What follows belongs to an exercise in optimizing a design on an open flow for small area; a production flow would make more cautious choices. In this exercise RTL edits were held to simulation tests only and were not proved equivalent to the original. Not every run is shown, and edits may drop behaviour that the tests do not exercise.

==> flow/design.v <==
package PCIE_PKG;
    typedef struct packed {                                 
        logic   [15:0]              zeros;
        logic   [15:0]              crc16;
        logic   [7:0]               acknak_seq_num_l;
        logic   [3:0]               reserved_l;
        logic   [3:0]               acknak_seq_num_h;
        logic   [7:0]               reserved_h;
        logic   [7:0]               dllp_type;
    } dllp_ACKNAK_packet_t;
    typedef struct packed {                                  
        logic   [15:0]              zeros;
        logic   [15:0]              crc16;
        logic   [23:0]              arbitrary_value;
        logic   [7:0]               dllp_type;
    } dllp_NOP_packet_t;
    typedef struct packed {                                  
        logic   [15:0]              zeros;
        logic   [15:0]              crc16;
        logic   [7:0]               dataFC_l;
        logic   [1:0]               hdrFC_l;
        logic   [1:0]               dataScale;
        logic   [3:0]               dataFC_h;
        logic   [1:0]               hdrScale;
        logic   [5:0]               hdrFC_h;
        logic   [7:0]               dllp_type;
    } dllp_FC_packet_t;
endpackage
module DLL_DLCMSM (
   input   wire    sclk,
   input   wire    srst_n,
   input   wire   init1_end_i,
   input   wire   init2_end_i,
   output  wire [1:0]    DLCM_state_o,
   output  wire          DLCM_change_o
);
localparam              S_INACTIVE = 2'd0,
                        S_INIT1    = 2'd1,
                        S_INIT2    = 2'd2,
                        S_ACTIVE   = 2'd3;
reg    [1:0]         state, state_n;
always_ff @(posedge sclk) begin
    if (!srst_n) state <= S_INACTIVE;
    else         state <= state_n;
end
always_comb begin
   state_n = state;
   case (state)
      S_INACTIVE: state_n = S_INIT1;
      S_INIT1:    if (init1_end_i) state_n = S_INIT2;
      S_INIT2:    if (init2_end_i) state_n = S_ACTIVE;
      default:    state_n = S_ACTIVE;
   endcase
end
assign DLCM_state_o  = state;
assign DLCM_change_o = !srst_n || (state_n != state);
endmodule
module DLL_DLLP_Generator
#(
    parameter   PIPE_DATA_WIDTH             = 256,
    parameter   SEQ_BITS                    = 12,
    parameter   CREDIT_LIMIT_P_HEADER       = 16,
    parameter   CREDIT_LIMIT_P_DATA         = 16,
    parameter   CREDIT_LIMIT_NP_HEADER      = 16,
    parameter   CREDIT_LIMIT_CPL_HEADER     = 16,
    parameter   CREDIT_LIMIT_CPL_DATA       = 16
)
(
    input   wire                                    sclk,
    input   wire                                    clear_i,                 
    input   wire     [1:0]                          DLCM_state_i,
    output  wire                                    init1_send_o,
    output  wire                                    init2_send_o,
    input 	wire	[11:0]		                    cc_p_h_i,
    input 	wire	[11:0]		                    cc_p_d_i,
	input 	wire	[11:0]		                    cc_np_h_i,
	input 	wire	[11:0]		                    cc_cpl_h_i,
    input 	wire	[11:0]		                    cc_cpl_d_i,
    output  wire                                    updatefc_p_o,
    output  wire                                    updatefc_np_o,
    output  wire                                    updatefc_cpl_o,
    input   wire                                    NAK_scheduled_i,
    input   wire    [SEQ_BITS-1:0]                  next_rcv_seq_i,
    output  wire    [PIPE_DATA_WIDTH-1:0]           dllp_data_o,
    output  wire                                    dllp_valid_o,
    input   wire                                    arb_ready_i
);
localparam  S_IDLE     = 4'd0,
            S_CRC_P    = 4'd1,
            S_SEND_P   = 4'd2,
            S_CRC_NP   = 4'd3,
            S_SEND_NP  = 4'd4,
            S_CRC_CPL  = 4'd5,
            S_SEND_CPL = 4'd6,
            S_CRC_AN   = 4'd7,
            S_SEND_AN  = 4'd8,
            S_WAIT     = 4'd9;
function automatic [15:0] dllp_crc(input [31:0] d);
    reg [15:0] c;
    begin
        c = 16'hFFFF;
        for (int i = 0; i < 32; i++) begin
            if (c[15] ^ d[31 - i]) c = {c[14:0], 1'b0} ^ 16'h100B;
            else                   c = {c[14:0], 1'b0};
        end
        dllp_crc = ~c;
    end
endfunction
wire active = (DLCM_state_i == 2'd3);
reg [3:0]   state, state_n;
reg [9:0]   cnt;
reg         sent;
always_comb begin
    state_n = state;
    case (state)
        S_IDLE:     state_n = S_CRC_P;
        S_CRC_P:    state_n = S_SEND_P;
        S_SEND_P:   if (arb_ready_i) state_n = S_CRC_NP;
        S_CRC_NP:   state_n = S_SEND_NP;
        S_SEND_NP:  if (arb_ready_i) state_n = S_CRC_CPL;
        S_CRC_CPL:  state_n = S_SEND_CPL;
        S_SEND_CPL: if (arb_ready_i) state_n = active ? S_CRC_AN : S_WAIT;
        S_CRC_AN:   state_n = S_SEND_AN;
        S_SEND_AN:  if (arb_ready_i) state_n = S_WAIT;
        S_WAIT:     if (&cnt) state_n = active ? S_IDLE : S_SEND_P;
        default:    state_n = S_IDLE;
    endcase
end
always_ff @(posedge sclk) begin
    if (clear_i) begin
        state   <= S_IDLE;
        cnt     <= 10'd0;
        sent    <= 1'b0;
    end
    else begin
        state   <= state_n;
        if (state == S_WAIT) begin
            cnt     <= cnt + 10'd1;
            sent    <= 1'b1;
        end
    end
end
reg [7:0]   p_h, np_h, cpl_h;
reg [11:0]  p_d, cpl_d, seq;
reg         nak;
always_ff @(posedge sclk) begin
    if (state == S_IDLE) begin
        p_h     <= cc_p_h_i[7:0];
        p_d     <= cc_p_d_i;
        np_h    <= cc_np_h_i[7:0];
        cpl_h   <= cc_cpl_h_i[7:0];
        cpl_d   <= cc_cpl_d_i;
        seq     <= next_rcv_seq_i;
        nak     <= NAK_scheduled_i;
    end
end
wire snd_p   = (state == S_SEND_P);
wire snd_np  = (state == S_SEND_NP);
wire snd_cpl = (state == S_SEND_CPL);
wire snd_an  = (state == S_SEND_AN);
reg [7:0]   typ;
reg [7:0]   hdr;
reg [11:0]  dat;
always_comb begin
    typ = 8'd0;
    hdr = 8'd0;
    dat = 12'd0;
    if (!active) begin
        typ[7] = DLCM_state_i[1];
        typ[6] = 1'b1;
        typ[5] = snd_cpl;
        typ[4] = snd_np;
        hdr    = snd_p  ? CREDIT_LIMIT_P_HEADER[7:0] :
                 snd_np ? CREDIT_LIMIT_NP_HEADER[7:0] : CREDIT_LIMIT_CPL_HEADER[7:0];
        dat    = snd_p  ? CREDIT_LIMIT_P_DATA[11:0] :
                 snd_np ? 12'd0 : CREDIT_LIMIT_CPL_DATA[11:0];
    end
    else begin
        typ[7] = !snd_an;
        typ[5] = snd_cpl;
        typ[4] = snd_np | (snd_an & !nak);
        hdr    = snd_p  ? p_h  :
                 snd_np ? np_h :
                 snd_cpl ? cpl_h : 8'd0;
        dat    = snd_p  ? p_d :
                 snd_np ? 12'd0 :
                 snd_cpl ? cpl_d : seq;
    end
end
wire [31:0] body = {dat[7:0], hdr[1:0], 2'b00, dat[11:8], 2'b00, hdr[7:2], typ};
assign dllp_data_o  = {176'd0, 16'd0, dllp_crc(body), body, 16'hACF0};
assign dllp_valid_o = snd_p | snd_np | snd_cpl | snd_an;
assign updatefc_p_o   = active & snd_p   & arb_ready_i;
assign updatefc_np_o  = active & snd_np  & arb_ready_i;
assign updatefc_cpl_o = active & snd_cpl & arb_ready_i;
assign init1_send_o = sent;
assign init2_send_o = sent;
endmodule
module DLL_Decoder
#( 
    parameter       PIPE_DATA_WIDTH     = 256,
    parameter       CREDIT_DEPTH        = 12
)
(   
    input   wire                                    sclk,
    input   wire                                    srst_n,
    output  wire                                    init1_received_o,
    output  wire                                    init2_received_o,
    input   wire                                    pipe2dll_valid_i,
    input   wire     [PIPE_DATA_WIDTH-1:0]          pipe2dll_data_i,
    output  wire                                    NAK_scheduled_o,
    output  wire      [11:0]                        next_rcv_seq_o,
    output  wire      [15:0]                        acknak_seq_num_o,
    output  wire      [1:0]                         acknak_seq_en_o,
    output   wire     [PIPE_DATA_WIDTH-1:0]          dll2tl_data_o,
    output   wire     [2:0]                          dll2tl_data_en_o,
    output   wire     [CREDIT_DEPTH-1:0]             ep_cc_p_h_o,
    output   wire     [CREDIT_DEPTH-1:0]             ep_cc_p_d_o,
    output   wire                                    ep_cc_p_en_o,
    output   wire     [CREDIT_DEPTH-1:0]             ep_cc_np_h_o,
    output   wire                                    ep_cc_np_en_o,
    output   wire     [CREDIT_DEPTH-1:0]             ep_cc_cpl_h_o,
    output   wire     [CREDIT_DEPTH-1:0]             ep_cc_cpl_d_o,
    output   wire                                    ep_cc_cpl_en_o,
    output   wire     [CREDIT_DEPTH-1:0]             ep_cl_p_h_o,
    output   wire     [CREDIT_DEPTH-1:0]             ep_cl_p_d_o,
    output   wire     [CREDIT_DEPTH-1:0]             ep_cl_np_h_o,
    output   wire     [CREDIT_DEPTH-1:0]             ep_cl_cpl_h_o,
    output   wire     [CREDIT_DEPTH-1:0]             ep_cl_cpl_d_o
);
function automatic [15:0] dllp_crc(input [31:0] d);
    reg [15:0] c;
    begin
        c = 16'hFFFF;
        for (int i = 0; i < 32; i++) begin
            if (c[15] ^ d[31 - i]) c = {c[14:0], 1'b0} ^ 16'h100B;
            else                   c = {c[14:0], 1'b0};
        end
        dllp_crc = ~c;
    end
endfunction
wire dllp_tok = (pipe2dll_data_i[15:0] == 16'hACF0);
localparam  D_IDLE  = 2'd0,
            D_OK    = 2'd1,      
            D_BAD   = 2'd2,      
            D_GET   = 2'd3;
reg [1:0]   dstate;
reg [7:0]   f_hdr;
reg [11:0]  f_dat;
reg [3:0]   f_act;               
wire crc_ok = (pipe2dll_data_i[63:48] == dllp_crc(pipe2dll_data_i[47:16]));
always_ff @(posedge sclk) begin
    if (!srst_n)
        dstate <= D_IDLE;
    else case (dstate)
        D_IDLE:  if (pipe2dll_valid_i && dllp_tok) dstate <= crc_ok ? D_OK : D_BAD;
        D_OK:    dstate <= D_GET;
        default: dstate <= D_IDLE;
    endcase
end
always_ff @(posedge sclk) begin
    if (dstate == D_IDLE) begin
        f_hdr <= {pipe2dll_data_i[29:24], pipe2dll_data_i[39:38]};
        f_dat <= {pipe2dll_data_i[35:32], pipe2dll_data_i[47:40]};
        f_act <= (pipe2dll_data_i[19:16] == 4'd0) ? pipe2dll_data_i[23:20] : 4'hF;
    end
end
wire get = (dstate == D_GET);
reg [7:0]   cl_p_h, cl_np_h, cl_cpl_h, cc_p_h, cc_np_h, cc_cpl_h;
reg [11:0]  cl_p_d, cl_cpl_d, cc_p_d, cc_cpl_d, an_num;
reg         i2_p, i2_np, i2_cpl;
reg         cc_p_en, cc_np_en, cc_cpl_en;
reg [1:0]   an_en;
always_ff @(posedge sclk) begin
    if (!srst_n) begin
        cl_p_h  <= 8'd0;  cl_p_d  <= 12'd0;
        cl_np_h <= 8'd0;
        cl_cpl_h <= 8'd0; cl_cpl_d <= 12'd0;
        cc_p_h  <= 8'd0;  cc_p_d  <= 12'd0;
        cc_np_h <= 8'd0;
        cc_cpl_h <= 8'd0; cc_cpl_d <= 12'd0;
        i2_p <= 1'b0; i2_np <= 1'b0; i2_cpl <= 1'b0;
        an_num  <= 12'd0;
    end
    else if (get) begin
        case (f_act)
            4'h4: begin cl_p_h   <= f_hdr; cl_p_d   <= f_dat; end
            4'h5: begin cl_np_h  <= f_hdr; end
            4'h6: begin cl_cpl_h <= f_hdr; cl_cpl_d <= f_dat; end
            4'hC: i2_p   <= 1'b1;
            4'hD: i2_np  <= 1'b1;
            4'hE: i2_cpl <= 1'b1;
            4'h8: begin cc_p_h   <= f_hdr; cc_p_d   <= f_dat; end
            4'h9: begin cc_np_h  <= f_hdr; end
            4'hA: begin cc_cpl_h <= f_hdr; cc_cpl_d <= f_dat; end
            4'h0, 4'h1: an_num <= f_dat;
            default: ;
        endcase
    end
end
always_ff @(posedge sclk) begin
    cc_p_en   <= srst_n & get & (f_act == 4'h8);
    cc_np_en  <= srst_n & get & (f_act == 4'h9);
    cc_cpl_en <= srst_n & get & (f_act == 4'hA);
    an_en     <= {srst_n & get & (f_act == 4'h1), srst_n & get & (f_act == 4'h0)};
end
assign init1_received_o = (|cl_p_h) && (|cl_p_d) && (|cl_np_h) && (|cl_cpl_h) && (|cl_cpl_d);
assign init2_received_o = i2_p && i2_np && i2_cpl;
assign ep_cl_p_h_o   = {4'd0, cl_p_h};
assign ep_cl_p_d_o   = cl_p_d;
assign ep_cl_np_h_o  = {4'd0, cl_np_h};
assign ep_cl_cpl_h_o = {4'd0, cl_cpl_h};
assign ep_cl_cpl_d_o = cl_cpl_d;
assign ep_cc_p_h_o   = {4'd0, cc_p_h};
assign ep_cc_p_d_o   = cc_p_d;
assign ep_cc_np_h_o  = {4'd0, cc_np_h};
assign ep_cc_cpl_h_o = {4'd0, cc_cpl_h};
assign ep_cc_cpl_d_o = cc_cpl_d;
assign ep_cc_p_en_o   = cc_p_en;
assign ep_cc_np_en_o  = cc_np_en;
assign ep_cc_cpl_en_o = cc_cpl_en;
assign acknak_seq_en_o  = an_en;
assign acknak_seq_num_o = {4'd0, an_num};
localparam  T_IDLE  = 3'd0,
            T_GETP  = 3'd1,
            T_SEQ   = 3'd2,
            T_SENDH = 3'd3,
            T_DONEH = 3'd4,
            T_SENDD = 3'd5,
            T_DONED = 3'd6;
reg [2:0]   tstate, tstate_n;
reg [127:0] hdr;
reg [255:0] pipe_q [4];
reg         np, match, last0;
reg [1:0]   m;                   
reg [2:0]   c;                   
reg [11:0]  next_rcv_seq;
reg         nak;
reg [2:0]   en;
wire        in_np  = (pipe2dll_data_i[3:0] == 4'hF);
wire [5:0]  len_m6 = pipe2dll_data_i[9:4] - 6'd6;       
wire [2:0]  in_n   = len_m6[5:3];
wire [11:0] in_seq = in_np ? {pipe2dll_data_i[19:16],  pipe2dll_data_i[31:24]}
                           : {pipe2dll_data_i[115:112], pipe2dll_data_i[127:120]};
wire posted = (hdr[7:0] == 8'h60);
reg shift;
always_comb begin
    shift    = 1'b0;
    tstate_n = tstate;
    case (tstate)
        T_IDLE:  if (pipe2dll_valid_i && !dllp_tok)
                     tstate_n = (in_np || in_n == 3'd0) ? T_SEQ : T_GETP;
        T_GETP:  begin
                     shift = 1'b1;
                     if (c[1:0] == m) tstate_n = T_SEQ;
                 end
        T_SEQ:   begin
                     shift    = !c[2];
                     tstate_n = match ? T_SENDH : T_IDLE;
                 end
        T_SENDH: begin
                     shift    = !c[2];
                     tstate_n = T_DONEH;
                 end
        T_DONEH: begin
                     shift    = !c[2];
                     tstate_n = last0 ? T_IDLE : T_SENDD;
                 end
        T_SENDD: tstate_n = T_DONED;
        T_DONED: begin
                     if (c[1:0] == m) tstate_n = T_IDLE;
                     else begin
                         shift    = 1'b1;
                         tstate_n = T_SENDD;
                     end
                 end
        default: tstate_n = T_IDLE;
    endcase
end
always_ff @(posedge sclk) begin
    if (!srst_n) tstate <= T_IDLE;
    else         tstate <= tstate_n;
end
always_ff @(posedge sclk) begin
    if (tstate == T_IDLE) begin
        hdr   <= in_np ? pipe2dll_data_i[159:32] : pipe2dll_data_i[255:128];
        np    <= in_np;
        last0 <= in_np || in_n == 3'd0;
        m     <= in_n[1:0] - 2'd1;
        match <= (in_seq == next_rcv_seq);
        c     <= 3'd0;
    end
    else if (shift)
        c     <= c + 3'd1;
end
always_ff @(posedge sclk) begin
    if (shift) begin
        pipe_q[0] <= pipe_q[1];
        pipe_q[1] <= pipe_q[2];
        pipe_q[2] <= pipe_q[3];
        pipe_q[3] <= pipe2dll_data_i;
    end
end
always_ff @(posedge sclk) begin
    if (!srst_n) begin
        next_rcv_seq <= 12'd0;
        nak          <= 1'b0;
    end
    else if (tstate == T_SEQ) begin
        if (match) next_rcv_seq <= next_rcv_seq + 12'd1;
        nak <= !match;
    end
end
always_ff @(posedge sclk) begin
    if (!srst_n) en <= 3'd0;
    else case (tstate)
        T_SENDH: en <= np ? 3'd3 : posted ? 3'd1 : 3'd5;
        T_SENDD: en <= posted ? 3'd2 : 3'd6;
        T_DONEH, T_DONED: en <= 3'd7;
        default: en <= 3'd0;
    endcase
end
assign dll2tl_data_o    = {pipe_q[0][255:128] & {128{tstate[1]}},
                           tstate[1] ? pipe_q[0][127:0] : hdr};
assign dll2tl_data_en_o = en;
assign next_rcv_seq_o  = next_rcv_seq;
assign NAK_scheduled_o = nak;
endmodule
module DLL_RD(
	input wire sclk,
	input wire srst_n,
	input wire [11:0] cc_p_h_i,		         
    input wire [11:0] cc_p_d_i,		         
	input wire [11:0] cc_np_h_i,		     
	input wire [11:0] cc_cpl_h_i,	         
    input wire [11:0] cc_cpl_d_i,            
	output wire [255:0] dll2tl_data_o,
    output wire [2:0] dll2tl_data_en_o,
    output wire [11:0] ep_cc_p_h_o,
    output wire [11:0] ep_cc_p_d_o,
	output wire ep_cc_p_en_o,
    output wire [11:0] ep_cc_np_h_o,
    output wire ep_cc_np_en_o,
    output wire [11:0] ep_cc_cpl_h_o,
    output wire [11:0] ep_cc_cpl_d_o,
    output wire ep_cc_cpl_en_o,
    output wire [11:0] ep_cl_p_h_o,
    output wire [11:0] ep_cl_p_d_o,
    output wire [11:0] ep_cl_np_h_o,
    output wire [11:0] ep_cl_cpl_h_o,
    output wire [11:0] ep_cl_cpl_d_o,
	output wire ep_cl_en_o,
	output wire updatefc_p_o,
	output wire updatefc_np_o,
	output wire updatefc_cpl_o,
	input wire arb_ready_i,
	output wire dllp_valid_o,
	output wire [255:0] dllp_data_o,
	input pipe2dll_valid_i,
	input wire [255:0] pipe2dll_data_i,
	output wire [15:0] acknak_seq_num_o,
    output wire [1:0] acknak_seq_en_o,
	output wire [1:0] dlcm_state
);
assign ep_cl_en_o = (dlcm_state == 2'd3);
wire init1_send;
wire init2_send;
wire init1_received;
wire init2_received;
wire dlcm_change;
wire NAK_scheduled;
wire [11:0] next_rcv_seq;
DLL_DLCMSM dlcmsm 
(
	.sclk(sclk),
	.srst_n(srst_n),
	.init1_end_i(init1_send & init1_received),
	.init2_end_i(init2_send & init2_received),
	.DLCM_state_o(dlcm_state),
	.DLCM_change_o(dlcm_change)
);
DLL_DLLP_Generator dllp_generator
(
	.sclk(sclk),
	.clear_i(dlcm_change),
	.DLCM_state_i(dlcm_state),
	.init1_send_o(init1_send),
	.init2_send_o(init2_send),
	.cc_p_h_i(cc_p_h_i),
	.cc_p_d_i(cc_p_d_i),
	.cc_np_h_i(cc_np_h_i),
	.cc_cpl_h_i(cc_cpl_h_i),
	.cc_cpl_d_i(cc_cpl_d_i),
	.updatefc_p_o(updatefc_p_o),
	.updatefc_np_o(updatefc_np_o),
	.updatefc_cpl_o(updatefc_cpl_o),
	.NAK_scheduled_i(NAK_scheduled),
	.next_rcv_seq_i(next_rcv_seq),
	.arb_ready_i(arb_ready_i),
	.dllp_data_o(dllp_data_o),
	.dllp_valid_o(dllp_valid_o)
);
DLL_Decoder decoder
(
	.sclk(sclk),
	.srst_n(srst_n),
	.init1_received_o(init1_received),
	.init2_received_o(init2_received),
	.pipe2dll_valid_i(pipe2dll_valid_i),
	.pipe2dll_data_i(pipe2dll_data_i),
	.NAK_scheduled_o(NAK_scheduled),
	.next_rcv_seq_o(next_rcv_seq),
	.acknak_seq_num_o(acknak_seq_num_o),
	.acknak_seq_en_o(acknak_seq_en_o),
	.dll2tl_data_o(dll2tl_data_o),
	.dll2tl_data_en_o(dll2tl_data_en_o),
	.ep_cc_p_h_o(ep_cc_p_h_o),
	.ep_cc_p_d_o(ep_cc_p_d_o),	
	.ep_cc_p_en_o(ep_cc_p_en_o),
	.ep_cc_np_h_o(ep_cc_np_h_o),
	.ep_cc_np_en_o(ep_cc_np_en_o),
	.ep_cc_cpl_h_o(ep_cc_cpl_h_o),
	.ep_cc_cpl_d_o(ep_cc_cpl_d_o),
	.ep_cc_cpl_en_o(ep_cc_cpl_en_o),
	.ep_cl_p_h_o(ep_cl_p_h_o),
	.ep_cl_p_d_o(ep_cl_p_d_o),
	.ep_cl_np_h_o(ep_cl_np_h_o),
	.ep_cl_cpl_h_o(ep_cl_cpl_h_o),
	.ep_cl_cpl_d_o(ep_cl_cpl_d_o)
);
endmodule
==> flow/run.sh <==
#!/bin/bash
# synth_recipe.tcl (not shown) runs the flow's synth.tcl, then flattens the netlist and writes it again
# the make line also repeats each setting of config.mk as NAME=value (left out here)
make -C /OpenROAD-flow-scripts/flow DESIGN_CONFIG=/design/flow/config.mk WORK_HOME=/design/flow/orfs CLKGATE_MAP_FILE= SYNTH_SCRIPT=/design/flow/synth_recipe.tcl finish
==> flow/config.mk <==
export PLATFORM = sky130hd
export DESIGN_NAME = DLL_RD
export DESIGN_NICKNAME = DLL_RD
export VERILOG_FILES = /design/flow/design.v
export SDC_FILE = /design/flow/constraint.sdc
export NUM_CORES = 4
export LEC_CHECK = 0
export CAP_MARGIN = 20
export CORE_MARGIN = 2
export CORE_UTILIZATION = 40
export PLACE_DENSITY = 0.6
export SLEW_MARGIN = 20
==> flow/constraint.sdc <==
create_clock -name core_clock -period 6.0 [get_ports {sclk}]
set_input_delay 1.2000 -clock core_clock [delete_from_list [all_inputs] [get_ports {sclk}]]
set_output_delay 1.2000 -clock core_clock [all_outputs]
set_load 0.01 [all_outputs]
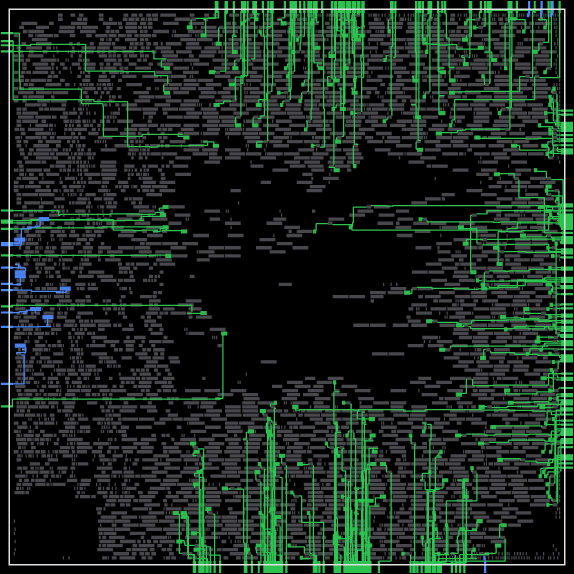
Run 1: I/O nets highlighted
Drawn at 1.5 px/micron.
color	port	bits	direction	end cells	buffers	wire
blue	ep_cc_np_h_o	12	output	12	8	266 microns
green	dll2tl_data_o	256	output	256	256	13300 microns

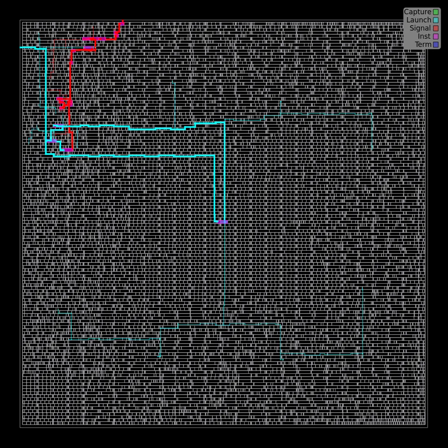
Run 1: path with the least slack
final setup margin: 158.7 ps
Final Non-Filler Cells: 6104
clock period minus worst slack: 5841 ps
final-layout setup total negative slack: 0 ps
Final Util: 50.71%

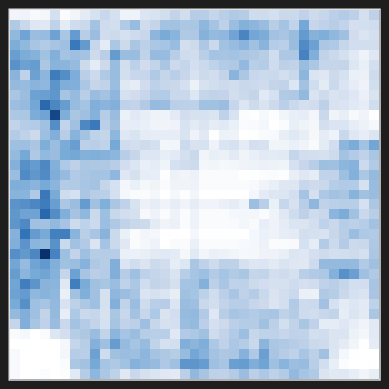
Run 1: signal metal coverage by tile
Drawn at 1 px/micron. 37 x 37 tiles, from white (low) to dark blue (high), scaled to the fullest tile. Values are wire area over tile area, all layers added.
fullest tile	0.61
densest ninth of the die	middle left
emptiest ninth of the die	center
tiles over half the peak	7.1%

==> reports/metrics.cfg, run 1 <==
[run_status]
status=finished clean

[logic_synthesis]
post_synth.cell_area_avg_sq_um=15.88
synth_seq_cells=1399
netlist_instances=3361
yosys_warnings=4
synth_top_flop_cell=sky130_fd_sc_hd__edfxtp_1
post_synthesis_instance_area_sq_um=53380
yosysSeqAreaShare_pct=75.76
synth_cell_types=80
synth-edff-count=1242
synth-async-reset-ratio_pct=0

[clock_network]
cts-root-buf=sky130_fd_sc_hd__clkbuf_16
clk-insertion-delay-late_ps=770
tritoncts=built
clock_path_buffers=3
post_cts_hold_fix_bufs=0
cts-buffers-inserted=149
clock_sink_count=1399
clk_pin_slew_ps=60
cts-htree-levels=4

[die]
floorplan.initialDensity_pct=40.15
std_cell_rows=134
num_io_pins=983
die_area_sq_um=136400
core_footprint_sq_um=133000
die_w_microns=369.3
fp.dieH_microns=369.3

[place]
globalplace.congestion=0.8491
placedCellCount=5793
detailedPlacementHpwl_mm=94.12
port_buffers=726

[drt]
detail_route.vias_per_cell=4.717
drt_first_iter_violations=2097
met1_length_mm=56.92
wirelength_mm=136.0
vias=28790
top_layer_used=met5
post-route-drc-count=0
routed-wl-met2_mm=65.26
drt_pass1_iterations=5
wl_met3_mm=10.75
routed_wire_length_per_instance_microns=22.27
antenna_violating_nets_post_route=0

[grt]
antenna_found_initial=26
wire_length_of_the_first_global_routing_pass_mm=192.4
grt-ovfl-total=0
grt_usage_pct=19.52
grt_pass1_vias=27820
grt_max_degree=166

[timing]
worst-slew-pin-transition_ps=1023
fin_worst_hold_slack_ps=404.8
slew_viol_final=0
setup-violations-final=0
layout_worst_path_cycle_share_pct=97.35
max_freq_ghz=0.1712
grt_setup_unrepaired=false
hold_violations=0
finClkSkew_ps=32.90
worst_slew_margin_rel_pct=31.18

[setup_path]
critPathArrivalTime_ps=4640
worst-setup-path-type=reg2out
worst_ep_required_time_ps=4800
crit_path_max_fanout=12
worst_setup_path_end_kind=primary output
startpoint_type=flip-flop

[cells_and_area]
layout.cells.most_common=sky130_fd_sc_hd__edfxtp_1
mostFrequentLayoutCells=1242 x sky130_fd_sc_hd__edfxtp_1, 721 x sky130_fd_sc_hd__clkdlybuf4s50_1, 611 x sky130_fd_sc_hd__nand2_1
synthToLayoutAreaGrowth_pct=26.30
final_nets=4522
drive_above_1_share_pct=11.45

[min_path]
hold_class=reg2reg

[run]
drv.max_cap_violation_count=0

-- run 1: Yosys cell counts, drive strengths merged, types with 14 or more instances --
| cell | number | area share, % |
|---|---|---|
| clkbuf | 106 | 0.75 |
| edfxtp | 1242 | 70 |
| nor3 | 14 | 0.13 |
| a21boi | 97 | 1.4 |
| xnor2 | 114 | 2.0 |
| nor2b | 27 | 0.32 |
| mux2i | 47 | 0.88 |
| nor2 | 81 | 0.61 |
| and2 | 147 | 1.7 |
| buf | 259 | 3.6 |
| o21ai | 33 | 0.33 |
| nand2 | 613 | 4.3 |
| dfxtp | 157 | 5.9 |
| a21oi | 30 | 0.30 |
| xor2 | 57 | 0.96 |
| nor4 | 19 | 0.22 |
| nand3 | 16 | 0.15 |
| mux2 | 136 | 2.9 |
| xnor3 | 35 | 1.5 |
-- run 1: registers in the layout (all words and copies together), names as in the netlist, 10 cells and up --
register / count
decoder.an_num: 12
decoder.cc_cpl_d: 12
decoder.cc_p_d: 12
decoder.cl_cpl_d: 12
decoder.cl_p_d: 12
decoder.f_dat: 12
decoder.hdr: 128
decoder.next_rcv_seq: 12
decoder.pipe_q: 1024
dllp_generator.cnt: 10
dllp_generator.cpl_d: 12
dllp_generator.p_d: 12
dllp_generator.seq: 12
-- run 1: critical path, stage by stage (launching register included) --
cell and delay [ps]:
sky130_fd_sc_hd__dfxtp_4 420, sky130_fd_sc_hd__buf_8 170, sky130_fd_sc_hd__mux2_2 390, sky130_fd_sc_hd__o21a_1 220, sky130_fd_sc_hd__o21ai_2 180, sky130_fd_sc_hd__nor2_4 80, sky130_fd_sc_hd__buf_4 160, sky130_fd_sc_hd__xor2_1 170
sky130_fd_sc_hd__xnor3_2 480, sky130_fd_sc_hd__xnor3_2 440, sky130_fd_sc_hd__xor2_2 170, sky130_fd_sc_hd__xnor2_2 200, sky130_fd_sc_hd__buf_4 160, sky130_fd_sc_hd__xnor2_1 110, sky130_fd_sc_hd__clkdlybuf4s50_1 550
-- run 1: cells by family after synthesis --
logic type	count (synthesis)	share of synthesized area, %
simple gates	978	8.256
other cells	2	0.01407
mux	183	3.751
fa+ha+maj	4	0.09377
flops	1399	75.76
xor+xnor	217	4.979
buf+inv	375	4.407
compound gates	203	2.738
-- run 1: final timing paths --
path	start	end	slack [ps]	cells after the start
setup / recovery	dllp_generator.state[2]	dllp_data_o[50]	160	14
hold reg to reg	decoder.pipe_q[1][30]	decoder.pipe_q[0][30]	400	0
setup reg to reg	decoder.tstate[2]	decoder.pipe_q[2][233]	2990	5
hold / removal	decoder.pipe_q[1][30]	decoder.pipe_q[0][30]	400	0
-- run 1: stage by stage --
| stage | utilization, % | worst slack (ps) | area (sq um) |
|---|---|---|---|
| finish | 50.71 | 158.7 | 67420 |
| global route | 50.69 | 1.419 | 67400 |
| CTS | 50.54 | 9.893 | 67200 |
| detailed placement | 46.77 | 159.7 | 62180 |
| global placement | 46.76 | 256.9 | 62170 |
| floorplan | - | -12040 | 54350 |
-- run 1: cell type report --
| type | count | area (sq um) |
|---|---|---|
| antenna | 12 | 30.03 |
| clock buffer | 189 | 4035 |
| clock inverter | 88 | 832.0 |
| fill | 11190 | 65540 |
| inverter | 10 | 42.54 |
| multi-input combinational | 1829 | 11700 |
| sequential | 1399 | 40450 |
| tap | 1768 | 2212 |
| timing repair buffer | 809 | 8115 |
-- run 1: metal layers --
layer,up-vias,global-route usage [%]
met1,14320,25.63
met4,18,5.063
met3,191,5.876
met5,-,0
li1,13270,-
met2,1001,31.59
-- run 1: timing repair --
action / 4_1_cts / 5_1_grt
setup endpoints to repair: 16 / 14
resized for setup: 17 / 27
setup buffers: 12 / 10
pin swaps: 15 / 10
==> inputs of run 2 (changes only) <==
--- a/flow/config.mk
+++ b/flow/config.mk
@@ -7,2 +7,3 @@
 export LEC_CHECK = 0
+export ABC_AREA = 1
 export CAP_MARGIN = 20
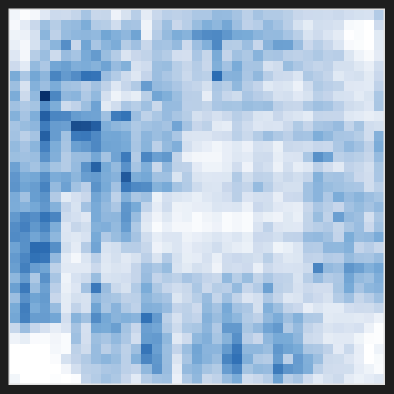
Run 2: signal metal coverage by tile
Drawn at 1 px/micron. 37 x 37 tiles, from white (low) to dark blue (high), scaled to the fullest tile. Values are wire area over tile area, all layers added.
mean over tiles	0.17
tiles over half the peak	14%
emptiest ninth of the die	center
densest ninth of the die	middle left
final wirelength: 149.6 mm
Vias: 33680

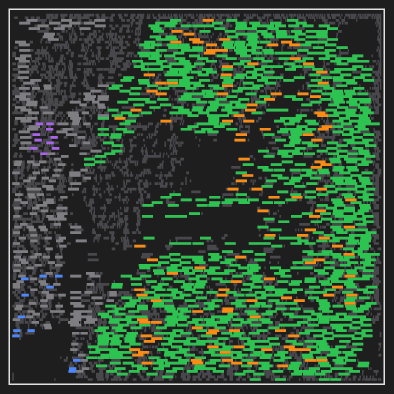
Run 2: register map, names as in the netlist
Drawn at 1 px/micron. Other sequential cells in the stronger gray, the rest of the logic in the fainter gray.
color	signal	sequential cells
blue	decoder.an_num	12
purple	dllp_generator.cnt	10
orange	decoder.hdr	128
green	decoder.pipe_q	1024
not colored	225
proportion of cell area occupied by registers: 59.28%

==> run 2 against run 1 <==
Net effect: register-to-register slack worse by 300 ps; count of clock-buffer cells in the layout decreased by 3; critical endpoint is now dllp_data_o[61]; still clean; critical path depth rose by 8; sequential share of layout area shrank 0.72 points.
==> reports/metrics.cfg, run 2 <==
[logic_synthesis]
synth_area_leaders=sky130_fd_sc_hd__edfxtp_1 68%, sky130_fd_sc_hd__nand2_1 9.4%, sky130_fd_sc_hd__dfxtp_1 5.8%, sky130_fd_sc_hd__buf_4 3.4%, sky130_fd_sc_hd__inv_1 2.7%  ; was sky130_fd_sc_hd__edfxtp_1 70%, sky130_fd_sc_hd__dfxtp_1 5.9%, sky130_fd_sc_hd__nand2_1 4.3%, sky130_fd_sc_hd__buf_4 3.4%, sky130_fd_sc_hd__mux2_2 2.9%
post_synth.cell_area_avg_sq_um=12.22  ; was 15.88 sq um
synth.mux.area_fraction_pct=0.01832  ; was 3.751%
synth_top_family_by_area=simple AND/OR/NAND/NOR gates  ; unchanged
yosys_warnings=4  ; unchanged
netlist_instances=4471  ; was 3361
synth-edff-count=1242  ; unchanged
synth-compound-area-share_pct=3.272  ; was 2.738%
synth-async-reset-ratio_pct=0  ; unchanged
synthDominantAreaCellType=sky130_fd_sc_hd__edfxtp_1  ; unchanged
synth_seq_cells=1399  ; unchanged
synth_top_flop_cell=sky130_fd_sc_hd__edfxtp_1  ; unchanged
synth_simple_gate_area_share_pct=14.40  ; was 8.256%
yosys.area_share.adder_pct=0.09160  ; was 0.09376%
synthMostInstantiatedCell=sky130_fd_sc_hd__nand2_1  ; was sky130_fd_sc_hd__edfxtp_1
synthDominantCellAreaShare_pct=68.26  ; was 69.87%
synthTopCellsByCount=1369 x sky130_fd_sc_hd__nand2_1, 1242 x sky130_fd_sc_hd__edfxtp_1, 400 x sky130_fd_sc_hd__inv_1, 250 x sky130_fd_sc_hd__buf_4, 205 x sky130_fd_sc_hd__o21ai_0  ; was 1242 x sky130_fd_sc_hd__edfxtp_1, 613 x sky130_fd_sc_hd__nand2_1, 245 x sky130_fd_sc_hd__buf_4, 157 x sky130_fd_sc_hd__dfxtp_1, 146 x sky130_fd_sc_hd__and2_1
synth_cell_types=55  ; was 80

[timing]
setup-violations-final=0  ; unchanged
finClkSkew_ps=24.56  ; was 32.90 ps
layout_worst_path_cycle_share_pct=93.89  ; was 97.35%
grt_setup_unrepaired=false  ; unchanged
slew_viol_final=0  ; unchanged
worst-slew-pin-transition_ps=1060  ; was 1023 ps
timing.final.ws_setup_ps=366.5  ; was 158.7 ps
hold_violations=0  ; unchanged
layout_min_cycle_time_ps=5633  ; was 5841 ps

[cells_and_area]
largest_register_ffs=1024  ; unchanged
drive_above_1_share_pct=7.762  ; was 11.45%
synthToLayoutAreaGrowth_pct=24.87  ; was 26.30%
top_regs=decoder.pipe_q x1024, decoder.hdr x128  ; unchanged
final_nets=5594  ; was 4522
mostFrequentLayoutCells=1368 x sky130_fd_sc_hd__nand2_1, 1242 x sky130_fd_sc_hd__edfxtp_1, 725 x sky130_fd_sc_hd__clkdlybuf4s50_1  ; was 1242 x sky130_fd_sc_hd__edfxtp_1, 721 x sky130_fd_sc_hd__clkdlybuf4s50_1, 611 x sky130_fd_sc_hd__nand2_1
layout.cells.most_common=sky130_fd_sc_hd__nand2_1  ; was sky130_fd_sc_hd__edfxtp_1

[grt]
grt_usage_pct=20.99  ; was 19.52%
grt-ovfl-total=0  ; unchanged
grt_max_degree=181  ; was 166
antenna_found_initial=33  ; was 26
wire_length_of_the_first_global_routing_pass_mm=214.1  ; was 192.4 mm
grt_pass1_vias=32030  ; was 27820

[clock_network]
post_cts_hold_fix_bufs=0  ; unchanged
tritoncts=built  ; unchanged
cts-buffers-inserted=150  ; was 149
clock_path_buffers=3  ; unchanged
cts-root-buf=sky130_fd_sc_hd__clkbuf_16  ; unchanged

[die]
fp.dieH_microns=373.6  ; was 369.3 microns
floorplan.initialDensity_pct=40.33  ; was 40.15%
die_area_sq_um=139600  ; was 136400 sq um
die_w_microns=373.6  ; was 369.3 microns
num_io_pins=983  ; unchanged

[setup_path]
crit_chain=inv_2 -> nand2_1 -> nor2_4 -> nor2_4 -> nand3_1 -> o21ai_2 -> nand2_2 -> nand2_2 -> nand2_4 -> nand2_1 -> nand2_1 -> nand2_1 -> nand2_1 -> nand2_1 -> nand4_2 -> nand2_4 -> nand2_2 -> nand2_4 -> nand2_2 -> nand2_2 -> xor2_1 -> clkdlybuf4s50_1  ; was buf_8 -> mux2_2 -> o21a_1 -> o21ai_2 -> nor2_4 -> buf_4 -> xor2_1 -> xnor3_2 -> xnor3_2 -> xor2_2 -> xnor2_2 -> buf_4 -> xnor2_1 -> clkdlybuf4s50_1
crit_path_max_fanout=8  ; was 12
critPathArrivalTime_ps=4430  ; was 4640 ps
crit_path_top_delay_cell=sky130_fd_sc_hd__clkdlybuf4s50_1  ; unchanged
worst-setup-path-type=reg2out  ; unchanged
crit_top_cell=sky130_fd_sc_hd__nand2_1

[drt]
antenna_violating_nets_post_route=0  ; unchanged
drt_first_iter_violations=2763  ; was 2097
post-route-drc-count=0  ; unchanged
detail_route.vias_per_cell=4.683  ; was 4.717
drt_pass1_iterations=8  ; was 5
routed_wire_length_per_instance_microns=20.80  ; was 22.27 microns

[run]
drv.max_cap_violation_count=0  ; unchanged

[place]
detailedPlacementHpwl_mm=106.2  ; was 94.12 mm
globalplace.congestion=0.8610  ; was 0.8491
postPlaceCellArea_sq_um=63100  ; was 62180 sq um

[run_status]
status=finished clean  ; unchanged

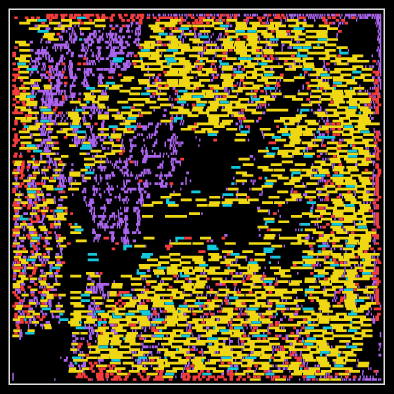
Run 2: cells colored by class
Drawn at 1 px/micron.
color	class	cells	share of their area
cyan	clock drivers and dummy loads	280	7.6%
purple	all other logic	2948	19%
yellow	flip-flops	1399	61%
red	other buffers and delay cells	771	12%
Row Count: 135
Core Footprint: 135500 sq um
design area: 68230 sq um
Final Util: 50.36%

-- run 2: changes by cell type after synthesis, sizes merged, moves of 98 or more --
cell | previous run | this run
inv | 10 | 425
mux2 | 136 | 0
o21ai | 33 | 220
xnor2 | 114 | 16
nand3 | 16 | 181
nor2 | 81 | 187
nand2 | 613 | 1453
and2 | 147 | 1
-- run 2: final timing paths --
path                                               from                      to  slack, ps  depth (start not counted)
worst max-delay path            dllp_generator.state[0]         dllp_data_o[61]        370                         22
worst max register to register        decoder.tstate[1]  decoder.pipe_q[1][160]       2690                          6
worst min register to register   decoder.pipe_q[3][111]  decoder.pipe_q[2][111]        400                          0
worst min-delay path             decoder.pipe_q[3][111]  decoder.pipe_q[2][111]        400                          0
-- run 2: final cells by class --
class / instances / area (sq um)
Clock buffer: 186 / 3930
Multi-Input combinational cell: 2523 / 11220
Inverter: 425 / 1615
Tap cell: 1781 / 2228
Timing Repair Buffer: 771 / 7682
Sequential cell: 1399 / 40450
Antenna cell: 13 / 32.53
Clock inverter: 94 / 1072
Fill cell: 11920 / 67240
-- run 2: what timing repair did --
action | in CTS | in global routing
buffers inserted | 0 | 8
endpoints found under the setup margin | 0 | 16
resized for setup | 0 | 7
-- run 2: worst max-delay path, delay by kind of cell (launching register included) --
family                 cells  cell delay (ps)
AND/OR/NAND/NOR           18             2230
flip-flops                 1              440
XOR/XNOR                   1              160
buffers and inverters      2              630
AO/OA/AOI/OAI              1              170
-- run 2: logic make-up after synthesis --
| logic type | Yosys count |
|---|---|
| mux | 1 |
| compound gates | 335 |
| other cells | 2 |
| buf+inv | 791 |
| flops | 1399 |
| xor+xnor | 59 |
| simple gates | 1880 |
| fa+ha+maj | 4 |
-- run 2: metal layers --
layer / track usage [%] / up-vias / routed length (microns)
li1: - / 16130 / -
met1: 27.95 / 16290 / 65100
met2: 33.36 / 1013 / 70000
met3: 6.154 / 213 / 10950
met4: 6.035 / 34 / 3335
met5: 0 / - / 207
-- run 2: stage by stage --
| step | util [%] | hold WS, ps | setup TNS (ps) | std cells |
|---|---|---|---|---|
| final | 50.36 | 399.2 | 0 | 7192 |
| after global routing | 50.36 | 402.0 | 0 | 7187 |
| after CTS | 50.27 | 398.5 | 0 | 7171 |
| after detailed placement | 46.58 | 404.5 | 0 | 6891 |
| after global placement | 46.58 | 400.0 | 0 | 6891 |
| after floorplan | - | 400.3 | -5340400 | 4713 |
==> inputs of run 3 (changes only) <==
--- a/flow/config.mk
+++ b/flow/config.mk
@@ -7,3 +7,2 @@
 export LEC_CHECK = 0
-export ABC_AREA = 1
 export CAP_MARGIN = 20
@@ -11,2 +10,3 @@
 export CORE_UTILIZATION = 40
+export CTS_BUF_LIST = sky130_fd_sc_hd__clkbuf_4 sky130_fd_sc_hd__clkbuf_8
 export PLACE_DENSITY = 0.6
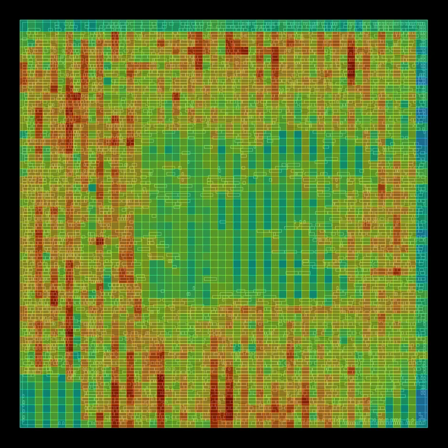
Run 3: congestion heat map
Final Util: 50.56%
global-route met3 utilization: 6.151%
GRT met1 Usage: 25.45%
global route hottest layer: met2

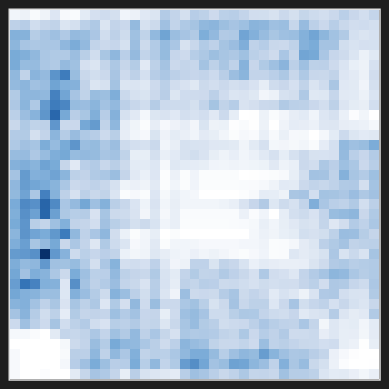
Run 3: signal metal coverage by tile
Drawn at 1 px/micron. 37 x 37 tiles, from white (low) to dark blue (high), scaled to the fullest tile. Values are wire area over tile area, all layers added.
emptiest ninth of the die	center
densest ninth of the die	middle left
nearly empty tiles	3.9%
tiles over half the peak	4.6%
fullest tile	0.65
overall track demand over capacity in global routing: 19.68%
WL/cell: 21.98 microns

==> run 3 against run 2 <==
Net effect: fmax fell by 2.9%; utilization grew 0.19 points; count of clock-buffer cells in the layout up 137; first-iteration DRC count down 21%; clock skew increased by 37 ps; worst hold slack worse by 15 ps; die area is 2.3% lower; final cell count decreased by 13%; flip-flop and latch count did not move; synthesized area decreased by 2.3%; largest cell class unchanged; sequential share of layout area rose by 0.90 points.
==> reports/metrics.cfg, run 3 <==
[logic_synthesis]
post_synth.cell_area_avg_sq_um=15.88  ; was 12.22 sq um
synthMostInstantiatedCell=sky130_fd_sc_hd__edfxtp_1  ; was sky130_fd_sc_hd__nand2_1
synth_top_flop_cell=sky130_fd_sc_hd__edfxtp_1  ; unchanged
synth_seq_cells=1399  ; unchanged
synthDominantAreaCellType=sky130_fd_sc_hd__edfxtp_1  ; unchanged
synth_area_leaders=sky130_fd_sc_hd__edfxtp_1 70%, sky130_fd_sc_hd__dfxtp_1 5.9%, sky130_fd_sc_hd__nand2_1 4.3%, sky130_fd_sc_hd__buf_4 3.4%, sky130_fd_sc_hd__mux2_2 2.9%  ; was sky130_fd_sc_hd__edfxtp_1 68%, sky130_fd_sc_hd__nand2_1 9.4%, sky130_fd_sc_hd__dfxtp_1 5.8%, sky130_fd_sc_hd__buf_4 3.4%, sky130_fd_sc_hd__inv_1 2.7%
synthTopCellsByCount=1242 x sky130_fd_sc_hd__edfxtp_1, 613 x sky130_fd_sc_hd__nand2_1, 245 x sky130_fd_sc_hd__buf_4, 157 x sky130_fd_sc_hd__dfxtp_1, 146 x sky130_fd_sc_hd__and2_1  ; was 1369 x sky130_fd_sc_hd__nand2_1, 1242 x sky130_fd_sc_hd__edfxtp_1, 400 x sky130_fd_sc_hd__inv_1, 250 x sky130_fd_sc_hd__buf_4, 205 x sky130_fd_sc_hd__o21ai_0
yosys_warnings=4  ; unchanged
synth_cell_types=80  ; was 55
yosysSeqAreaShare_pct=75.76  ; was 74.01%
netlist_instances=3361  ; was 4471
synth-async-reset-ratio_pct=0  ; unchanged
post_synthesis_instance_area_sq_um=53380  ; was 54640 sq um

[cells_and_area]
layout.cells.most_common=sky130_fd_sc_hd__edfxtp_1  ; was sky130_fd_sc_hd__nand2_1
synthToLayoutAreaGrowth_pct=25.93  ; was 24.87%
num-fill-cells=11330  ; was 11920
registers.top_by_ff_count=decoder.pipe_q  ; unchanged
drive_above_1_share_pct=14.87  ; was 7.762%
largest_register_ffs=1024  ; unchanged
final_nets=4604  ; was 5594
final_cell_area_sq_um=67220  ; was 68230 sq um

[place]
port_buffers=726  ; unchanged
globalplace.congestion=0.8491  ; was 0.8610
postPlaceCellArea_sq_um=62180  ; was 63100 sq um
detailedPlacementHpwl_mm=94.12  ; was 106.2 mm

[setup_path]
worstSetupStartpoint=dllp_generator.state[2]  ; was dllp_generator.state[0]
crit_path_max_fanout=10  ; was 8
worst-r2r-setup-slack_ps=3040  ; was 2690 ps
worst_setup_path_end_kind=primary output  ; unchanged
critPathArrivalTime_ps=4600  ; was 4430 ps
startpoint_type=flip-flop  ; unchanged
crit-reg2reg-capture=decoder.pipe_q[2][101]  ; was decoder.pipe_q[1][160]
worst_r2r_startpoint=decoder.tstate[2]  ; was decoder.tstate[1]
worst_ep_required_time_ps=4800  ; about the same

[die]
std_cell_rows=134  ; was 135
num_io_pins=983  ; unchanged
floorplan.initialDensity_pct=40.15  ; was 40.33%
die_area_sq_um=136400  ; was 139600 sq um
die_w_microns=369.3  ; was 373.6 microns

[clock_network]
clock_path_buffers=3  ; unchanged
clk-insertion-delay-late_ps=960  ; was 790 ps
post_cts_hold_fix_bufs=0  ; unchanged
tritoncts=built  ; unchanged
cts-htree-levels=4  ; unchanged
clock_sink_count=1399  ; unchanged
cts-buffers-inserted=224  ; was 150
cts-root-buf=sky130_fd_sc_hd__clkbuf_8  ; was sky130_fd_sc_hd__clkbuf_16

[timing]
setup-violations-final=0  ; unchanged
fin_worst_hold_slack_ps=384.5  ; was 399.2 ps
layout_min_cycle_time_ps=5804  ; was 5633 ps

[run_status]
status=finished clean  ; unchanged

[run]
drv.max_cap_violation_count=0  ; unchanged

[grt]
grt_pass1_vias=28550  ; was 32030
wire_length_of_the_first_global_routing_pass_mm=194.0  ; was 214.1 mm
met2_usage_pct=31.64  ; was 33.36%
grt_max_degree=166  ; was 181

[min_path]
hold-path-endpoint=decoder.pipe_q[1][5]  ; was decoder.pipe_q[2][111]
hold_start=decoder.pipe_q[2][5]  ; was decoder.pipe_q[3][111]
hold_class=reg2reg  ; unchanged

[drt]
antenna_violating_nets_post_route=0  ; unchanged
post-route-drc-count=0  ; unchanged
drt_pass1_iterations=5  ; was 8
drt_first_iter_violations=2184  ; was 2763
vias=29110  ; was 33680

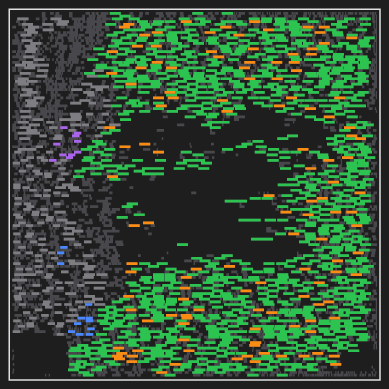
Run 3: register map, names as in the netlist
Drawn at 1 px/micron. Other sequential cells in the stronger gray, the rest of the logic in the fainter gray.
color	signal	sequential cells
green	decoder.pipe_q	1024
blue	decoder.an_num	12
purple	dllp_generator.cnt	10
orange	decoder.hdr	128
not colored	225
flip-flop and latch area: 40450 sq um
proportion of cell area occupied by registers: 60.18%

## run 3: changes by cell type in the layout (fill, tap and decap cells not counted), sizes merged, moves of 35 or more
cell / delta
inv: -415
a21oi: -57
and2: +146
o21ai: -187
a21boi: +97
nand2: -840
clkbuf: +137
buf: +44
nand3: -165
xnor2: +98
mux2i: +46
mux2: +136
nor2: -106
xnor3: +35
## run 3: routing by layer
layer  share of wire [%]  wire [microns]
met4                 2.2            3032
met3                 7.8           10650
met1                  42           57670
met2                  48           65730
met5               0.088             121
## run 3: layout make-up
cell class	count	area, sq um	share of cell area (%)
multi-input cells	1830	11750	17.47
well taps	1768	2212	3.291
repair buffers	815	8152	12.13
clock inverters	82	713.2	1.061
clock buffers	323	3864	5.748
flip-flops and latches	1399	40450	60.18
diodes	14	35.03	0.05212
inverters	10	42.54	0.06329
## run 3: critical path: stages (launching register included)
cell,delay [ps]
sky130_fd_sc_hd__dfxtp_4,420
sky130_fd_sc_hd__buf_12,160
sky130_fd_sc_hd__mux2_2,360
sky130_fd_sc_hd__and3_1,220
sky130_fd_sc_hd__a221oi_4,330
sky130_fd_sc_hd__xnor3_1,300
sky130_fd_sc_hd__xor3_1,250
sky130_fd_sc_hd__xor2_1,180
sky130_fd_sc_hd__o21ai_2,90
sky130_fd_sc_hd__buf_4,160
sky130_fd_sc_hd__xnor2_4,200
sky130_fd_sc_hd__xnor3_2,330
sky130_fd_sc_hd__xor3_1,360
sky130_fd_sc_hd__dlygate4sd2_1,290
## run 3: worst max-delay path by stage
stage,to,slack (ps),depth (start not counted)
final,dllp_data_o[51],200,13
after global routing,dllp_data_o[57],0.06,13
after floorplan,decoder.c[2],-12040,7
after CTS,dllp_data_o[54],-20,11
after detailed placement,dllp_data_o[52],160,12
after global placement,dllp_data_o[52],260,12
## run 3: kinds of logic (layout without fill, tap and decap cells)
logic type                 Yosys count  after routing  share of synthesized area [%]
muxes                              183            183                          3.751
AOI/OAI and AO/OA                  203            203                          2.738
adders and majority gates            4              4                        0.09377
DFF                               1399           1399                          75.76
and+or+nand+nor                    978            979                          8.256
buffers and inverters              375           1230                          4.407
xor gates and xnor gates           217            217                          4.979
other                                2            258                        0.01407
## run 3: stage by stage
| stage | worst slack (ps) | std cells |
|---|---|---|
| after floorplan | -12040 | 3603 |
| after global placement | 256.9 | 5793 |
| after detailed placement | 159.7 | 5793 |
| after CTS | -17.34 | 6218 |
| after global routing | 0.05551 | 6234 |
| final | 196.5 | 6241 |
## run 3: repair_timing
item,CTS,global route
pin swaps,20,8
setup endpoints to repair,16,15
endpoints found under the hold margin,0,0
buffers inserted,20,8
cloned,0,1
gates resized for setup,35,30
==> inputs of run 4 (changes only) <==
==> flow/flow/run.sh (new file) <==
#!/bin/bash
# The standard layout (standard.sh: ORFS synthesis, floorplan, place, CTS, route,
# finish), with the port buffers that global placement inserts made from
# sky130_fd_sc_hd__buf_1 instead of the cell buffer_ports picks by default.
set -euo pipefail
cd "$(dirname "$0")/.."
bash standard.sh "BUFFER_PORTS_ARGS=-buffer_cell sky130_fd_sc_hd__buf_1" finish > make_finish.log 2>&1
==> flow/standard.sh (new file) <==
#!/bin/bash
# synth_recipe.tcl (not shown) runs the flow's synth.tcl, then flattens the netlist and writes it again
# the make line also repeats each setting of config.mk as NAME=value (left out here)
make -C /OpenROAD-flow-scripts/flow DESIGN_CONFIG=/design/flow/config.mk WORK_HOME=/design/flow/orfs CLKGATE_MAP_FILE= SYNTH_SCRIPT=/design/flow/synth_recipe.tcl "${@:-finish}"
removed: flow/run.sh
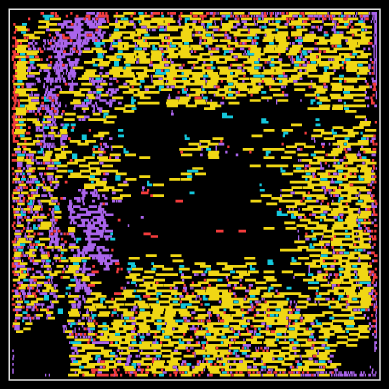
Run 4: cells colored by class
Drawn at 1 px/micron.
color	class	cells	share of their area
purple	all other logic	1839	19%
yellow	flip-flops	1399	67%
cyan	clock drivers and dummy loads	413	7.8%
red	other buffers and delay cells	797	5.7%
Final Util: 47.02%
Row Count: 134
Core Footprint: 133000 sq um
design area: 62520 sq um

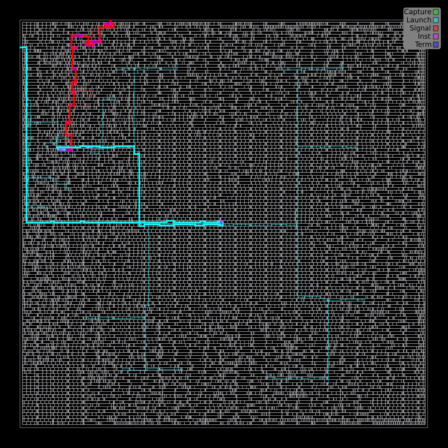
Run 4: path with the least slack
Final Non-Filler Cells: 6225
clock period minus worst slack: 5744 ps
final setup margin: 255.6 ps

==> run 4 against run 3 <==
Net effect: die area is the same; final cell count shrank 0.26%; clock skew shrank 22 ps; via count shrank 0.92%; highest routed layer unchanged.
==> reports/metrics.cfg, run 4 <==
[die]
num_io_pins=983  ; unchanged
die_w_microns=369.3  ; unchanged
floorplan.initialDensity_pct=40.15  ; unchanged
die_area_sq_um=136400  ; unchanged
fp.dieH_microns=369.3  ; unchanged

[logic_synthesis]
synth_area_leaders=sky130_fd_sc_hd__edfxtp_1 70%, sky130_fd_sc_hd__dfxtp_1 5.9%, sky130_fd_sc_hd__nand2_1 4.3%, sky130_fd_sc_hd__buf_4 3.4%, sky130_fd_sc_hd__mux2_2 2.9%  ; unchanged
post_synthesis_instance_area_sq_um=53380  ; unchanged
yosys_warnings=4  ; unchanged
synth-edff-count=1242  ; unchanged
netlist_instances=3361  ; unchanged
synthMostInstantiatedCell=sky130_fd_sc_hd__edfxtp_1  ; unchanged
synth_top_flop_cell=sky130_fd_sc_hd__edfxtp_1  ; unchanged
synth_cell_types=80  ; unchanged
synth-async-reset-ratio_pct=0  ; unchanged
synthTopCellsByCount=1242 x sky130_fd_sc_hd__edfxtp_1, 613 x sky130_fd_sc_hd__nand2_1, 245 x sky130_fd_sc_hd__buf_4, 157 x sky130_fd_sc_hd__dfxtp_1, 146 x sky130_fd_sc_hd__and2_1  ; unchanged
synth_seq_cells=1399  ; unchanged
post_synth.cell_area_avg_sq_um=15.88  ; unchanged
synthDominantAreaCellType=sky130_fd_sc_hd__edfxtp_1  ; unchanged
synthDominantCellAreaShare_pct=69.87  ; unchanged
yosysSeqAreaShare_pct=75.76  ; unchanged

[cells_and_area]
top_regs=decoder.pipe_q x1024, decoder.hdr x128  ; unchanged
largest_register_ffs=1024  ; unchanged
final_nets=4585  ; was 4604
synthToLayoutAreaGrowth_pct=17.13  ; was 25.93%
multi_input_comb_area_sq_um=11690  ; was 11750 sq um
layout.cells.most_common=sky130_fd_sc_hd__edfxtp_1  ; unchanged
drive_above_1_share_pct=14.16  ; was 14.87%
num-fill-cells=11680  ; was 11330
mostFrequentLayoutCells=1242 x sky130_fd_sc_hd__edfxtp_1, 725 x sky130_fd_sc_hd__buf_1, 610 x sky130_fd_sc_hd__nand2_1  ; was 1242 x sky130_fd_sc_hd__edfxtp_1, 711 x sky130_fd_sc_hd__clkdlybuf4s50_1, 611 x sky130_fd_sc_hd__nand2_1
flip_flop_and_latch_area_sq_um=40450  ; about the same
registers.top_by_ff_count=decoder.pipe_q  ; unchanged

[timing]
worst_slew_margin_rel_pct=24.53  ; was 30.83%
worst-slew-pin-transition_ps=1124  ; was 1031 ps
finClkSkew_ps=39.04  ; was 61.33 ps
slew_viol_final=0  ; unchanged
setup-violations-final=0  ; unchanged
hold_violations=0  ; unchanged
max_freq_ghz=0.1741  ; was 0.1723 GHz
fin_worst_hold_slack_ps=386.0  ; was 384.5 ps
layout_worst_path_cycle_share_pct=95.74  ; was 96.73%
finalSetupTns_ps=0  ; unchanged

[drt]
drt_first_iter_violations=2156  ; was 2184
routed_wire_length_per_instance_microns=21.51  ; was 21.98 microns
antenna_violating_nets_post_route=0  ; unchanged
vias=28850  ; was 29110
wirelength_mm=133.9  ; was 137.2 mm
post-route-drc-count=0  ; unchanged
drt_pass1_iterations=5  ; unchanged
detail_route.vias_per_cell=4.634  ; was 4.665

[clock_network]
clk-insertion-delay-late_ps=930  ; was 960 ps
clk_pin_slew_ps=60  ; about the same
clock_sink_count=1399  ; unchanged
tritoncts=built  ; unchanged
cts-buffers-inserted=224  ; unchanged
cts-htree-levels=4  ; unchanged
cts-root-buf=sky130_fd_sc_hd__clkbuf_8  ; unchanged
clock_path_buffers=3  ; unchanged

[setup_path]
crit_path_max_fanout=11  ; was 10
worst-setup-path-type=reg2out  ; unchanged
startpoint_type=flip-flop  ; unchanged
worst_ep_required_time_ps=4800  ; about the same
worst_setup_path_end_kind=primary output  ; unchanged
worst-r2r-setup-slack_ps=2790  ; was 3040 ps
worstSetupStartpoint=dllp_generator.state[3]  ; was dllp_generator.state[2]
worst_r2r_startpoint=decoder.tstate[1]  ; was decoder.tstate[2]
critPathArrivalTime_ps=4540  ; was 4600 ps

[grt]
grt_pass1_vias=27760  ; was 28550
wire_length_of_the_first_global_routing_pass_mm=188.2  ; was 194.0 mm
antenna_found_initial=31  ; was 28
grt_usage_pct=19.09  ; was 19.68%
grt_max_degree=200  ; was 166
grt-ovfl-total=0  ; unchanged

[place]
port_buffers=726  ; unchanged
postPlaceCellArea_sq_um=57560  ; was 62180 sq um
globalplace.congestion=0.8587  ; was 0.8491
detailedPlacementHpwl_mm=92.31  ; was 94.12 mm

[min_path]
hold_class=reg2reg  ; unchanged
hold_start=decoder.pipe_q[2][227]  ; was decoder.pipe_q[2][5]

[run_status]
status=finished clean  ; unchanged

[run]
drv.max_cap_violation_count=0  ; unchanged

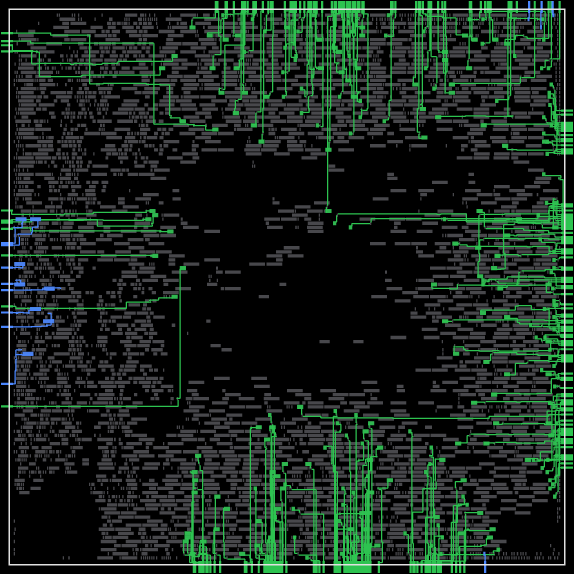
Run 4: I/O nets highlighted
Drawn at 1.5 px/micron.
color	port	bits	direction	end cells	buffers	wire
blue	ep_cc_np_h_o	12	output	12	8	259 microns
green	dll2tl_data_o	256	output	256	256	12200 microns

[run 4: timing repair]
action / in CTS / in global routing
gates resized for setup: 15 / 14
pin swaps: 9 / 7
hold buffers: 0 / 0
setup endpoints to repair: 16 / 9
setup buffers: 6 / 10
[run 4: logic make-up (layout without fill, tap and decap cells)]
group                    after synthesis  in the layout  share of synthesized area [%]
AO/OA/AOI/OAI                        203            203                          2.738
XOR/XNOR                             217            217                          4.979
adder cells (fa/ha/maj)                4              4                        0.09377
buffers and inverters                375           1220                          4.407
flip-flops                          1399           1399                          75.76
multiplexers                         183            183                          3.751
other                                  2            253                        0.01407
AND/OR/NAND/NOR                      978            978                          8.256
[run 4: path summary, 6_finish.rpt]
kind,endpoint,cells past startpoint
hold reg to reg,decoder.pipe_q[1][227],0
setup reg to reg,decoder.pipe_q[3][232],7
hold / removal,decoder.pipe_q[1][227],0
setup / recovery,dllp_data_o[51],11
[run 4: metal layers]
| metal | wire length (microns) | share of wire, % | GRT usage [%] | vias up |
|---|---|---|---|---|
| met5 | 91 | 0.068 | 0 | - |
| met4 | 3484 | 2.6 | 6.813 | 14 |
| met3 | 10300 | 7.7 | 5.591 | 208 |
| met2 | 63240 | 47 | 29.91 | 1078 |
| met1 | 56800 | 42 | 25.29 | 14130 |
| li1 | - | - | - | 13410 |
[run 4: through the flow]
step | worst slack [ps] | instances
CTS | 6.661 | 6206
finish | 255.6 | 6225
floorplan | -12040 | 3603
detailed placement | 453.4 | 5787
global placement | 456.4 | 5786
global route | -5.601 | 6224
[run 4: worst max-delay path: stages (launching register included)]
cell	delay, ps
sky130_fd_sc_hd__dfxtp_1	410
sky130_fd_sc_hd__or2_1	380
sky130_fd_sc_hd__nor2_2	370
sky130_fd_sc_hd__o221ai_1	260
sky130_fd_sc_hd__nand3_1	160
sky130_fd_sc_hd__mux2_2	380
sky130_fd_sc_hd__a21oi_4	220
sky130_fd_sc_hd__xnor2_4	180
sky130_fd_sc_hd__xnor3_2	450
sky130_fd_sc_hd__xnor2_4	230
sky130_fd_sc_hd__xor3_1	440
sky130_fd_sc_hd__buf_1	140
[run 4: area by class of cell]
cell class / instances / area share [%]
multi-input cells: 1829 / 18.69
well taps: 1768 / 3.538
clock inverters: 107 / 1.389
inverters: 10 / 0.07405
flip-flops and latches: 1399 / 64.70
diodes: 9 / 0.03602
repair buffers: 797 / 5.464
clock buffers: 306 / 6.106
==> inputs of run 5 (changes only) <==
--- a/flow/config.mk
+++ b/flow/config.mk
@@ -10,3 +10,5 @@
 export CORE_UTILIZATION = 40
-export CTS_BUF_LIST = sky130_fd_sc_hd__clkbuf_4 sky130_fd_sc_hd__clkbuf_8
+export CTS_BUF_LIST = sky130_fd_sc_hd__clkbuf_8
+export CTS_CLUSTER_DIAMETER = 60
+export CTS_CLUSTER_SIZE = 20
 export PLACE_DENSITY = 0.6
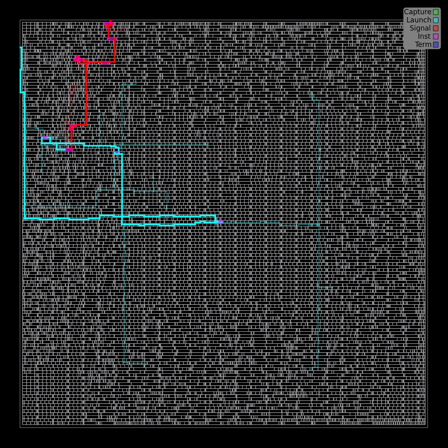
Run 5: path with the least slack
clock period minus worst slack: 5751 ps
Final Non-Filler Cells: 6007
final setup margin: 249.4 ps

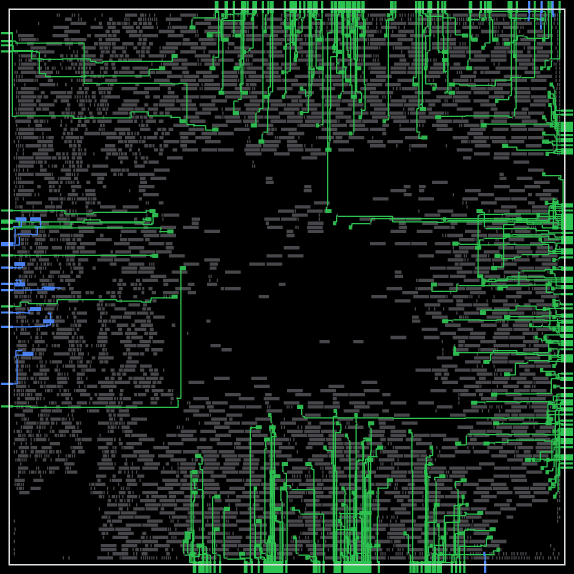
Run 5: I/O nets highlighted
Drawn at 1.5 px/micron.
color	port	bits	direction	end cells	buffers	wire
blue	ep_cc_np_h_o	12	output	12	8	260 microns
green	dll2tl_data_o	256	output	256	256	12100 microns

==> run 5 against run 4 <==
Net effect: still clean on timing, DRC and antenna; utilization down 1.7 points; flip-flop and latch count stayed put; routed wire length decreased by 1.4%; global-route usage is 0.42 points lower; critical path depth down 1; die area did not move; first-iteration DRC count increased by 5.3%; count of clock-buffer cells in the layout is 192 lower; sequential share of layout area is 2.4 points higher.
==> reports/metrics.cfg, run 5 <==
[drt]
vias=28140  ; was 28850
post-route-drc-count=0  ; unchanged
routed_wire_length_per_instance_microns=21.97  ; was 21.51 microns
detail_route.vias_per_cell=4.684  ; was 4.634
drt_first_iter_violations=2270  ; was 2156
drt_pass1_iterations=5  ; unchanged
wirelength_mm=132.0  ; was 133.9 mm
antenna_violating_nets_post_route=0  ; unchanged

[setup_path]
timing.critical_path.to=dllp_data_o[51]  ; unchanged
worst_ep_required_time_ps=4800  ; about the same
crit_top_cell=sky130_fd_sc_hd__xor3_1  ; was sky130_fd_sc_hd__xnor2_4
critical_path_cell_count=10  ; was 11
startpoint_type=flip-flop  ; unchanged
worst-r2r-setup-slack_ps=2800  ; was 2790 ps
worst_r2r_startpoint=decoder.tstate[1]  ; unchanged
worstSetupStartpoint=dllp_generator.state[3]  ; unchanged
crit_path_top_delay_cell=sky130_fd_sc_hd__xor3_1  ; was sky130_fd_sc_hd__xnor3_2
crit_chain=or3b_4 -> buf_4 -> o21ai_0 -> xor3_1 -> xor2_1 -> o21ai_2 -> xnor2_2 -> xnor3_2 -> xor3_1 -> buf_1  ; was or2_1 -> nor2_2 -> o221ai_1 -> nand3_1 -> mux2_2 -> a21oi_4 -> xnor2_4 -> xnor3_2 -> xnor2_4 -> xor3_1 -> buf_1
worst_setup_path_end_kind=primary output  ; unchanged
cp.buffers_inverters=2  ; was 1
ff2ff_path_depth=7  ; unchanged
crit-reg2reg-capture=decoder.pipe_q[0][116]  ; was decoder.pipe_q[3][232]
cp_top_family=XOR/XNOR gates  ; unchanged
worst-setup-path-type=reg2out  ; unchanged
crit_path_max_fanout=11  ; unchanged
critPathArrivalTime_ps=4550  ; was 4540 ps
slowest_delay_ps=570  ; was 450 ps

[place]
detailedPlacementHpwl_mm=92.31  ; unchanged
globalplace.congestion=0.8587  ; unchanged
detailedPlace.worstSlack_ps=453.4  ; unchanged
port_buffers=726  ; unchanged

[timing]
worst_slew_margin_rel_pct=19.49  ; was 24.53%
slew_viol_final=0  ; unchanged
finalSetupTns_ps=0  ; unchanged
max_freq_ghz=0.1739  ; was 0.1741 GHz
layout_worst_path_cycle_share_pct=95.84  ; was 95.74%
fin_worst_hold_slack_ps=391.0  ; was 386.0 ps
hold_violations=0  ; unchanged
grt_setup_unrepaired=false
finClkSkew_ps=41.77  ; was 39.04 ps
setup-violations-final=0  ; unchanged
worst-slew-pin-transition_ps=1208  ; was 1124 ps

[clock_network]
clk-insertion-delay-late_ps=840  ; was 930 ps
cts-root-buf=sky130_fd_sc_hd__clkbuf_8  ; unchanged
tritoncts=built  ; unchanged
clock_sink_count=1399  ; unchanged
post_cts_hold_fix_bufs=0  ; unchanged
clk_pin_slew_ps=110  ; was 60 ps
cts-htree-levels=3  ; was 4
cts-buffers-inserted=111  ; was 224
clock_path_buffers=3  ; unchanged

[run_status]
status=finished clean  ; unchanged

[grt]
grt_usage_pct=18.67  ; was 19.09%
antenna_found_initial=29  ; was 31
grt_max_degree=200  ; unchanged
grt-ovfl-total=0  ; unchanged
wire_length_of_the_first_global_routing_pass_mm=184.5  ; was 188.2 mm
grt_pass1_vias=26510  ; was 27760

[logic_synthesis]
yosysSeqAreaShare_pct=75.76  ; unchanged
synth_top_flop_cell=sky130_fd_sc_hd__edfxtp_1  ; unchanged
synthDominantAreaCellType=sky130_fd_sc_hd__edfxtp_1  ; unchanged
synthTopCellsByCount=1242 x sky130_fd_sc_hd__edfxtp_1, 613 x sky130_fd_sc_hd__nand2_1, 245 x sky130_fd_sc_hd__buf_4, 157 x sky130_fd_sc_hd__dfxtp_1, 146 x sky130_fd_sc_hd__and2_1  ; unchanged
post_synthesis_instance_area_sq_um=53380  ; unchanged
synth_cell_types=80  ; unchanged
synthDominantCellAreaShare_pct=69.87  ; unchanged
synth-edff-count=1242  ; unchanged
synthMostInstantiatedCell=sky130_fd_sc_hd__edfxtp_1  ; unchanged
synth-async-reset-ratio_pct=0  ; unchanged
synth_area_leaders=sky130_fd_sc_hd__edfxtp_1 70%, sky130_fd_sc_hd__dfxtp_1 5.9%, sky130_fd_sc_hd__nand2_1 4.3%, sky130_fd_sc_hd__buf_4 3.4%, sky130_fd_sc_hd__mux2_2 2.9%  ; unchanged
yosys_warnings=4  ; unchanged
post_synth.cell_area_avg_sq_um=15.88  ; unchanged
netlist_instances=3361  ; unchanged
synth_seq_cells=1399  ; unchanged

[cells_and_area]
num-fill-cells=11870  ; was 11680
flip_flop_and_latch_area_sq_um=40450  ; unchanged
registers.top_by_ff_count=decoder.pipe_q  ; unchanged
drive_above_1_share_pct=10.57  ; was 14.16%
multi_input_comb_area_sq_um=11660  ; was 11690 sq um
mostFrequentLayoutCells=1242 x sky130_fd_sc_hd__edfxtp_1, 725 x sky130_fd_sc_hd__buf_1, 612 x sky130_fd_sc_hd__nand2_1  ; was 1242 x sky130_fd_sc_hd__edfxtp_1, 725 x sky130_fd_sc_hd__buf_1, 610 x sky130_fd_sc_hd__nand2_1
largest_register_ffs=1024  ; unchanged
layout.cells.most_common=sky130_fd_sc_hd__edfxtp_1  ; unchanged
final_nets=4468  ; was 4585
synthToLayoutAreaGrowth_pct=12.87  ; was 17.13%
top_regs=decoder.pipe_q x1024, decoder.hdr x128  ; unchanged

[die]
floorplan.initialDensity_pct=40.15  ; unchanged
num_io_pins=983  ; unchanged
std_cell_rows=134  ; unchanged
die_area_sq_um=136400  ; unchanged
die_w_microns=369.3  ; unchanged
core_footprint_sq_um=133000  ; unchanged
fp.dieH_microns=369.3  ; unchanged

[min_path]
hold_class=reg2reg  ; unchanged

[run]
drv.max_cap_violation_count=0  ; unchanged

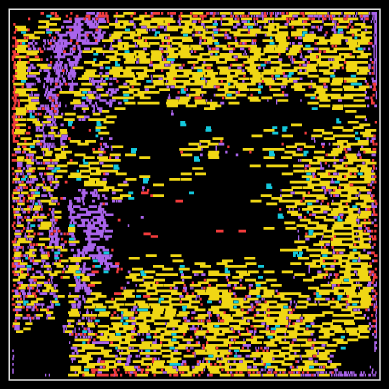
Run 5: cells colored by class
Drawn at 1 px/micron.
color	class	cells	share of their area
cyan	clock drivers and dummy loads	198	4.3%
red	other buffers and delay cells	793	5.8%
yellow	flip-flops	1399	70%
purple	all other logic	1839	20%

## run 5: cells by family after synthesis
group	Yosys count	synth area share [%]
buffers and inverters	375	4.407
flip-flops	1399	75.76
AO/OA/AOI/OAI	203	2.738
AND/OR/NAND/NOR	978	8.256
multiplexers	183	3.751
XOR/XNOR	217	4.979
adder cells (fa/ha/maj)	4	0.09377
other	2	0.01407
## run 5: cell type report
type                       instances  area share, %
sequential                      1399          67.14
multi-input combinational       1829          19.36
timing repair buffer             793          5.599
tap                             1768          3.672
clock buffer                     114          2.604
clock inverter                    84          1.514
inverter                          10        0.07061
antenna                           10        0.04154
## run 5: repair_timing
item / CTS / global route
resized for setup: 9 / 16
endpoints found under the hold margin: 0 / 0
setup endpoints to repair: 16 / 7
pin swaps: 7 / 8
setup buffers: 5 / 7
## run 5: worst min path at each step
stage	from	to	slack (ps)	cells past startpoint
after floorplan	decoder.pipe_q[1][0]	decoder.pipe_q[0][0]	400	0
after global placement	decoder.pipe_q[3][254]	decoder.pipe_q[2][254]	400	0
after detailed placement	decoder.pipe_q[1][128]	decoder.pipe_q[0][128]	400	0
after CTS	cc_cpl_h_i[2]	dllp_generator.cpl_h[2]	380	1
after global routing	decoder.pipe_q[3][163]	decoder.pipe_q[2][163]	390	0
final	decoder.pipe_q[1][85]	decoder.pipe_q[0][85]	390	0
## run 5: metrics by stage
step	area [sq um]	instances	utilization, %
finish	60250	6007	45.31
global route	60240	6004	45.31
CTS	60100	5990	45.20
detailed placement	57560	5787	43.29
global placement	57530	5786	43.27
floorplan	54350	3603	-
## run 5: per-layer routing
metal	up-vias	part of all wire (%)	global-route usage [%]
li1	13080	-	-
met1	13910	43	25.37
met2	969	48	29.86
met3	170	7.2	4.477
met4	12	2.3	5.392
met5	-	0.059	0
==> inputs of run 6 (changes only) <==
--- a/flow/config.mk
+++ b/flow/config.mk
@@ -10,5 +10,6 @@
 export CORE_UTILIZATION = 40
-export CTS_BUF_LIST = sky130_fd_sc_hd__clkbuf_8
-export CTS_CLUSTER_DIAMETER = 60
-export CTS_CLUSTER_SIZE = 20
+export CTS_BUF_LIST = sky130_fd_sc_hd__clkbuf_16
+export CTS_CLUSTER_DIAMETER = 80
+export CTS_CLUSTER_SIZE = 30
+export GPL_TIMING_DRIVEN = 0
 export PLACE_DENSITY = 0.6
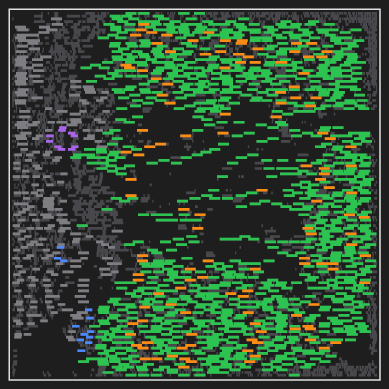
Run 6: register map, names as in the netlist
Drawn at 1 px/micron. Other sequential cells in the stronger gray, the rest of the logic in the fainter gray.
color	signal	sequential cells
blue	decoder.an_num	12
purple	dllp_generator.cnt	10
orange	decoder.hdr	128
green	decoder.pipe_q	1024

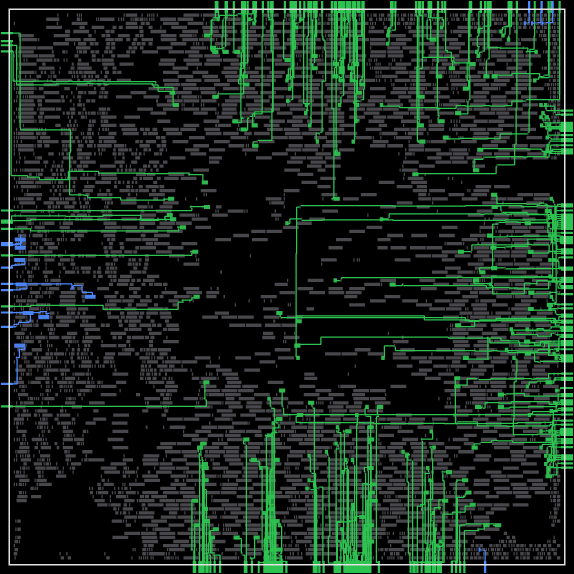
Run 6: I/O nets highlighted
Drawn at 1.5 px/micron.
color	port	bits	direction	end cells	buffers	wire
blue	ep_cc_np_h_o	12	output	12	12	263 microns
green	dll2tl_data_o	256	output	256	256	14600 microns
count of port buffers added during placement: 726
number of top-level pins: 983

==> run 6 against run 5 <==
Net effect: still clean on timing, DRC and antenna; clock skew fell by 12 ps; critical path depth increased by 4; utilization is 2.8 points higher; critical path type unchanged.
==> reports/metrics.cfg, run 6 <==
[grt]
antenna_found_initial=28  ; was 29
grt_max_degree=33  ; was 200
grt_pass1_vias=28060  ; was 26510

[drt]
drt_first_iter_violations=2574  ; was 2270
post-route-drc-count=0  ; unchanged
detail_route.vias_per_cell=4.665  ; was 4.684

[clock_network]
clk_pin_slew_ps=100  ; was 110 ps
cts-buffers-inserted=74  ; was 111
cts-root-buf=sky130_fd_sc_hd__clkbuf_16  ; was sky130_fd_sc_hd__clkbuf_8
clock_sink_count=1399  ; unchanged

[setup_path]
critical_path_cell_count=14  ; was 10
worst_ep_required_time_ps=4800  ; about the same
timing.critical_path.to=dllp_data_o[51]  ; unchanged
startpoint_type=flip-flop  ; unchanged
critPathArrivalTime_ps=4580  ; was 4550 ps
crit_path_max_fanout=10  ; was 11
crit-reg2reg-capture=decoder.pipe_q[0][224]  ; was decoder.pipe_q[0][116]
cp.buffers_inverters=4  ; was 2
worst_setup_path_end_kind=primary output  ; unchanged
ff2ff_path_depth=12  ; was 7
crit_path_top_delay_cell=sky130_fd_sc_hd__xor3_1  ; unchanged

[place]
postPlaceCellArea_sq_um=61030  ; was 57560 sq um
globalplace.congestion=0.8928  ; was 0.8587

[cells_and_area]
registers.top_by_ff_count=decoder.pipe_q  ; unchanged
top_regs=decoder.pipe_q x1024, decoder.hdr x128  ; unchanged
mostFrequentLayoutCells=1242 x sky130_fd_sc_hd__edfxtp_1, 729 x sky130_fd_sc_hd__buf_1, 612 x sky130_fd_sc_hd__nand2_1  ; was 1242 x sky130_fd_sc_hd__edfxtp_1, 725 x sky130_fd_sc_hd__buf_1, 612 x sky130_fd_sc_hd__nand2_1
layout.cells.most_common=sky130_fd_sc_hd__edfxtp_1  ; unchanged
multi_input_comb_area_sq_um=11640  ; was 11660 sq um
largest_register_ffs=1024  ; unchanged
flip_flop_and_latch_area_sq_um=40440  ; was 40450 sq um

[logic_synthesis]
synth-async-reset-ratio_pct=0  ; unchanged
synthTopCellsByCount=1242 x sky130_fd_sc_hd__edfxtp_1, 613 x sky130_fd_sc_hd__nand2_1, 245 x sky130_fd_sc_hd__buf_4, 157 x sky130_fd_sc_hd__dfxtp_1, 146 x sky130_fd_sc_hd__and2_1  ; unchanged
netlist_instances=3361  ; unchanged
synthMostInstantiatedCell=sky130_fd_sc_hd__edfxtp_1  ; unchanged
synth_seq_cells=1399  ; unchanged
post_synthesis_instance_area_sq_um=53380  ; unchanged

[die]
fp.dieH_microns=369.3  ; unchanged
die_w_microns=369.3  ; unchanged
core_footprint_sq_um=133000  ; unchanged

[timing]
setup-violations-final=0  ; unchanged
timing.final.ws_setup_ps=221.5  ; was 249.4 ps
worst-slew-pin-transition_ps=1108  ; was 1208 ps
slew_viol_final=0  ; unchanged

[run]
drv.max_cap_violation_count=0  ; unchanged

[run_status]
status=finished clean  ; unchanged

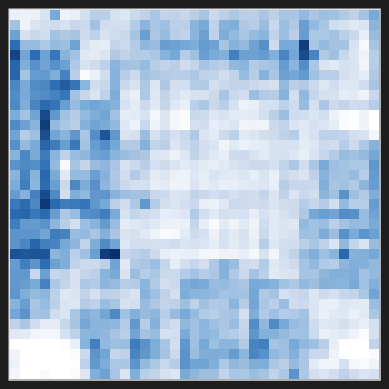
Run 6: signal metal coverage by tile
Drawn at 1 px/micron. 37 x 37 tiles, from white (low) to dark blue (high), scaled to the fullest tile. Values are wire area over tile area, all layers added.
nearly empty tiles	2.5%
tiles over half the peak	16%
densest ninth of the die	middle left
fullest tile	0.53
mean over tiles	0.17
final wirelength: 145.4 mm
WL/cell: 23.04 microns
Vias: 29440
overall track demand over capacity in global routing: 20.79%

run 6: cell counts after synthesis:
No cell type changed its count.
run 6: how the worst min path moves through the flow:
stage                                 startpoint  slack [ps]                     end  cells after the start
after floorplan             decoder.pipe_q[1][0]         400    decoder.pipe_q[0][0]                      0
after global routing      decoder.pipe_q[1][135]         400  decoder.pipe_q[0][135]                      0
after global placement     decoder.pipe_q[3][83]         400   decoder.pipe_q[2][83]                      0
final                     decoder.pipe_q[2][151]         400  decoder.pipe_q[1][151]                      0
after detailed placement  decoder.pipe_q[1][132]         400  decoder.pipe_q[0][132]                      0
after CTS                 decoder.pipe_q[2][151]         390  decoder.pipe_q[1][151]                      0
run 6: area by class of cell:
cell class / instances / share of cell area [%]
Sequential cell: 1399 / 63.28
Buffer: 365 / 3.681
Clock buffer: 76 / 2.976
Clock inverter: 51 / 1.249
Multi-Input combinational cell: 1829 / 18.21
Tap cell: 1768 / 3.461
Antenna cell: 10 / 0.03916
Inverter: 10 / 0.05873
Timing Repair Buffer: 804 / 7.046
run 6: logic make-up after synthesis:
logic type	count (synthesis)	share of synthesized area [%]
mux	183	3.751
xor+xnor	217	4.979
simple gates	978	8.256
compound gates	203	2.738
other cells	2	0.01407
fa+ha+maj	4	0.09377
flops	1399	75.76
buf+inv	375	4.407
run 6: per-stage QoR:
stage	util [%]	hold WS [ps]	setup TNS (ps)	instances
4_1_cts	47.96	393.8	0	6294
6_report	48.07	397.5	0	6312
2_1_floorplan	-	400.3	-	3603
5_1_grt	48.05	397.3	-6.745	6305
3_3_place_gp	44.59	400.1	-	6097
3_5_place_dp	45.90	404.5	-5.709	6166
run 6: per-layer routing:
metal | GRT usage [%] | share of wire, % | vias up
li1 | - | - | 13750
met1 | 27.21 | 41 | 14460
met2 | 34.37 | 49 | 1022
met3 | 4.619 | 7.5 | 194
met4 | 6.703 | 2.9 | 12
met5 | 0 | 0.047 | -
run 6: worst reg2reg max path, delay by kind of cell (launching register included):
kind,cells,cell delay (ps)
AO/OA/AOI/OAI,1,290
buffers and inverters,9,1690
flip-flops,1,520
AND/OR/NAND/NOR,2,460
run 6: what timing repair did:
| action | 4_1_cts | 5_1_grt |
|---|---|---|
| gates resized for setup | 11 | 13 |
| pin swaps | 1 | 6 |
| gates cloned | 0 | 0 |
| setup buffers | 1 | 8 |
| setup endpoints to repair | 7 | 4 |
==> inputs of run 7 (changes only) <==
--- a/flow/config.mk
+++ b/flow/config.mk
@@ -13,3 +13,2 @@
 export CTS_CLUSTER_SIZE = 30
-export GPL_TIMING_DRIVEN = 0
 export PLACE_DENSITY = 0.6
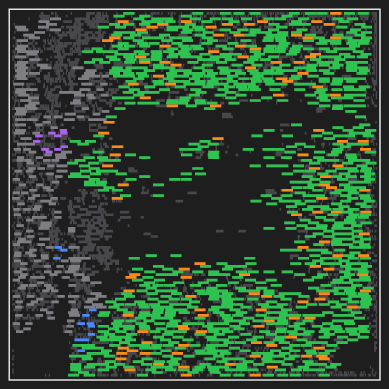
Run 7: register map, names as in the netlist
Drawn at 1 px/micron. Other sequential cells in the stronger gray, the rest of the logic in the fainter gray.
color	signal	sequential cells
purple	dllp_generator.cnt	10
orange	decoder.hdr	128
blue	decoder.an_num	12
green	decoder.pipe_q	1024

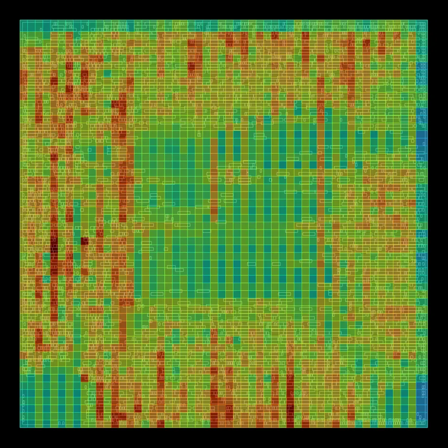
Run 7: congestion heat map
global routing met2 resource utilization: 29.62%
WL/cell: 22.05 microns
global-route met3 utilization: 4.278%
Final Util: 45.19%

==> run 7 against run 6 <==
Net effect: global-route usage shrank 2.3 points; routed wire length shrank 10%; worst hold slack lost 6.7 ps; register-to-register slack gained 60 ps; critical endpoint unchanged.
==> reports/metrics.cfg, run 7 <==
[run_status]
status=finished clean  ; unchanged

[logic_synthesis]
yosys.area_share.adder_pct=0.09376  ; unchanged
synth_top_family_by_area=simple AND/OR/NAND/NOR gates  ; unchanged
synth_seq_cells=1399  ; unchanged
synth.mux.area_fraction_pct=3.751  ; unchanged
synthDominantCellAreaShare_pct=69.87  ; unchanged
netlist_instances=3361  ; unchanged
synthDominantAreaCellType=sky130_fd_sc_hd__edfxtp_1  ; unchanged
synth-async-reset-ratio_pct=0  ; unchanged
yosysSeqAreaShare_pct=75.76  ; unchanged
synth_top_flop_cell=sky130_fd_sc_hd__edfxtp_1  ; unchanged
synth_area_leaders=sky130_fd_sc_hd__edfxtp_1 70%, sky130_fd_sc_hd__dfxtp_1 5.9%, sky130_fd_sc_hd__nand2_1 4.3%, sky130_fd_sc_hd__buf_4 3.4%, sky130_fd_sc_hd__mux2_2 2.9%  ; unchanged
synth-edff-count=1242  ; unchanged
synth_xor_xnor_area_share_pct=4.979  ; unchanged
synthTopCellsByCount=1242 x sky130_fd_sc_hd__edfxtp_1, 613 x sky130_fd_sc_hd__nand2_1, 245 x sky130_fd_sc_hd__buf_4, 157 x sky130_fd_sc_hd__dfxtp_1, 146 x sky130_fd_sc_hd__and2_1  ; unchanged
yosys_warnings=4  ; unchanged
synth_simple_gate_area_share_pct=8.256  ; unchanged

[setup_path]
worst_ep_required_time_ps=4800  ; about the same
ff2ff_path_depth=7  ; was 12
crit-reg2reg-capture=decoder.pipe_q[2][231]  ; was decoder.pipe_q[0][224]
worst-r2r-setup-slack_ps=2810  ; was 2750 ps
startpoint_type=flip-flop  ; unchanged
timing.critical_path.to=dllp_data_o[51]  ; unchanged
worstSetupStartpoint=dllp_generator.state[1]  ; was dllp_generator.state[2]
worst-setup-path-type=reg2out  ; unchanged

[drt]
post-route-drc-count=0  ; unchanged
antenna_violating_nets_post_route=0  ; unchanged
vias=27940  ; was 29440
detail_route.vias_per_cell=4.719  ; was 4.665
wirelength_mm=130.6  ; was 145.4 mm
drt_pass1_iterations=5  ; unchanged

[grt]
grt-ovfl-total=0  ; unchanged
grt_pass1_vias=26160  ; was 28060
antenna_found_initial=30  ; was 28
wire_length_of_the_first_global_routing_pass_mm=182.8  ; was 200.6 mm
grt_usage_pct=18.50  ; was 20.79%

[timing]
fin_worst_hold_slack_ps=390.8  ; was 397.5 ps
finClkSkew_ps=36.74  ; was 30.12 ps
worst-slew-pin-transition_ps=1106  ; was 1108 ps
layout_min_cycle_time_ps=5767  ; was 5778 ps
hold_violations=0  ; unchanged
layout_worst_path_cycle_share_pct=96.12  ; was 96.31%
setup-violations-final=0  ; unchanged
slew_viol_final=0  ; unchanged

[die]
die_w_microns=369.3  ; unchanged
core_footprint_sq_um=133000  ; unchanged
num_io_pins=983  ; unchanged
std_cell_rows=134  ; unchanged

[clock_network]
cts-root-buf=sky130_fd_sc_hd__clkbuf_16  ; unchanged
clk_pin_slew_ps=100  ; about the same
cts-buffers-inserted=70  ; was 74
clock_path_buffers=3  ; unchanged
cts-htree-levels=3  ; unchanged
clock_sink_count=1399  ; unchanged
clk-insertion-delay-late_ps=690  ; was 710 ps

[cells_and_area]
num-fill-cells=11820  ; was 11560
flip_flop_and_latch_area_sq_um=40450  ; was 40440 sq um
final_nets=4424  ; was 4807
multi_input_comb_area_sq_um=11600  ; was 11640 sq um
top_regs=decoder.pipe_q x1024, decoder.hdr x128  ; unchanged
drive_above_1_share_pct=8.615  ; was 14.42%
largest_register_ffs=1024  ; unchanged

[min_path]
hold_class=reg2reg  ; unchanged

[place]
detailedPlacementHpwl_mm=92.31  ; was 111.3 mm

[run]
drv.max_cap_violation_count=0  ; unchanged

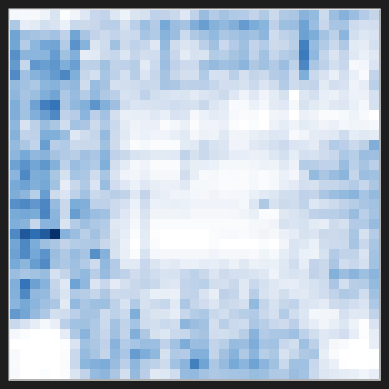
Run 7: signal metal coverage by tile
Drawn at 1 px/micron. 37 x 37 tiles, from white (low) to dark blue (high), scaled to the fullest tile. Values are wire area over tile area, all layers added.
nearly empty tiles	4.2%
emptiest ninth of the die	center
fullest tile	0.63
tiles over half the peak	5.4%
mean over tiles	0.15

[run 7: cell families after synthesis]
family,count (synthesis)
flops,1399
simple gates,978
buf+inv,375
xor+xnor,217
compound gates,203
mux,183
fa+ha+maj,4
other cells,2
[run 7: layout make-up]
type,count,area share [%]
flip-flops and latches,1399,67.31
multi-input cells,1829,19.31
repair buffers,790,5.576
well taps,1768,3.681
clock buffers,72,2.998
clock inverters,44,1.014
inverters,10,0.07080
diodes,9,0.03748
[run 7: critical path: stages (launching register included)]
cell                       delay [ps]
sky130_fd_sc_hd__dfxtp_1          350
sky130_fd_sc_hd__buf_4            200
sky130_fd_sc_hd__nor3b_1          210
sky130_fd_sc_hd__buf_4            190
sky130_fd_sc_hd__o21ai_0          150
sky130_fd_sc_hd__a221oi_4         380
sky130_fd_sc_hd__xnor3_1          490
sky130_fd_sc_hd__xor3_1           250
sky130_fd_sc_hd__xor2_1           210
sky130_fd_sc_hd__o21ai_2          110
sky130_fd_sc_hd__xnor2_2          350
sky130_fd_sc_hd__xnor3_1          490
sky130_fd_sc_hd__xor3_1           380
sky130_fd_sc_hd__buf_1            140
[run 7: timing repair]
item,in CTS,in global routing
endpoints found under the setup margin,7,4
pin swaps,1,5
endpoints found under the hold margin,0,0
hold buffers,0,0
gates resized for setup,4,7
setup buffers,0,9
[run 7: per-layer routing]
metal	up-vias	GRT usage, %	share of wire [%]
li1	12950	-	-
met1	13870	25.33	43
met2	957	29.62	48
met3	158	4.278	7.2
met4	12	5.086	2.3
met5	-	0	0.054
[run 7: worst min-delay path by stage]
stage,start,to,slack [ps],cells after the start
after global routing,decoder.pipe_q[3][191],decoder.pipe_q[2][191],390,0
after global placement,decoder.pipe_q[3][254],decoder.pipe_q[2][254],400,0
final,decoder.pipe_q[2][114],decoder.pipe_q[1][114],390,0
after CTS,decoder.pipe_q[3][191],decoder.pipe_q[2][191],400,0
after detailed placement,decoder.pipe_q[1][128],decoder.pipe_q[0][128],400,0
after floorplan,decoder.pipe_q[1][0],decoder.pipe_q[0][0],400,0
[run 7: stage by stage]
| step | TNS [ps] | cell area (sq um) | std cells |
|---|---|---|---|
| 6_report | 0 | 60090 | 5921 |
| 5_1_grt | -5.436 | 60080 | 5918 |
| 4_1_cts | 0 | 59980 | 5903 |
| 3_5_place_dp | 0 | 57560 | 5787 |
| 3_3_place_gp | 0 | 57530 | 5786 |
| 2_1_floorplan | - | 54350 | 3603 |
==> inputs of run 8 (changes only) <==
--- a/flow/config.mk
+++ b/flow/config.mk
@@ -7,3 +7,3 @@
 export LEC_CHECK = 0
-export CAP_MARGIN = 20
+export CAP_MARGIN = 5
 export CORE_MARGIN = 2
@@ -14,2 +14,2 @@
 export PLACE_DENSITY = 0.6
-export SLEW_MARGIN = 20
+export SLEW_MARGIN = 5
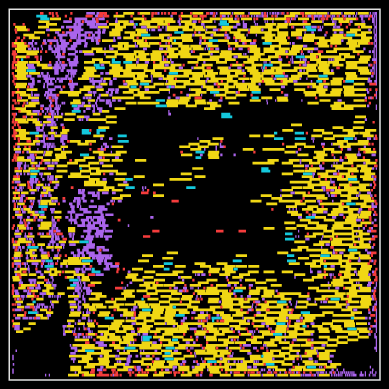
Run 8: cells colored by class
Drawn at 1 px/micron.
color	class	cells	share of their area
red	other buffers and delay cells	790	5.8%
purple	all other logic	1839	20%
yellow	flip-flops	1399	70%
cyan	clock drivers and dummy loads	122	4.4%

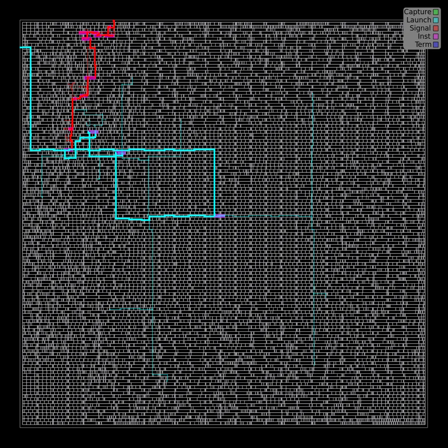
Run 8: path with the least slack
Final Non-Filler Cells: 5928
clock period minus worst slack: 5759 ps
Final Util: 45.28%
final setup margin: 241.3 ps

==> run 8 against run 7 <==
Net effect: count of clock-buffer cells in the layout increased by 1; final cell count up 0.12%; sequential share of layout area fell by 0.12 points; via count grew 0.37%; non-clock buffer count stayed put; die area unchanged; synthesized cell count did not move; highest routed layer unchanged.
==> reports/metrics.cfg, run 8 <==
[cells_and_area]
mostFrequentLayoutCells=1242 x sky130_fd_sc_hd__edfxtp_1, 725 x sky130_fd_sc_hd__buf_1, 612 x sky130_fd_sc_hd__nand2_1  ; unchanged
registers.top_by_ff_count=decoder.pipe_q  ; unchanged
final_nets=4426  ; was 4424
top_regs=decoder.pipe_q x1024, decoder.hdr x128  ; unchanged
final_cell_area_sq_um=60200  ; was 60090 sq um
layout.cells.most_common=sky130_fd_sc_hd__edfxtp_1  ; unchanged
largest_register_ffs=1024  ; unchanged

[setup_path]
crit_top_cell=sky130_fd_sc_hd__xnor3_2
crit_chain=or3b_4 -> nor2_2 -> a211oi_1 -> a211o_1 -> xor2_4 -> xnor3_2 -> xnor3_2 -> xor2_2 -> xnor2_2 -> xnor3_1 -> buf_1  ; was buf_4 -> nor3b_1 -> buf_4 -> o21ai_0 -> a221oi_4 -> xnor3_1 -> xor3_1 -> xor2_1 -> o21ai_2 -> xnor2_2 -> xnor3_1 -> xor3_1 -> buf_1
cp_top_family=XOR/XNOR gates  ; unchanged
startpoint_type=flip-flop  ; unchanged
crit_path_max_fanout=12  ; unchanged
slowest_delay_ps=530  ; was 490 ps
critical_path_cell_count=11  ; was 13
crit_path_top_delay_cell=sky130_fd_sc_hd__or3b_4  ; was sky130_fd_sc_hd__xnor3_1
critPathArrivalTime_ps=4560  ; was 4570 ps
worst_setup_path_end_kind=primary output  ; unchanged

[clock_network]
tritoncts=built  ; unchanged
clock_sink_count=1399  ; unchanged
cts-root-buf=sky130_fd_sc_hd__clkbuf_16  ; unchanged
post_cts_hold_fix_bufs=0  ; unchanged
cts-htree-levels=3  ; unchanged

[timing]
finClkSkew_ps=43.83  ; was 36.74 ps
hold_violations=0  ; unchanged
fin_worst_hold_slack_ps=377.6  ; was 390.8 ps
worst_slew_margin_rel_pct=17.30  ; was 26.28%
worst-slew-pin-transition_ps=1240  ; was 1106 ps
layout_worst_path_cycle_share_pct=95.98  ; was 96.12%
grt_setup_unrepaired=false

[drt]
vias=28040  ; was 27940
routed_wire_length_per_instance_microns=22.16  ; was 22.05 microns
drt_first_iter_violations=2324  ; was 2295
drt_pass1_iterations=5  ; unchanged

[place]
globalplace.congestion=0.8587  ; unchanged

[logic_synthesis]
synth-async-reset-ratio_pct=0  ; unchanged
synthDominantAreaCellType=sky130_fd_sc_hd__edfxtp_1  ; unchanged
synthTopCellsByCount=1242 x sky130_fd_sc_hd__edfxtp_1, 613 x sky130_fd_sc_hd__nand2_1, 245 x sky130_fd_sc_hd__buf_4, 157 x sky130_fd_sc_hd__dfxtp_1, 146 x sky130_fd_sc_hd__and2_1  ; unchanged
yosysSeqAreaShare_pct=75.76  ; unchanged
synth-edff-count=1242  ; unchanged
yosys_warnings=4  ; unchanged
synth_cell_types=80  ; unchanged
post_synth.cell_area_avg_sq_um=15.88  ; unchanged
netlist_instances=3361  ; unchanged

[grt]
antenna_found_initial=27  ; was 30
grt-ovfl-total=0  ; unchanged

[die]
floorplan.initialDensity_pct=40.15  ; unchanged
num_io_pins=983  ; unchanged
fp.dieH_microns=369.3  ; unchanged
core_footprint_sq_um=133000  ; unchanged
die_w_microns=369.3  ; unchanged

[min_path]
holdPathStages=0  ; unchanged
hold_class=reg2reg  ; unchanged

[run_status]
status=finished clean  ; unchanged

[run]
drv.max_cap_violation_count=0  ; unchanged

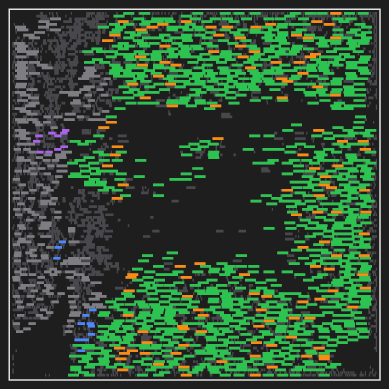
Run 8: register map, names as in the netlist
Drawn at 1 px/micron. Other sequential cells in the stronger gray, the rest of the logic in the fainter gray.
color	signal	sequential cells
purple	dllp_generator.cnt	10
blue	decoder.an_num	12
orange	decoder.hdr	128
green	decoder.pipe_q	1024
proportion of cell area occupied by registers: 67.19%
flip-flop and latch area: 40450 sq um

-- run 8: metal layers --
metal  track usage, %  wire [microns]
met1            25.22           56620
met2            30.08           63050
met3            4.392            9054
met4            4.969            2540
met5                0              75
-- run 8: cell type report --
cell class,count,area [sq um]
fill,11870,72760
sequential,1399,40450
multi-input combinational,1829,11600
timing repair buffer,790,3351
tap,1768,2212
clock buffer,73,1827
clock inverter,49,695.7
inverter,10,42.54
antenna,10,25.02
-- run 8: logic make-up (layout without fill, tap and decap cells) --
| group | count (synthesis) | count (layout) | synth area share (%) |
|---|---|---|---|
| flip-flops | 1399 | 1399 | 75.76 |
| AND/OR/NAND/NOR | 978 | 978 | 8.256 |
| buffers and inverters | 375 | 922 | 4.407 |
| XOR/XNOR | 217 | 217 | 4.979 |
| AO/OA/AOI/OAI | 203 | 203 | 2.738 |
| multiplexers | 183 | 183 | 3.751 |
| adder cells (fa/ha/maj) | 4 | 4 | 0.09377 |
| other | 2 | 254 | 0.01407 |
-- run 8: final timing paths --
kind,startpoint,endpoint,slack (ps)
max reg2reg,decoder.tstate[1],decoder.pipe_q[2][217],2850
min,decoder.pipe_q[2][114],decoder.pipe_q[1][114],380
min reg2reg,decoder.pipe_q[2][114],decoder.pipe_q[1][114],380
max,dllp_generator.state[3],dllp_data_o[52],240
-- run 8: repair_timing --
item	CTS	global route
buffers inserted	0	9
gates cloned	0	0
endpoints found under the setup margin	10	5
pin swaps	2	5
resized for setup	8	3
-- run 8: through the flow --
step	utilization, %	std cells	setup slack, ps
floorplan	-	3603	-12040
global placement	43.27	5786	456.4
detailed placement	43.27	5786	445.6
CTS	45.19	5908	48.37
global route	45.27	5924	13.57
finish	45.28	5928	241.3
==> inputs of run 9 (changes only) <==
--- a/flow/config.mk
+++ b/flow/config.mk
@@ -7,5 +7,5 @@
 export LEC_CHECK = 0
-export CAP_MARGIN = 5
+export CAP_MARGIN = 20
 export CORE_MARGIN = 2
-export CORE_UTILIZATION = 40
+export CORE_UTILIZATION = 60
 export CTS_BUF_LIST = sky130_fd_sc_hd__clkbuf_16
@@ -13,3 +13,3 @@
 export CTS_CLUSTER_SIZE = 30
-export PLACE_DENSITY = 0.6
-export SLEW_MARGIN = 5
+export PLACE_DENSITY = 0.75
+export SLEW_MARGIN = 20
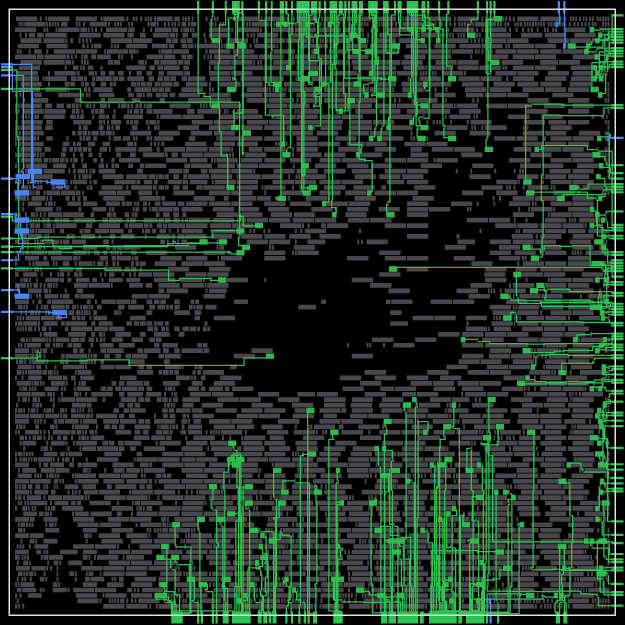
Run 9: I/O nets highlighted
Drawn at 2 px/micron.
color	port	bits	direction	end cells	buffers	wire
blue	ep_cc_np_h_o	12	output	12	8	392 microns
green	dll2tl_data_o	256	output	256	256	12200 microns

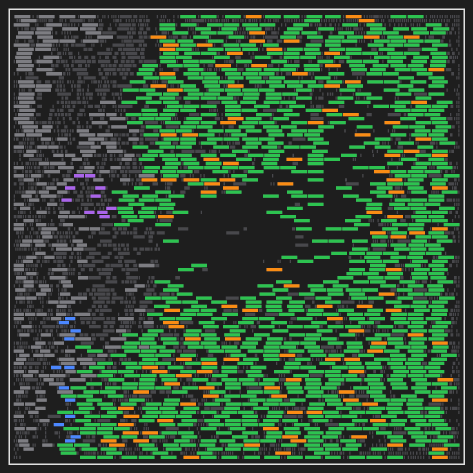
Run 9: register map, names as in the netlist
Drawn at 1.5 px/micron. Other sequential cells in the stronger gray, the rest of the logic in the fainter gray.
color	signal	sequential cells
blue	decoder.an_num	12
purple	dllp_generator.cnt	10
orange	decoder.hdr	128
green	decoder.pipe_q	1024
flip-flop and latch area: 40450 sq um
Final Util: 66.29%
proportion of cell area occupied by registers: 69.15%

==> run 9 against run 8 <==
Net effect: final cell count shrank 11%; setup slack better by 22 ps; still clean; sequential share of layout area grew 2.0 points; synthesized cell count unchanged; non-clock buffer count shrank 14; critical endpoint is now dllp_data_o[51]; die area is 33% lower; routed wire length is 6.1% lower.
==> reports/metrics.cfg, run 9 <==
[run_status]
status=finished clean  ; unchanged

[drt]
post-route-drc-count=0  ; unchanged
vias=28180  ; was 28040
drt_first_iter_violations=2682  ; was 2324
detail_route.vias_per_cell=5.339  ; was 4.731
routed_wire_length_per_instance_microns=23.37  ; was 22.16 microns
wirelength_mm=123.4  ; was 131.3 mm
antenna_violating_nets_post_route=0  ; unchanged

[die]
num_io_pins=983  ; unchanged
fp.dieH_microns=302.3  ; was 369.3 microns
core_footprint_sq_um=88240  ; was 133000 sq um
std_cell_rows=109  ; was 134
die_w_microns=302.3  ; was 369.3 microns
die_area_sq_um=91360  ; was 136400 sq um
floorplan.initialDensity_pct=60.49  ; was 40.15%

[cells_and_area]
mostFrequentLayoutCells=1242 x sky130_fd_sc_hd__edfxtp_1, 725 x sky130_fd_sc_hd__buf_1, 611 x sky130_fd_sc_hd__nand2_1  ; was 1242 x sky130_fd_sc_hd__edfxtp_1, 725 x sky130_fd_sc_hd__buf_1, 612 x sky130_fd_sc_hd__nand2_1
num-fill-cells=6111  ; was 11870
top_regs=decoder.pipe_q x1024, decoder.hdr x128  ; unchanged
final_cell_area_sq_um=58490  ; was 60200 sq um
drive_above_1_share_pct=7.488  ; was 8.699%
final_cell_count_no_fill=5278  ; was 5928
registers.top_by_ff_count=decoder.pipe_q  ; unchanged
synthToLayoutAreaGrowth_pct=9.585  ; was 12.78%
largest_register_ffs=1024  ; unchanged
layout.cells.most_common=sky130_fd_sc_hd__edfxtp_1  ; unchanged

[timing]
hold_violations=0  ; unchanged
worst_slew_margin_rel_pct=28.79  ; was 17.30%
max_freq_ghz=0.1743  ; was 0.1737 GHz
slew_viol_final=0  ; unchanged
layout_min_cycle_time_ps=5736  ; was 5759 ps
fin_worst_hold_slack_ps=405.6  ; was 377.6 ps
timing.final.ws_setup_ps=263.7  ; was 241.3 ps
finalSetupTns_ps=0  ; unchanged
worst-slew-pin-transition_ps=1064  ; was 1240 ps
setup-violations-final=0  ; unchanged
finClkSkew_ps=33.65  ; was 43.83 ps

[setup_path]
cp.buffers_inverters=1  ; unchanged
slowest_delay_ps=630  ; was 530 ps
worst_setup_path_end_kind=primary output  ; unchanged
cp_top_family=XOR/XNOR gates  ; unchanged
crit_path_max_fanout=13  ; was 12
worst_ep_required_time_ps=4800  ; about the same

[logic_synthesis]
synth-edff-count=1242  ; unchanged
synthMostInstantiatedCell=sky130_fd_sc_hd__edfxtp_1  ; unchanged
synth_top_flop_cell=sky130_fd_sc_hd__edfxtp_1  ; unchanged
synthTopCellsByCount=1242 x sky130_fd_sc_hd__edfxtp_1, 613 x sky130_fd_sc_hd__nand2_1, 245 x sky130_fd_sc_hd__buf_4, 157 x sky130_fd_sc_hd__dfxtp_1, 146 x sky130_fd_sc_hd__and2_1  ; unchanged
synthDominantCellAreaShare_pct=69.87  ; unchanged
synthDominantAreaCellType=sky130_fd_sc_hd__edfxtp_1  ; unchanged
synth-async-reset-ratio_pct=0  ; unchanged
synth_cell_types=80  ; unchanged
yosys_warnings=4  ; unchanged
synth_area_leaders=sky130_fd_sc_hd__edfxtp_1 70%, sky130_fd_sc_hd__dfxtp_1 5.9%, sky130_fd_sc_hd__nand2_1 4.3%, sky130_fd_sc_hd__buf_4 3.4%, sky130_fd_sc_hd__mux2_2 2.9%  ; unchanged
post_synth.cell_area_avg_sq_um=15.88  ; unchanged
netlist_instances=3361  ; unchanged

[grt]
wire_length_of_the_first_global_routing_pass_mm=171.7  ; was 184.1 mm
grt-ovfl-total=0  ; unchanged
grt.busiest_layer=met2  ; unchanged
grt_pass1_vias=26220  ; was 26400
grt_max_degree=169  ; was 200

[place]
placedCellCount=5174  ; was 5786
detailedPlace.worstSlack_ps=408.1  ; was 445.6 ps
port_buffers=726  ; unchanged
globalplace.congestion=0.8656  ; was 0.8587
postPlaceCellArea_sq_um=56690  ; was 57530 sq um
detailedPlacementHpwl_mm=88.13  ; was 92.61 mm

[clock_network]
clock_sink_count=1399  ; unchanged
clk_pin_slew_ps=110  ; about the same
cts-buffers-inserted=56  ; was 72
tritoncts=built  ; unchanged
clk-insertion-delay-late_ps=680  ; was 700 ps
clock_path_buffers=3  ; unchanged
cts-root-buf=sky130_fd_sc_hd__clkbuf_16  ; unchanged

[run]
drv.max_cap_violation_count=0  ; unchanged

[min_path]
hold_class=reg2reg  ; unchanged

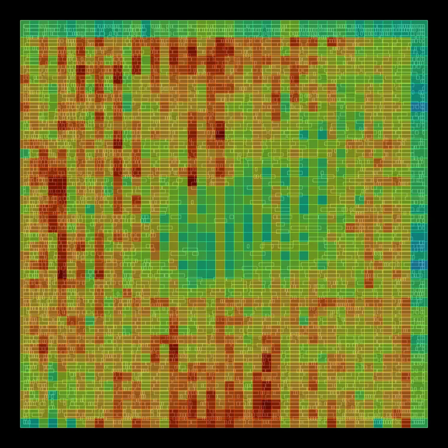
Run 9: congestion heat map
GRT met1 Usage: 34.90%
overall track demand over capacity in global routing: 26.02%
global routing met2 resource utilization: 42.96%
global-route met3 utilization: 6.206%

-- run 9: cell types whose count changed in the layout (fill, tap and decap cells not counted), sizes merged --
cell	change
inv	-8
buf	-12
diode	+3
clkbuf	-17
clkinv	-13
-- run 9: logic make-up after synthesis --
logic type	Yosys count	synth area share, %
AND/OR/NAND/NOR	978	8.256
XOR/XNOR	217	4.979
multiplexers	183	3.751
buffers and inverters	375	4.407
other	2	0.01407
flip-flops	1399	75.76
adder cells (fa/ha/maj)	4	0.09377
AO/OA/AOI/OAI	203	2.738
-- run 9: layout make-up --
cell class | instances | area (sq um) | share of cell area (%)
Multi-Input combinational cell | 1829 | 11620 | 19.86
Antenna cell | 13 | 32.53 | 0.05562
Clock buffer | 58 | 1451 | 2.481
Tap cell | 1165 | 1458 | 2.492
Clock inverter | 28 | 227.7 | 0.3893
Inverter | 10 | 42.54 | 0.07273
Sequential cell | 1399 | 40450 | 69.15
Timing Repair Buffer | 776 | 3214 | 5.495
-- run 9: worst paths after layout --
path,start,to,depth (start not counted)
worst max-delay path,dllp_generator.state[0],dllp_data_o[51],11
worst min-delay path,decoder.pipe_q[1][20],decoder.pipe_q[0][20],0
worst max register to register,decoder.tstate[1],decoder.pipe_q[0][189],7
worst min register to register,decoder.pipe_q[1][20],decoder.pipe_q[0][20],0
-- run 9: repair_timing --
action,in CTS,in global routing
setup endpoints to repair,7,6
setup buffers,0,5
gates resized for setup,4,9
pin swaps,1,4
-- run 9: metrics by stage --
stage	utilization, %
after detailed placement	64.24
final	66.29
after CTS	66.16
after global routing	66.26
after global placement	64.24
after floorplan	-
-- run 9: metal layers --
| metal | part of all wire (%) | vias to the layer above |
|---|---|---|
| met4 | 2.8 | 18 |
| met2 | 49 | 1199 |
| met1 | 39 | 13910 |
| met5 | 0.10 | - |
| met3 | 8.8 | 172 |
| li1 | - | 12880 |
==> inputs of run 10 (changes only) <==
--- a/flow/config.mk
+++ b/flow/config.mk
@@ -9,7 +9,7 @@
 export CORE_MARGIN = 2
-export CORE_UTILIZATION = 60
+export CORE_UTILIZATION = 40
 export CTS_BUF_LIST = sky130_fd_sc_hd__clkbuf_16
-export CTS_CLUSTER_DIAMETER = 80
-export CTS_CLUSTER_SIZE = 30
-export PLACE_DENSITY = 0.75
+export CTS_CLUSTER_DIAMETER = 60
+export CTS_CLUSTER_SIZE = 36
+export PLACE_DENSITY = 0.6
 export SLEW_MARGIN = 20
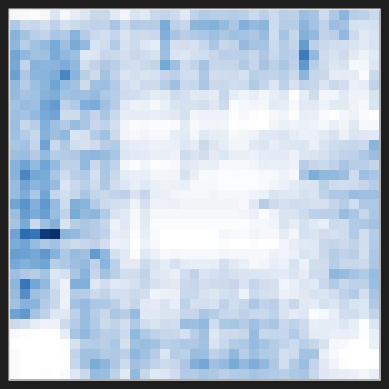
Run 10: signal metal coverage by tile
Drawn at 1 px/micron. 37 x 37 tiles, from white (low) to dark blue (high), scaled to the fullest tile. Values are wire area over tile area, all layers added.
densest ninth of the die	middle left
nearly empty tiles	4.5%
fullest tile	0.68

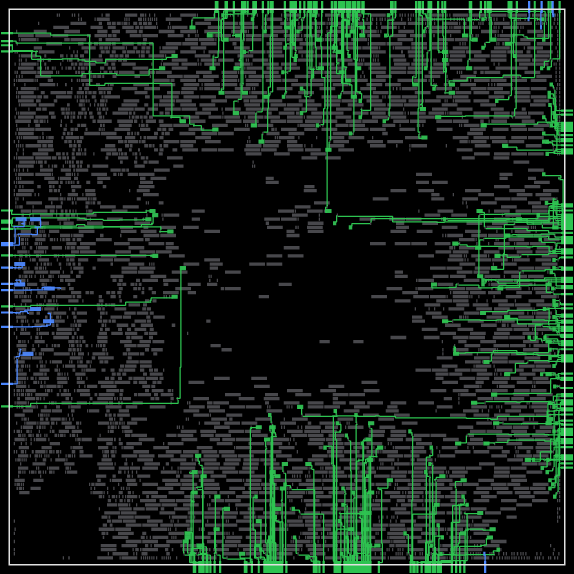
Run 10: I/O nets highlighted
Drawn at 1.5 px/micron.
color	port	bits	direction	end cells	buffers	wire
green	dll2tl_data_o	256	output	256	256	12100 microns
blue	ep_cc_np_h_o	12	output	12	8	262 microns

==> run 10 against run 9 <==
Net effect: via count increased by 0.36%; clock skew increased by 12 ps; largest cell class unchanged; first-iteration DRC count decreased by 15%.
==> reports/metrics.cfg, run 10 <==
[run_status]
status=finished clean  ; unchanged

[cells_and_area]
top_regs=decoder.pipe_q x1024, decoder.hdr x128  ; unchanged
final_cell_area_sq_um=61710  ; was 58490 sq um
largest_register_ffs=1024  ; unchanged
registers.top_by_ff_count=decoder.pipe_q  ; unchanged
multi_input_comb_area_sq_um=11610  ; was 11620 sq um
synthToLayoutAreaGrowth_pct=15.62  ; was 9.585%
mostFrequentLayoutCells=1242 x sky130_fd_sc_hd__edfxtp_1, 725 x sky130_fd_sc_hd__buf_1, 612 x sky130_fd_sc_hd__nand2_1  ; was 1242 x sky130_fd_sc_hd__edfxtp_1, 725 x sky130_fd_sc_hd__buf_1, 611 x sky130_fd_sc_hd__nand2_1
final_nets=4465  ; was 4396
flip_flop_and_latch_area_sq_um=40450  ; about the same
num-fill-cells=11710  ; was 6111
layout.cells.most_common=sky130_fd_sc_hd__edfxtp_1  ; unchanged
drive_above_1_share_pct=10.58  ; was 7.488%

[logic_synthesis]
yosys.area_share.adder_pct=0.09376  ; unchanged
synth_simple_gate_area_share_pct=8.256  ; unchanged
synth-edff-count=1242  ; unchanged
yosys_warnings=4  ; unchanged
synth_area_leaders=sky130_fd_sc_hd__edfxtp_1 70%, sky130_fd_sc_hd__dfxtp_1 5.9%, sky130_fd_sc_hd__nand2_1 4.3%, sky130_fd_sc_hd__buf_4 3.4%, sky130_fd_sc_hd__mux2_2 2.9%  ; unchanged
synthMostInstantiatedCell=sky130_fd_sc_hd__edfxtp_1  ; unchanged
post_synth.cell_area_avg_sq_um=15.88  ; unchanged
synth-compound-area-share_pct=2.738  ; unchanged
synth_xor_xnor_area_share_pct=4.979  ; unchanged
synthDominantAreaCellType=sky130_fd_sc_hd__edfxtp_1  ; unchanged
synth_top_flop_cell=sky130_fd_sc_hd__edfxtp_1  ; unchanged
synth_cell_types=80  ; unchanged
synth.mux.area_fraction_pct=3.751  ; unchanged
netlist_instances=3361  ; unchanged
yosysSeqAreaShare_pct=75.76  ; unchanged

[clock_network]
clock_path_buffers=3  ; unchanged
cts-buffers-inserted=109  ; was 56
clk_pin_slew_ps=100  ; was 110 ps
clk-insertion-delay-late_ps=750  ; was 680 ps
tritoncts=built  ; unchanged
cts-htree-levels=3  ; was 2
clock_sink_count=1399  ; unchanged

[grt]
grt_max_degree=200  ; was 169
wire_length_of_the_first_global_routing_pass_mm=185.3  ; was 171.7 mm
grt-ovfl-total=0  ; unchanged
antenna_found_initial=27  ; was 20
grt_pass1_vias=26620  ; was 26220
grt_usage_pct=18.73  ; was 26.02%

[setup_path]
crit_chain=or3b_4 -> nor2_2 -> a211oi_1 -> a211o_1 -> xor2_4 -> xnor3_2 -> xnor3_2 -> xor2_2 -> xnor2_2 -> xnor3_1 -> buf_1  ; was or2_1 -> o22ai_1 -> a221oi_4 -> xnor3_1 -> xor3_1 -> xor2_1 -> o21ai_2 -> xnor2_2 -> xnor3_1 -> xor3_1 -> buf_1
crit_path_max_fanout=12  ; was 13
cp_top_family=XOR/XNOR gates  ; unchanged
worst_setup_path_end_kind=primary output  ; unchanged
crit_top_cell=sky130_fd_sc_hd__xnor3_2
cp.buffers_inverters=1  ; unchanged
worst-setup-path-type=reg2out  ; unchanged
crit_path_top_delay_cell=sky130_fd_sc_hd__or3b_4  ; was sky130_fd_sc_hd__dfxtp_1
slowest_delay_ps=530  ; was 630 ps
critPathArrivalTime_ps=4570  ; was 4540 ps
startpoint_type=flip-flop  ; unchanged

[die]
fp.dieH_microns=369.3  ; was 302.3 microns
std_cell_rows=134  ; was 109
core_footprint_sq_um=133000  ; was 88240 sq um
die_area_sq_um=136400  ; was 91360 sq um
num_io_pins=983  ; unchanged
floorplan.initialDensity_pct=40.15  ; was 60.49%
die_w_microns=369.3  ; was 302.3 microns

[timing]
layout_min_cycle_time_ps=5769  ; was 5736 ps
worst_slew_margin_rel_pct=26.10  ; was 28.79%
grt_setup_unrepaired=false  ; unchanged
finClkSkew_ps=45.88  ; was 33.65 ps
finalSetupTns_ps=0  ; unchanged
layout_worst_path_cycle_share_pct=96.15  ; was 95.60%
slew_viol_final=0  ; unchanged
hold_violations=0  ; unchanged
setup-violations-final=0  ; unchanged

[place]
detailedPlacementHpwl_mm=92.31  ; was 88.13 mm
postPlaceCellArea_sq_um=57560  ; was 56690 sq um
port_buffers=726  ; unchanged
globalplace.congestion=0.8587  ; was 0.8656

[drt]
wirelength_mm=131.8  ; was 123.4 mm
detail_route.vias_per_cell=4.706  ; was 5.339
drt_first_iter_violations=2270  ; was 2682
routed_wire_length_per_instance_microns=21.93  ; was 23.37 microns
vias=28280  ; was 28180
post-route-drc-count=0  ; unchanged

[min_path]
hold_class=reg2reg  ; unchanged

[run]
drv.max_cap_violation_count=0  ; unchanged

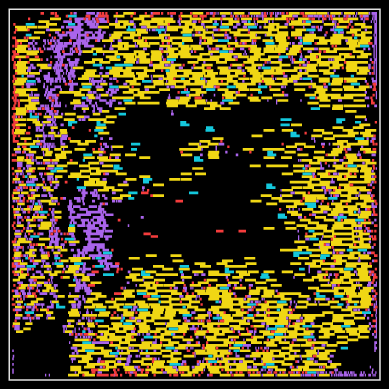
Run 10: cells colored by class
Drawn at 1 px/micron.
color	class	cells	share of their area
purple	all other logic	1839	20%
cyan	clock drivers and dummy loads	206	6.8%
red	other buffers and delay cells	792	5.7%
yellow	flip-flops	1399	68%

## run 10: metrics by stage
step | instances | util [%] | setup slack (ps)
floorplan | 3603 | - | -12040
global placement | 5786 | 43.27 | 456.4
detailed placement | 5787 | 43.29 | 453.4
CTS | 5993 | 46.33 | 39.68
global route | 6008 | 46.42 | 0.2487
finish | 6009 | 46.42 | 230.9
## run 10: logic make-up (layout without fill, tap and decap cells)
family	count (synthesis)	after routing
other cells	2	249
simple gates	978	978
fa+ha+maj	4	4
xor+xnor	217	217
flops	1399	1399
mux	183	183
buf+inv	375	1008
compound gates	203	203
## run 10: path summary, 6_finish.rpt
path | start | endpoint | slack [ps] | cells after the start
worst max-delay path | dllp_generator.state[3] | dllp_data_o[52] | 230 | 11
worst min-delay path | decoder.pipe_q[3][163] | decoder.pipe_q[2][163] | 380 | 0
worst max register to register | decoder.tstate[1] | decoder.pipe_q[0][141] | 2790 | 7
worst min register to register | decoder.pipe_q[3][163] | decoder.pipe_q[2][163] | 380 | 0
## run 10: layer usage
| layer | vias up | share of wire, % | track usage, % |
|---|---|---|---|
| met1 | 13990 | 43 | 25.41 |
| met5 | - | 0.064 | 0 |
| met2 | 961 | 48 | 30.00 |
| li1 | 13120 | - | - |
| met4 | 14 | 2.4 | 5.400 |
| met3 | 196 | 7.2 | 4.501 |
## run 10: what timing repair did
action	CTS	global route
setup endpoints to repair	10	5
buffers inserted	0	11
pin swaps	2	5
gates resized for setup	7	5
## run 10: cell type report
cell class                 count  share of cell area [%]
timing repair buffer         792                   5.454
tap                         1768                   3.584
inverter                      10                 0.06893
multi-input combinational   1829                   18.81
sequential                  1399                   65.54
clock inverter                96                   2.060
clock buffer                 110                   4.460
antenna                        5                 0.02027

-- port drivers added, routing unchanged --
In the flow no input, the clock included, has a driving cell. The finished layouts below were timed again as built, in two steps.
Step 1: set_driving_cell puts a clkbuf_16 on sclk and a buf_2 on each other input, an assumption about the parent block.
Step 2, shift: input delay + t, output delay - t, t = (earliest + latest rising clock arrival at the registers) / 2. This alone moves slack from input paths to output paths.
Three values: ideal, step 1, step 2; two values: the first two.
run	t (ns)	setup WS [ns]	slew at the worst register clock pin (ns)
run 1	0.833	0.159 / 0.083 / 0.335	0.07 / 0.07
run 2	0.859	0.367 / 0.287 / 0.962	0.06 / 0.06
run 3	1.000	0.196 / 0.121 / 0.323	0.07 / 0.07
run 4	0.989	0.256 / 0.179 / 0.787	0.07 / 0.07
run 5	0.901	0.249 / 0.168 / 0.805	0.12 / 0.12
run 6	0.776	0.222 / 0.139 / 0.068	0.11 / 0.11
run 7	0.748	0.233 / 0.158 / 0.837	0.12 / 0.12
run 8	0.759	0.241 / 0.167 / 0.858	0.11 / 0.11
run 9	0.738	0.264 / 0.192 / 0.696	0.11 / 0.11
run 10	0.802	0.231 / 0.155 / 0.820	0.10 / 0.10
After both steps every run listed still meets setup and hold. For run 6, which loses most, drivers alone change the setup slack by -0.083 ns; drivers and shift together by -0.154 ns.
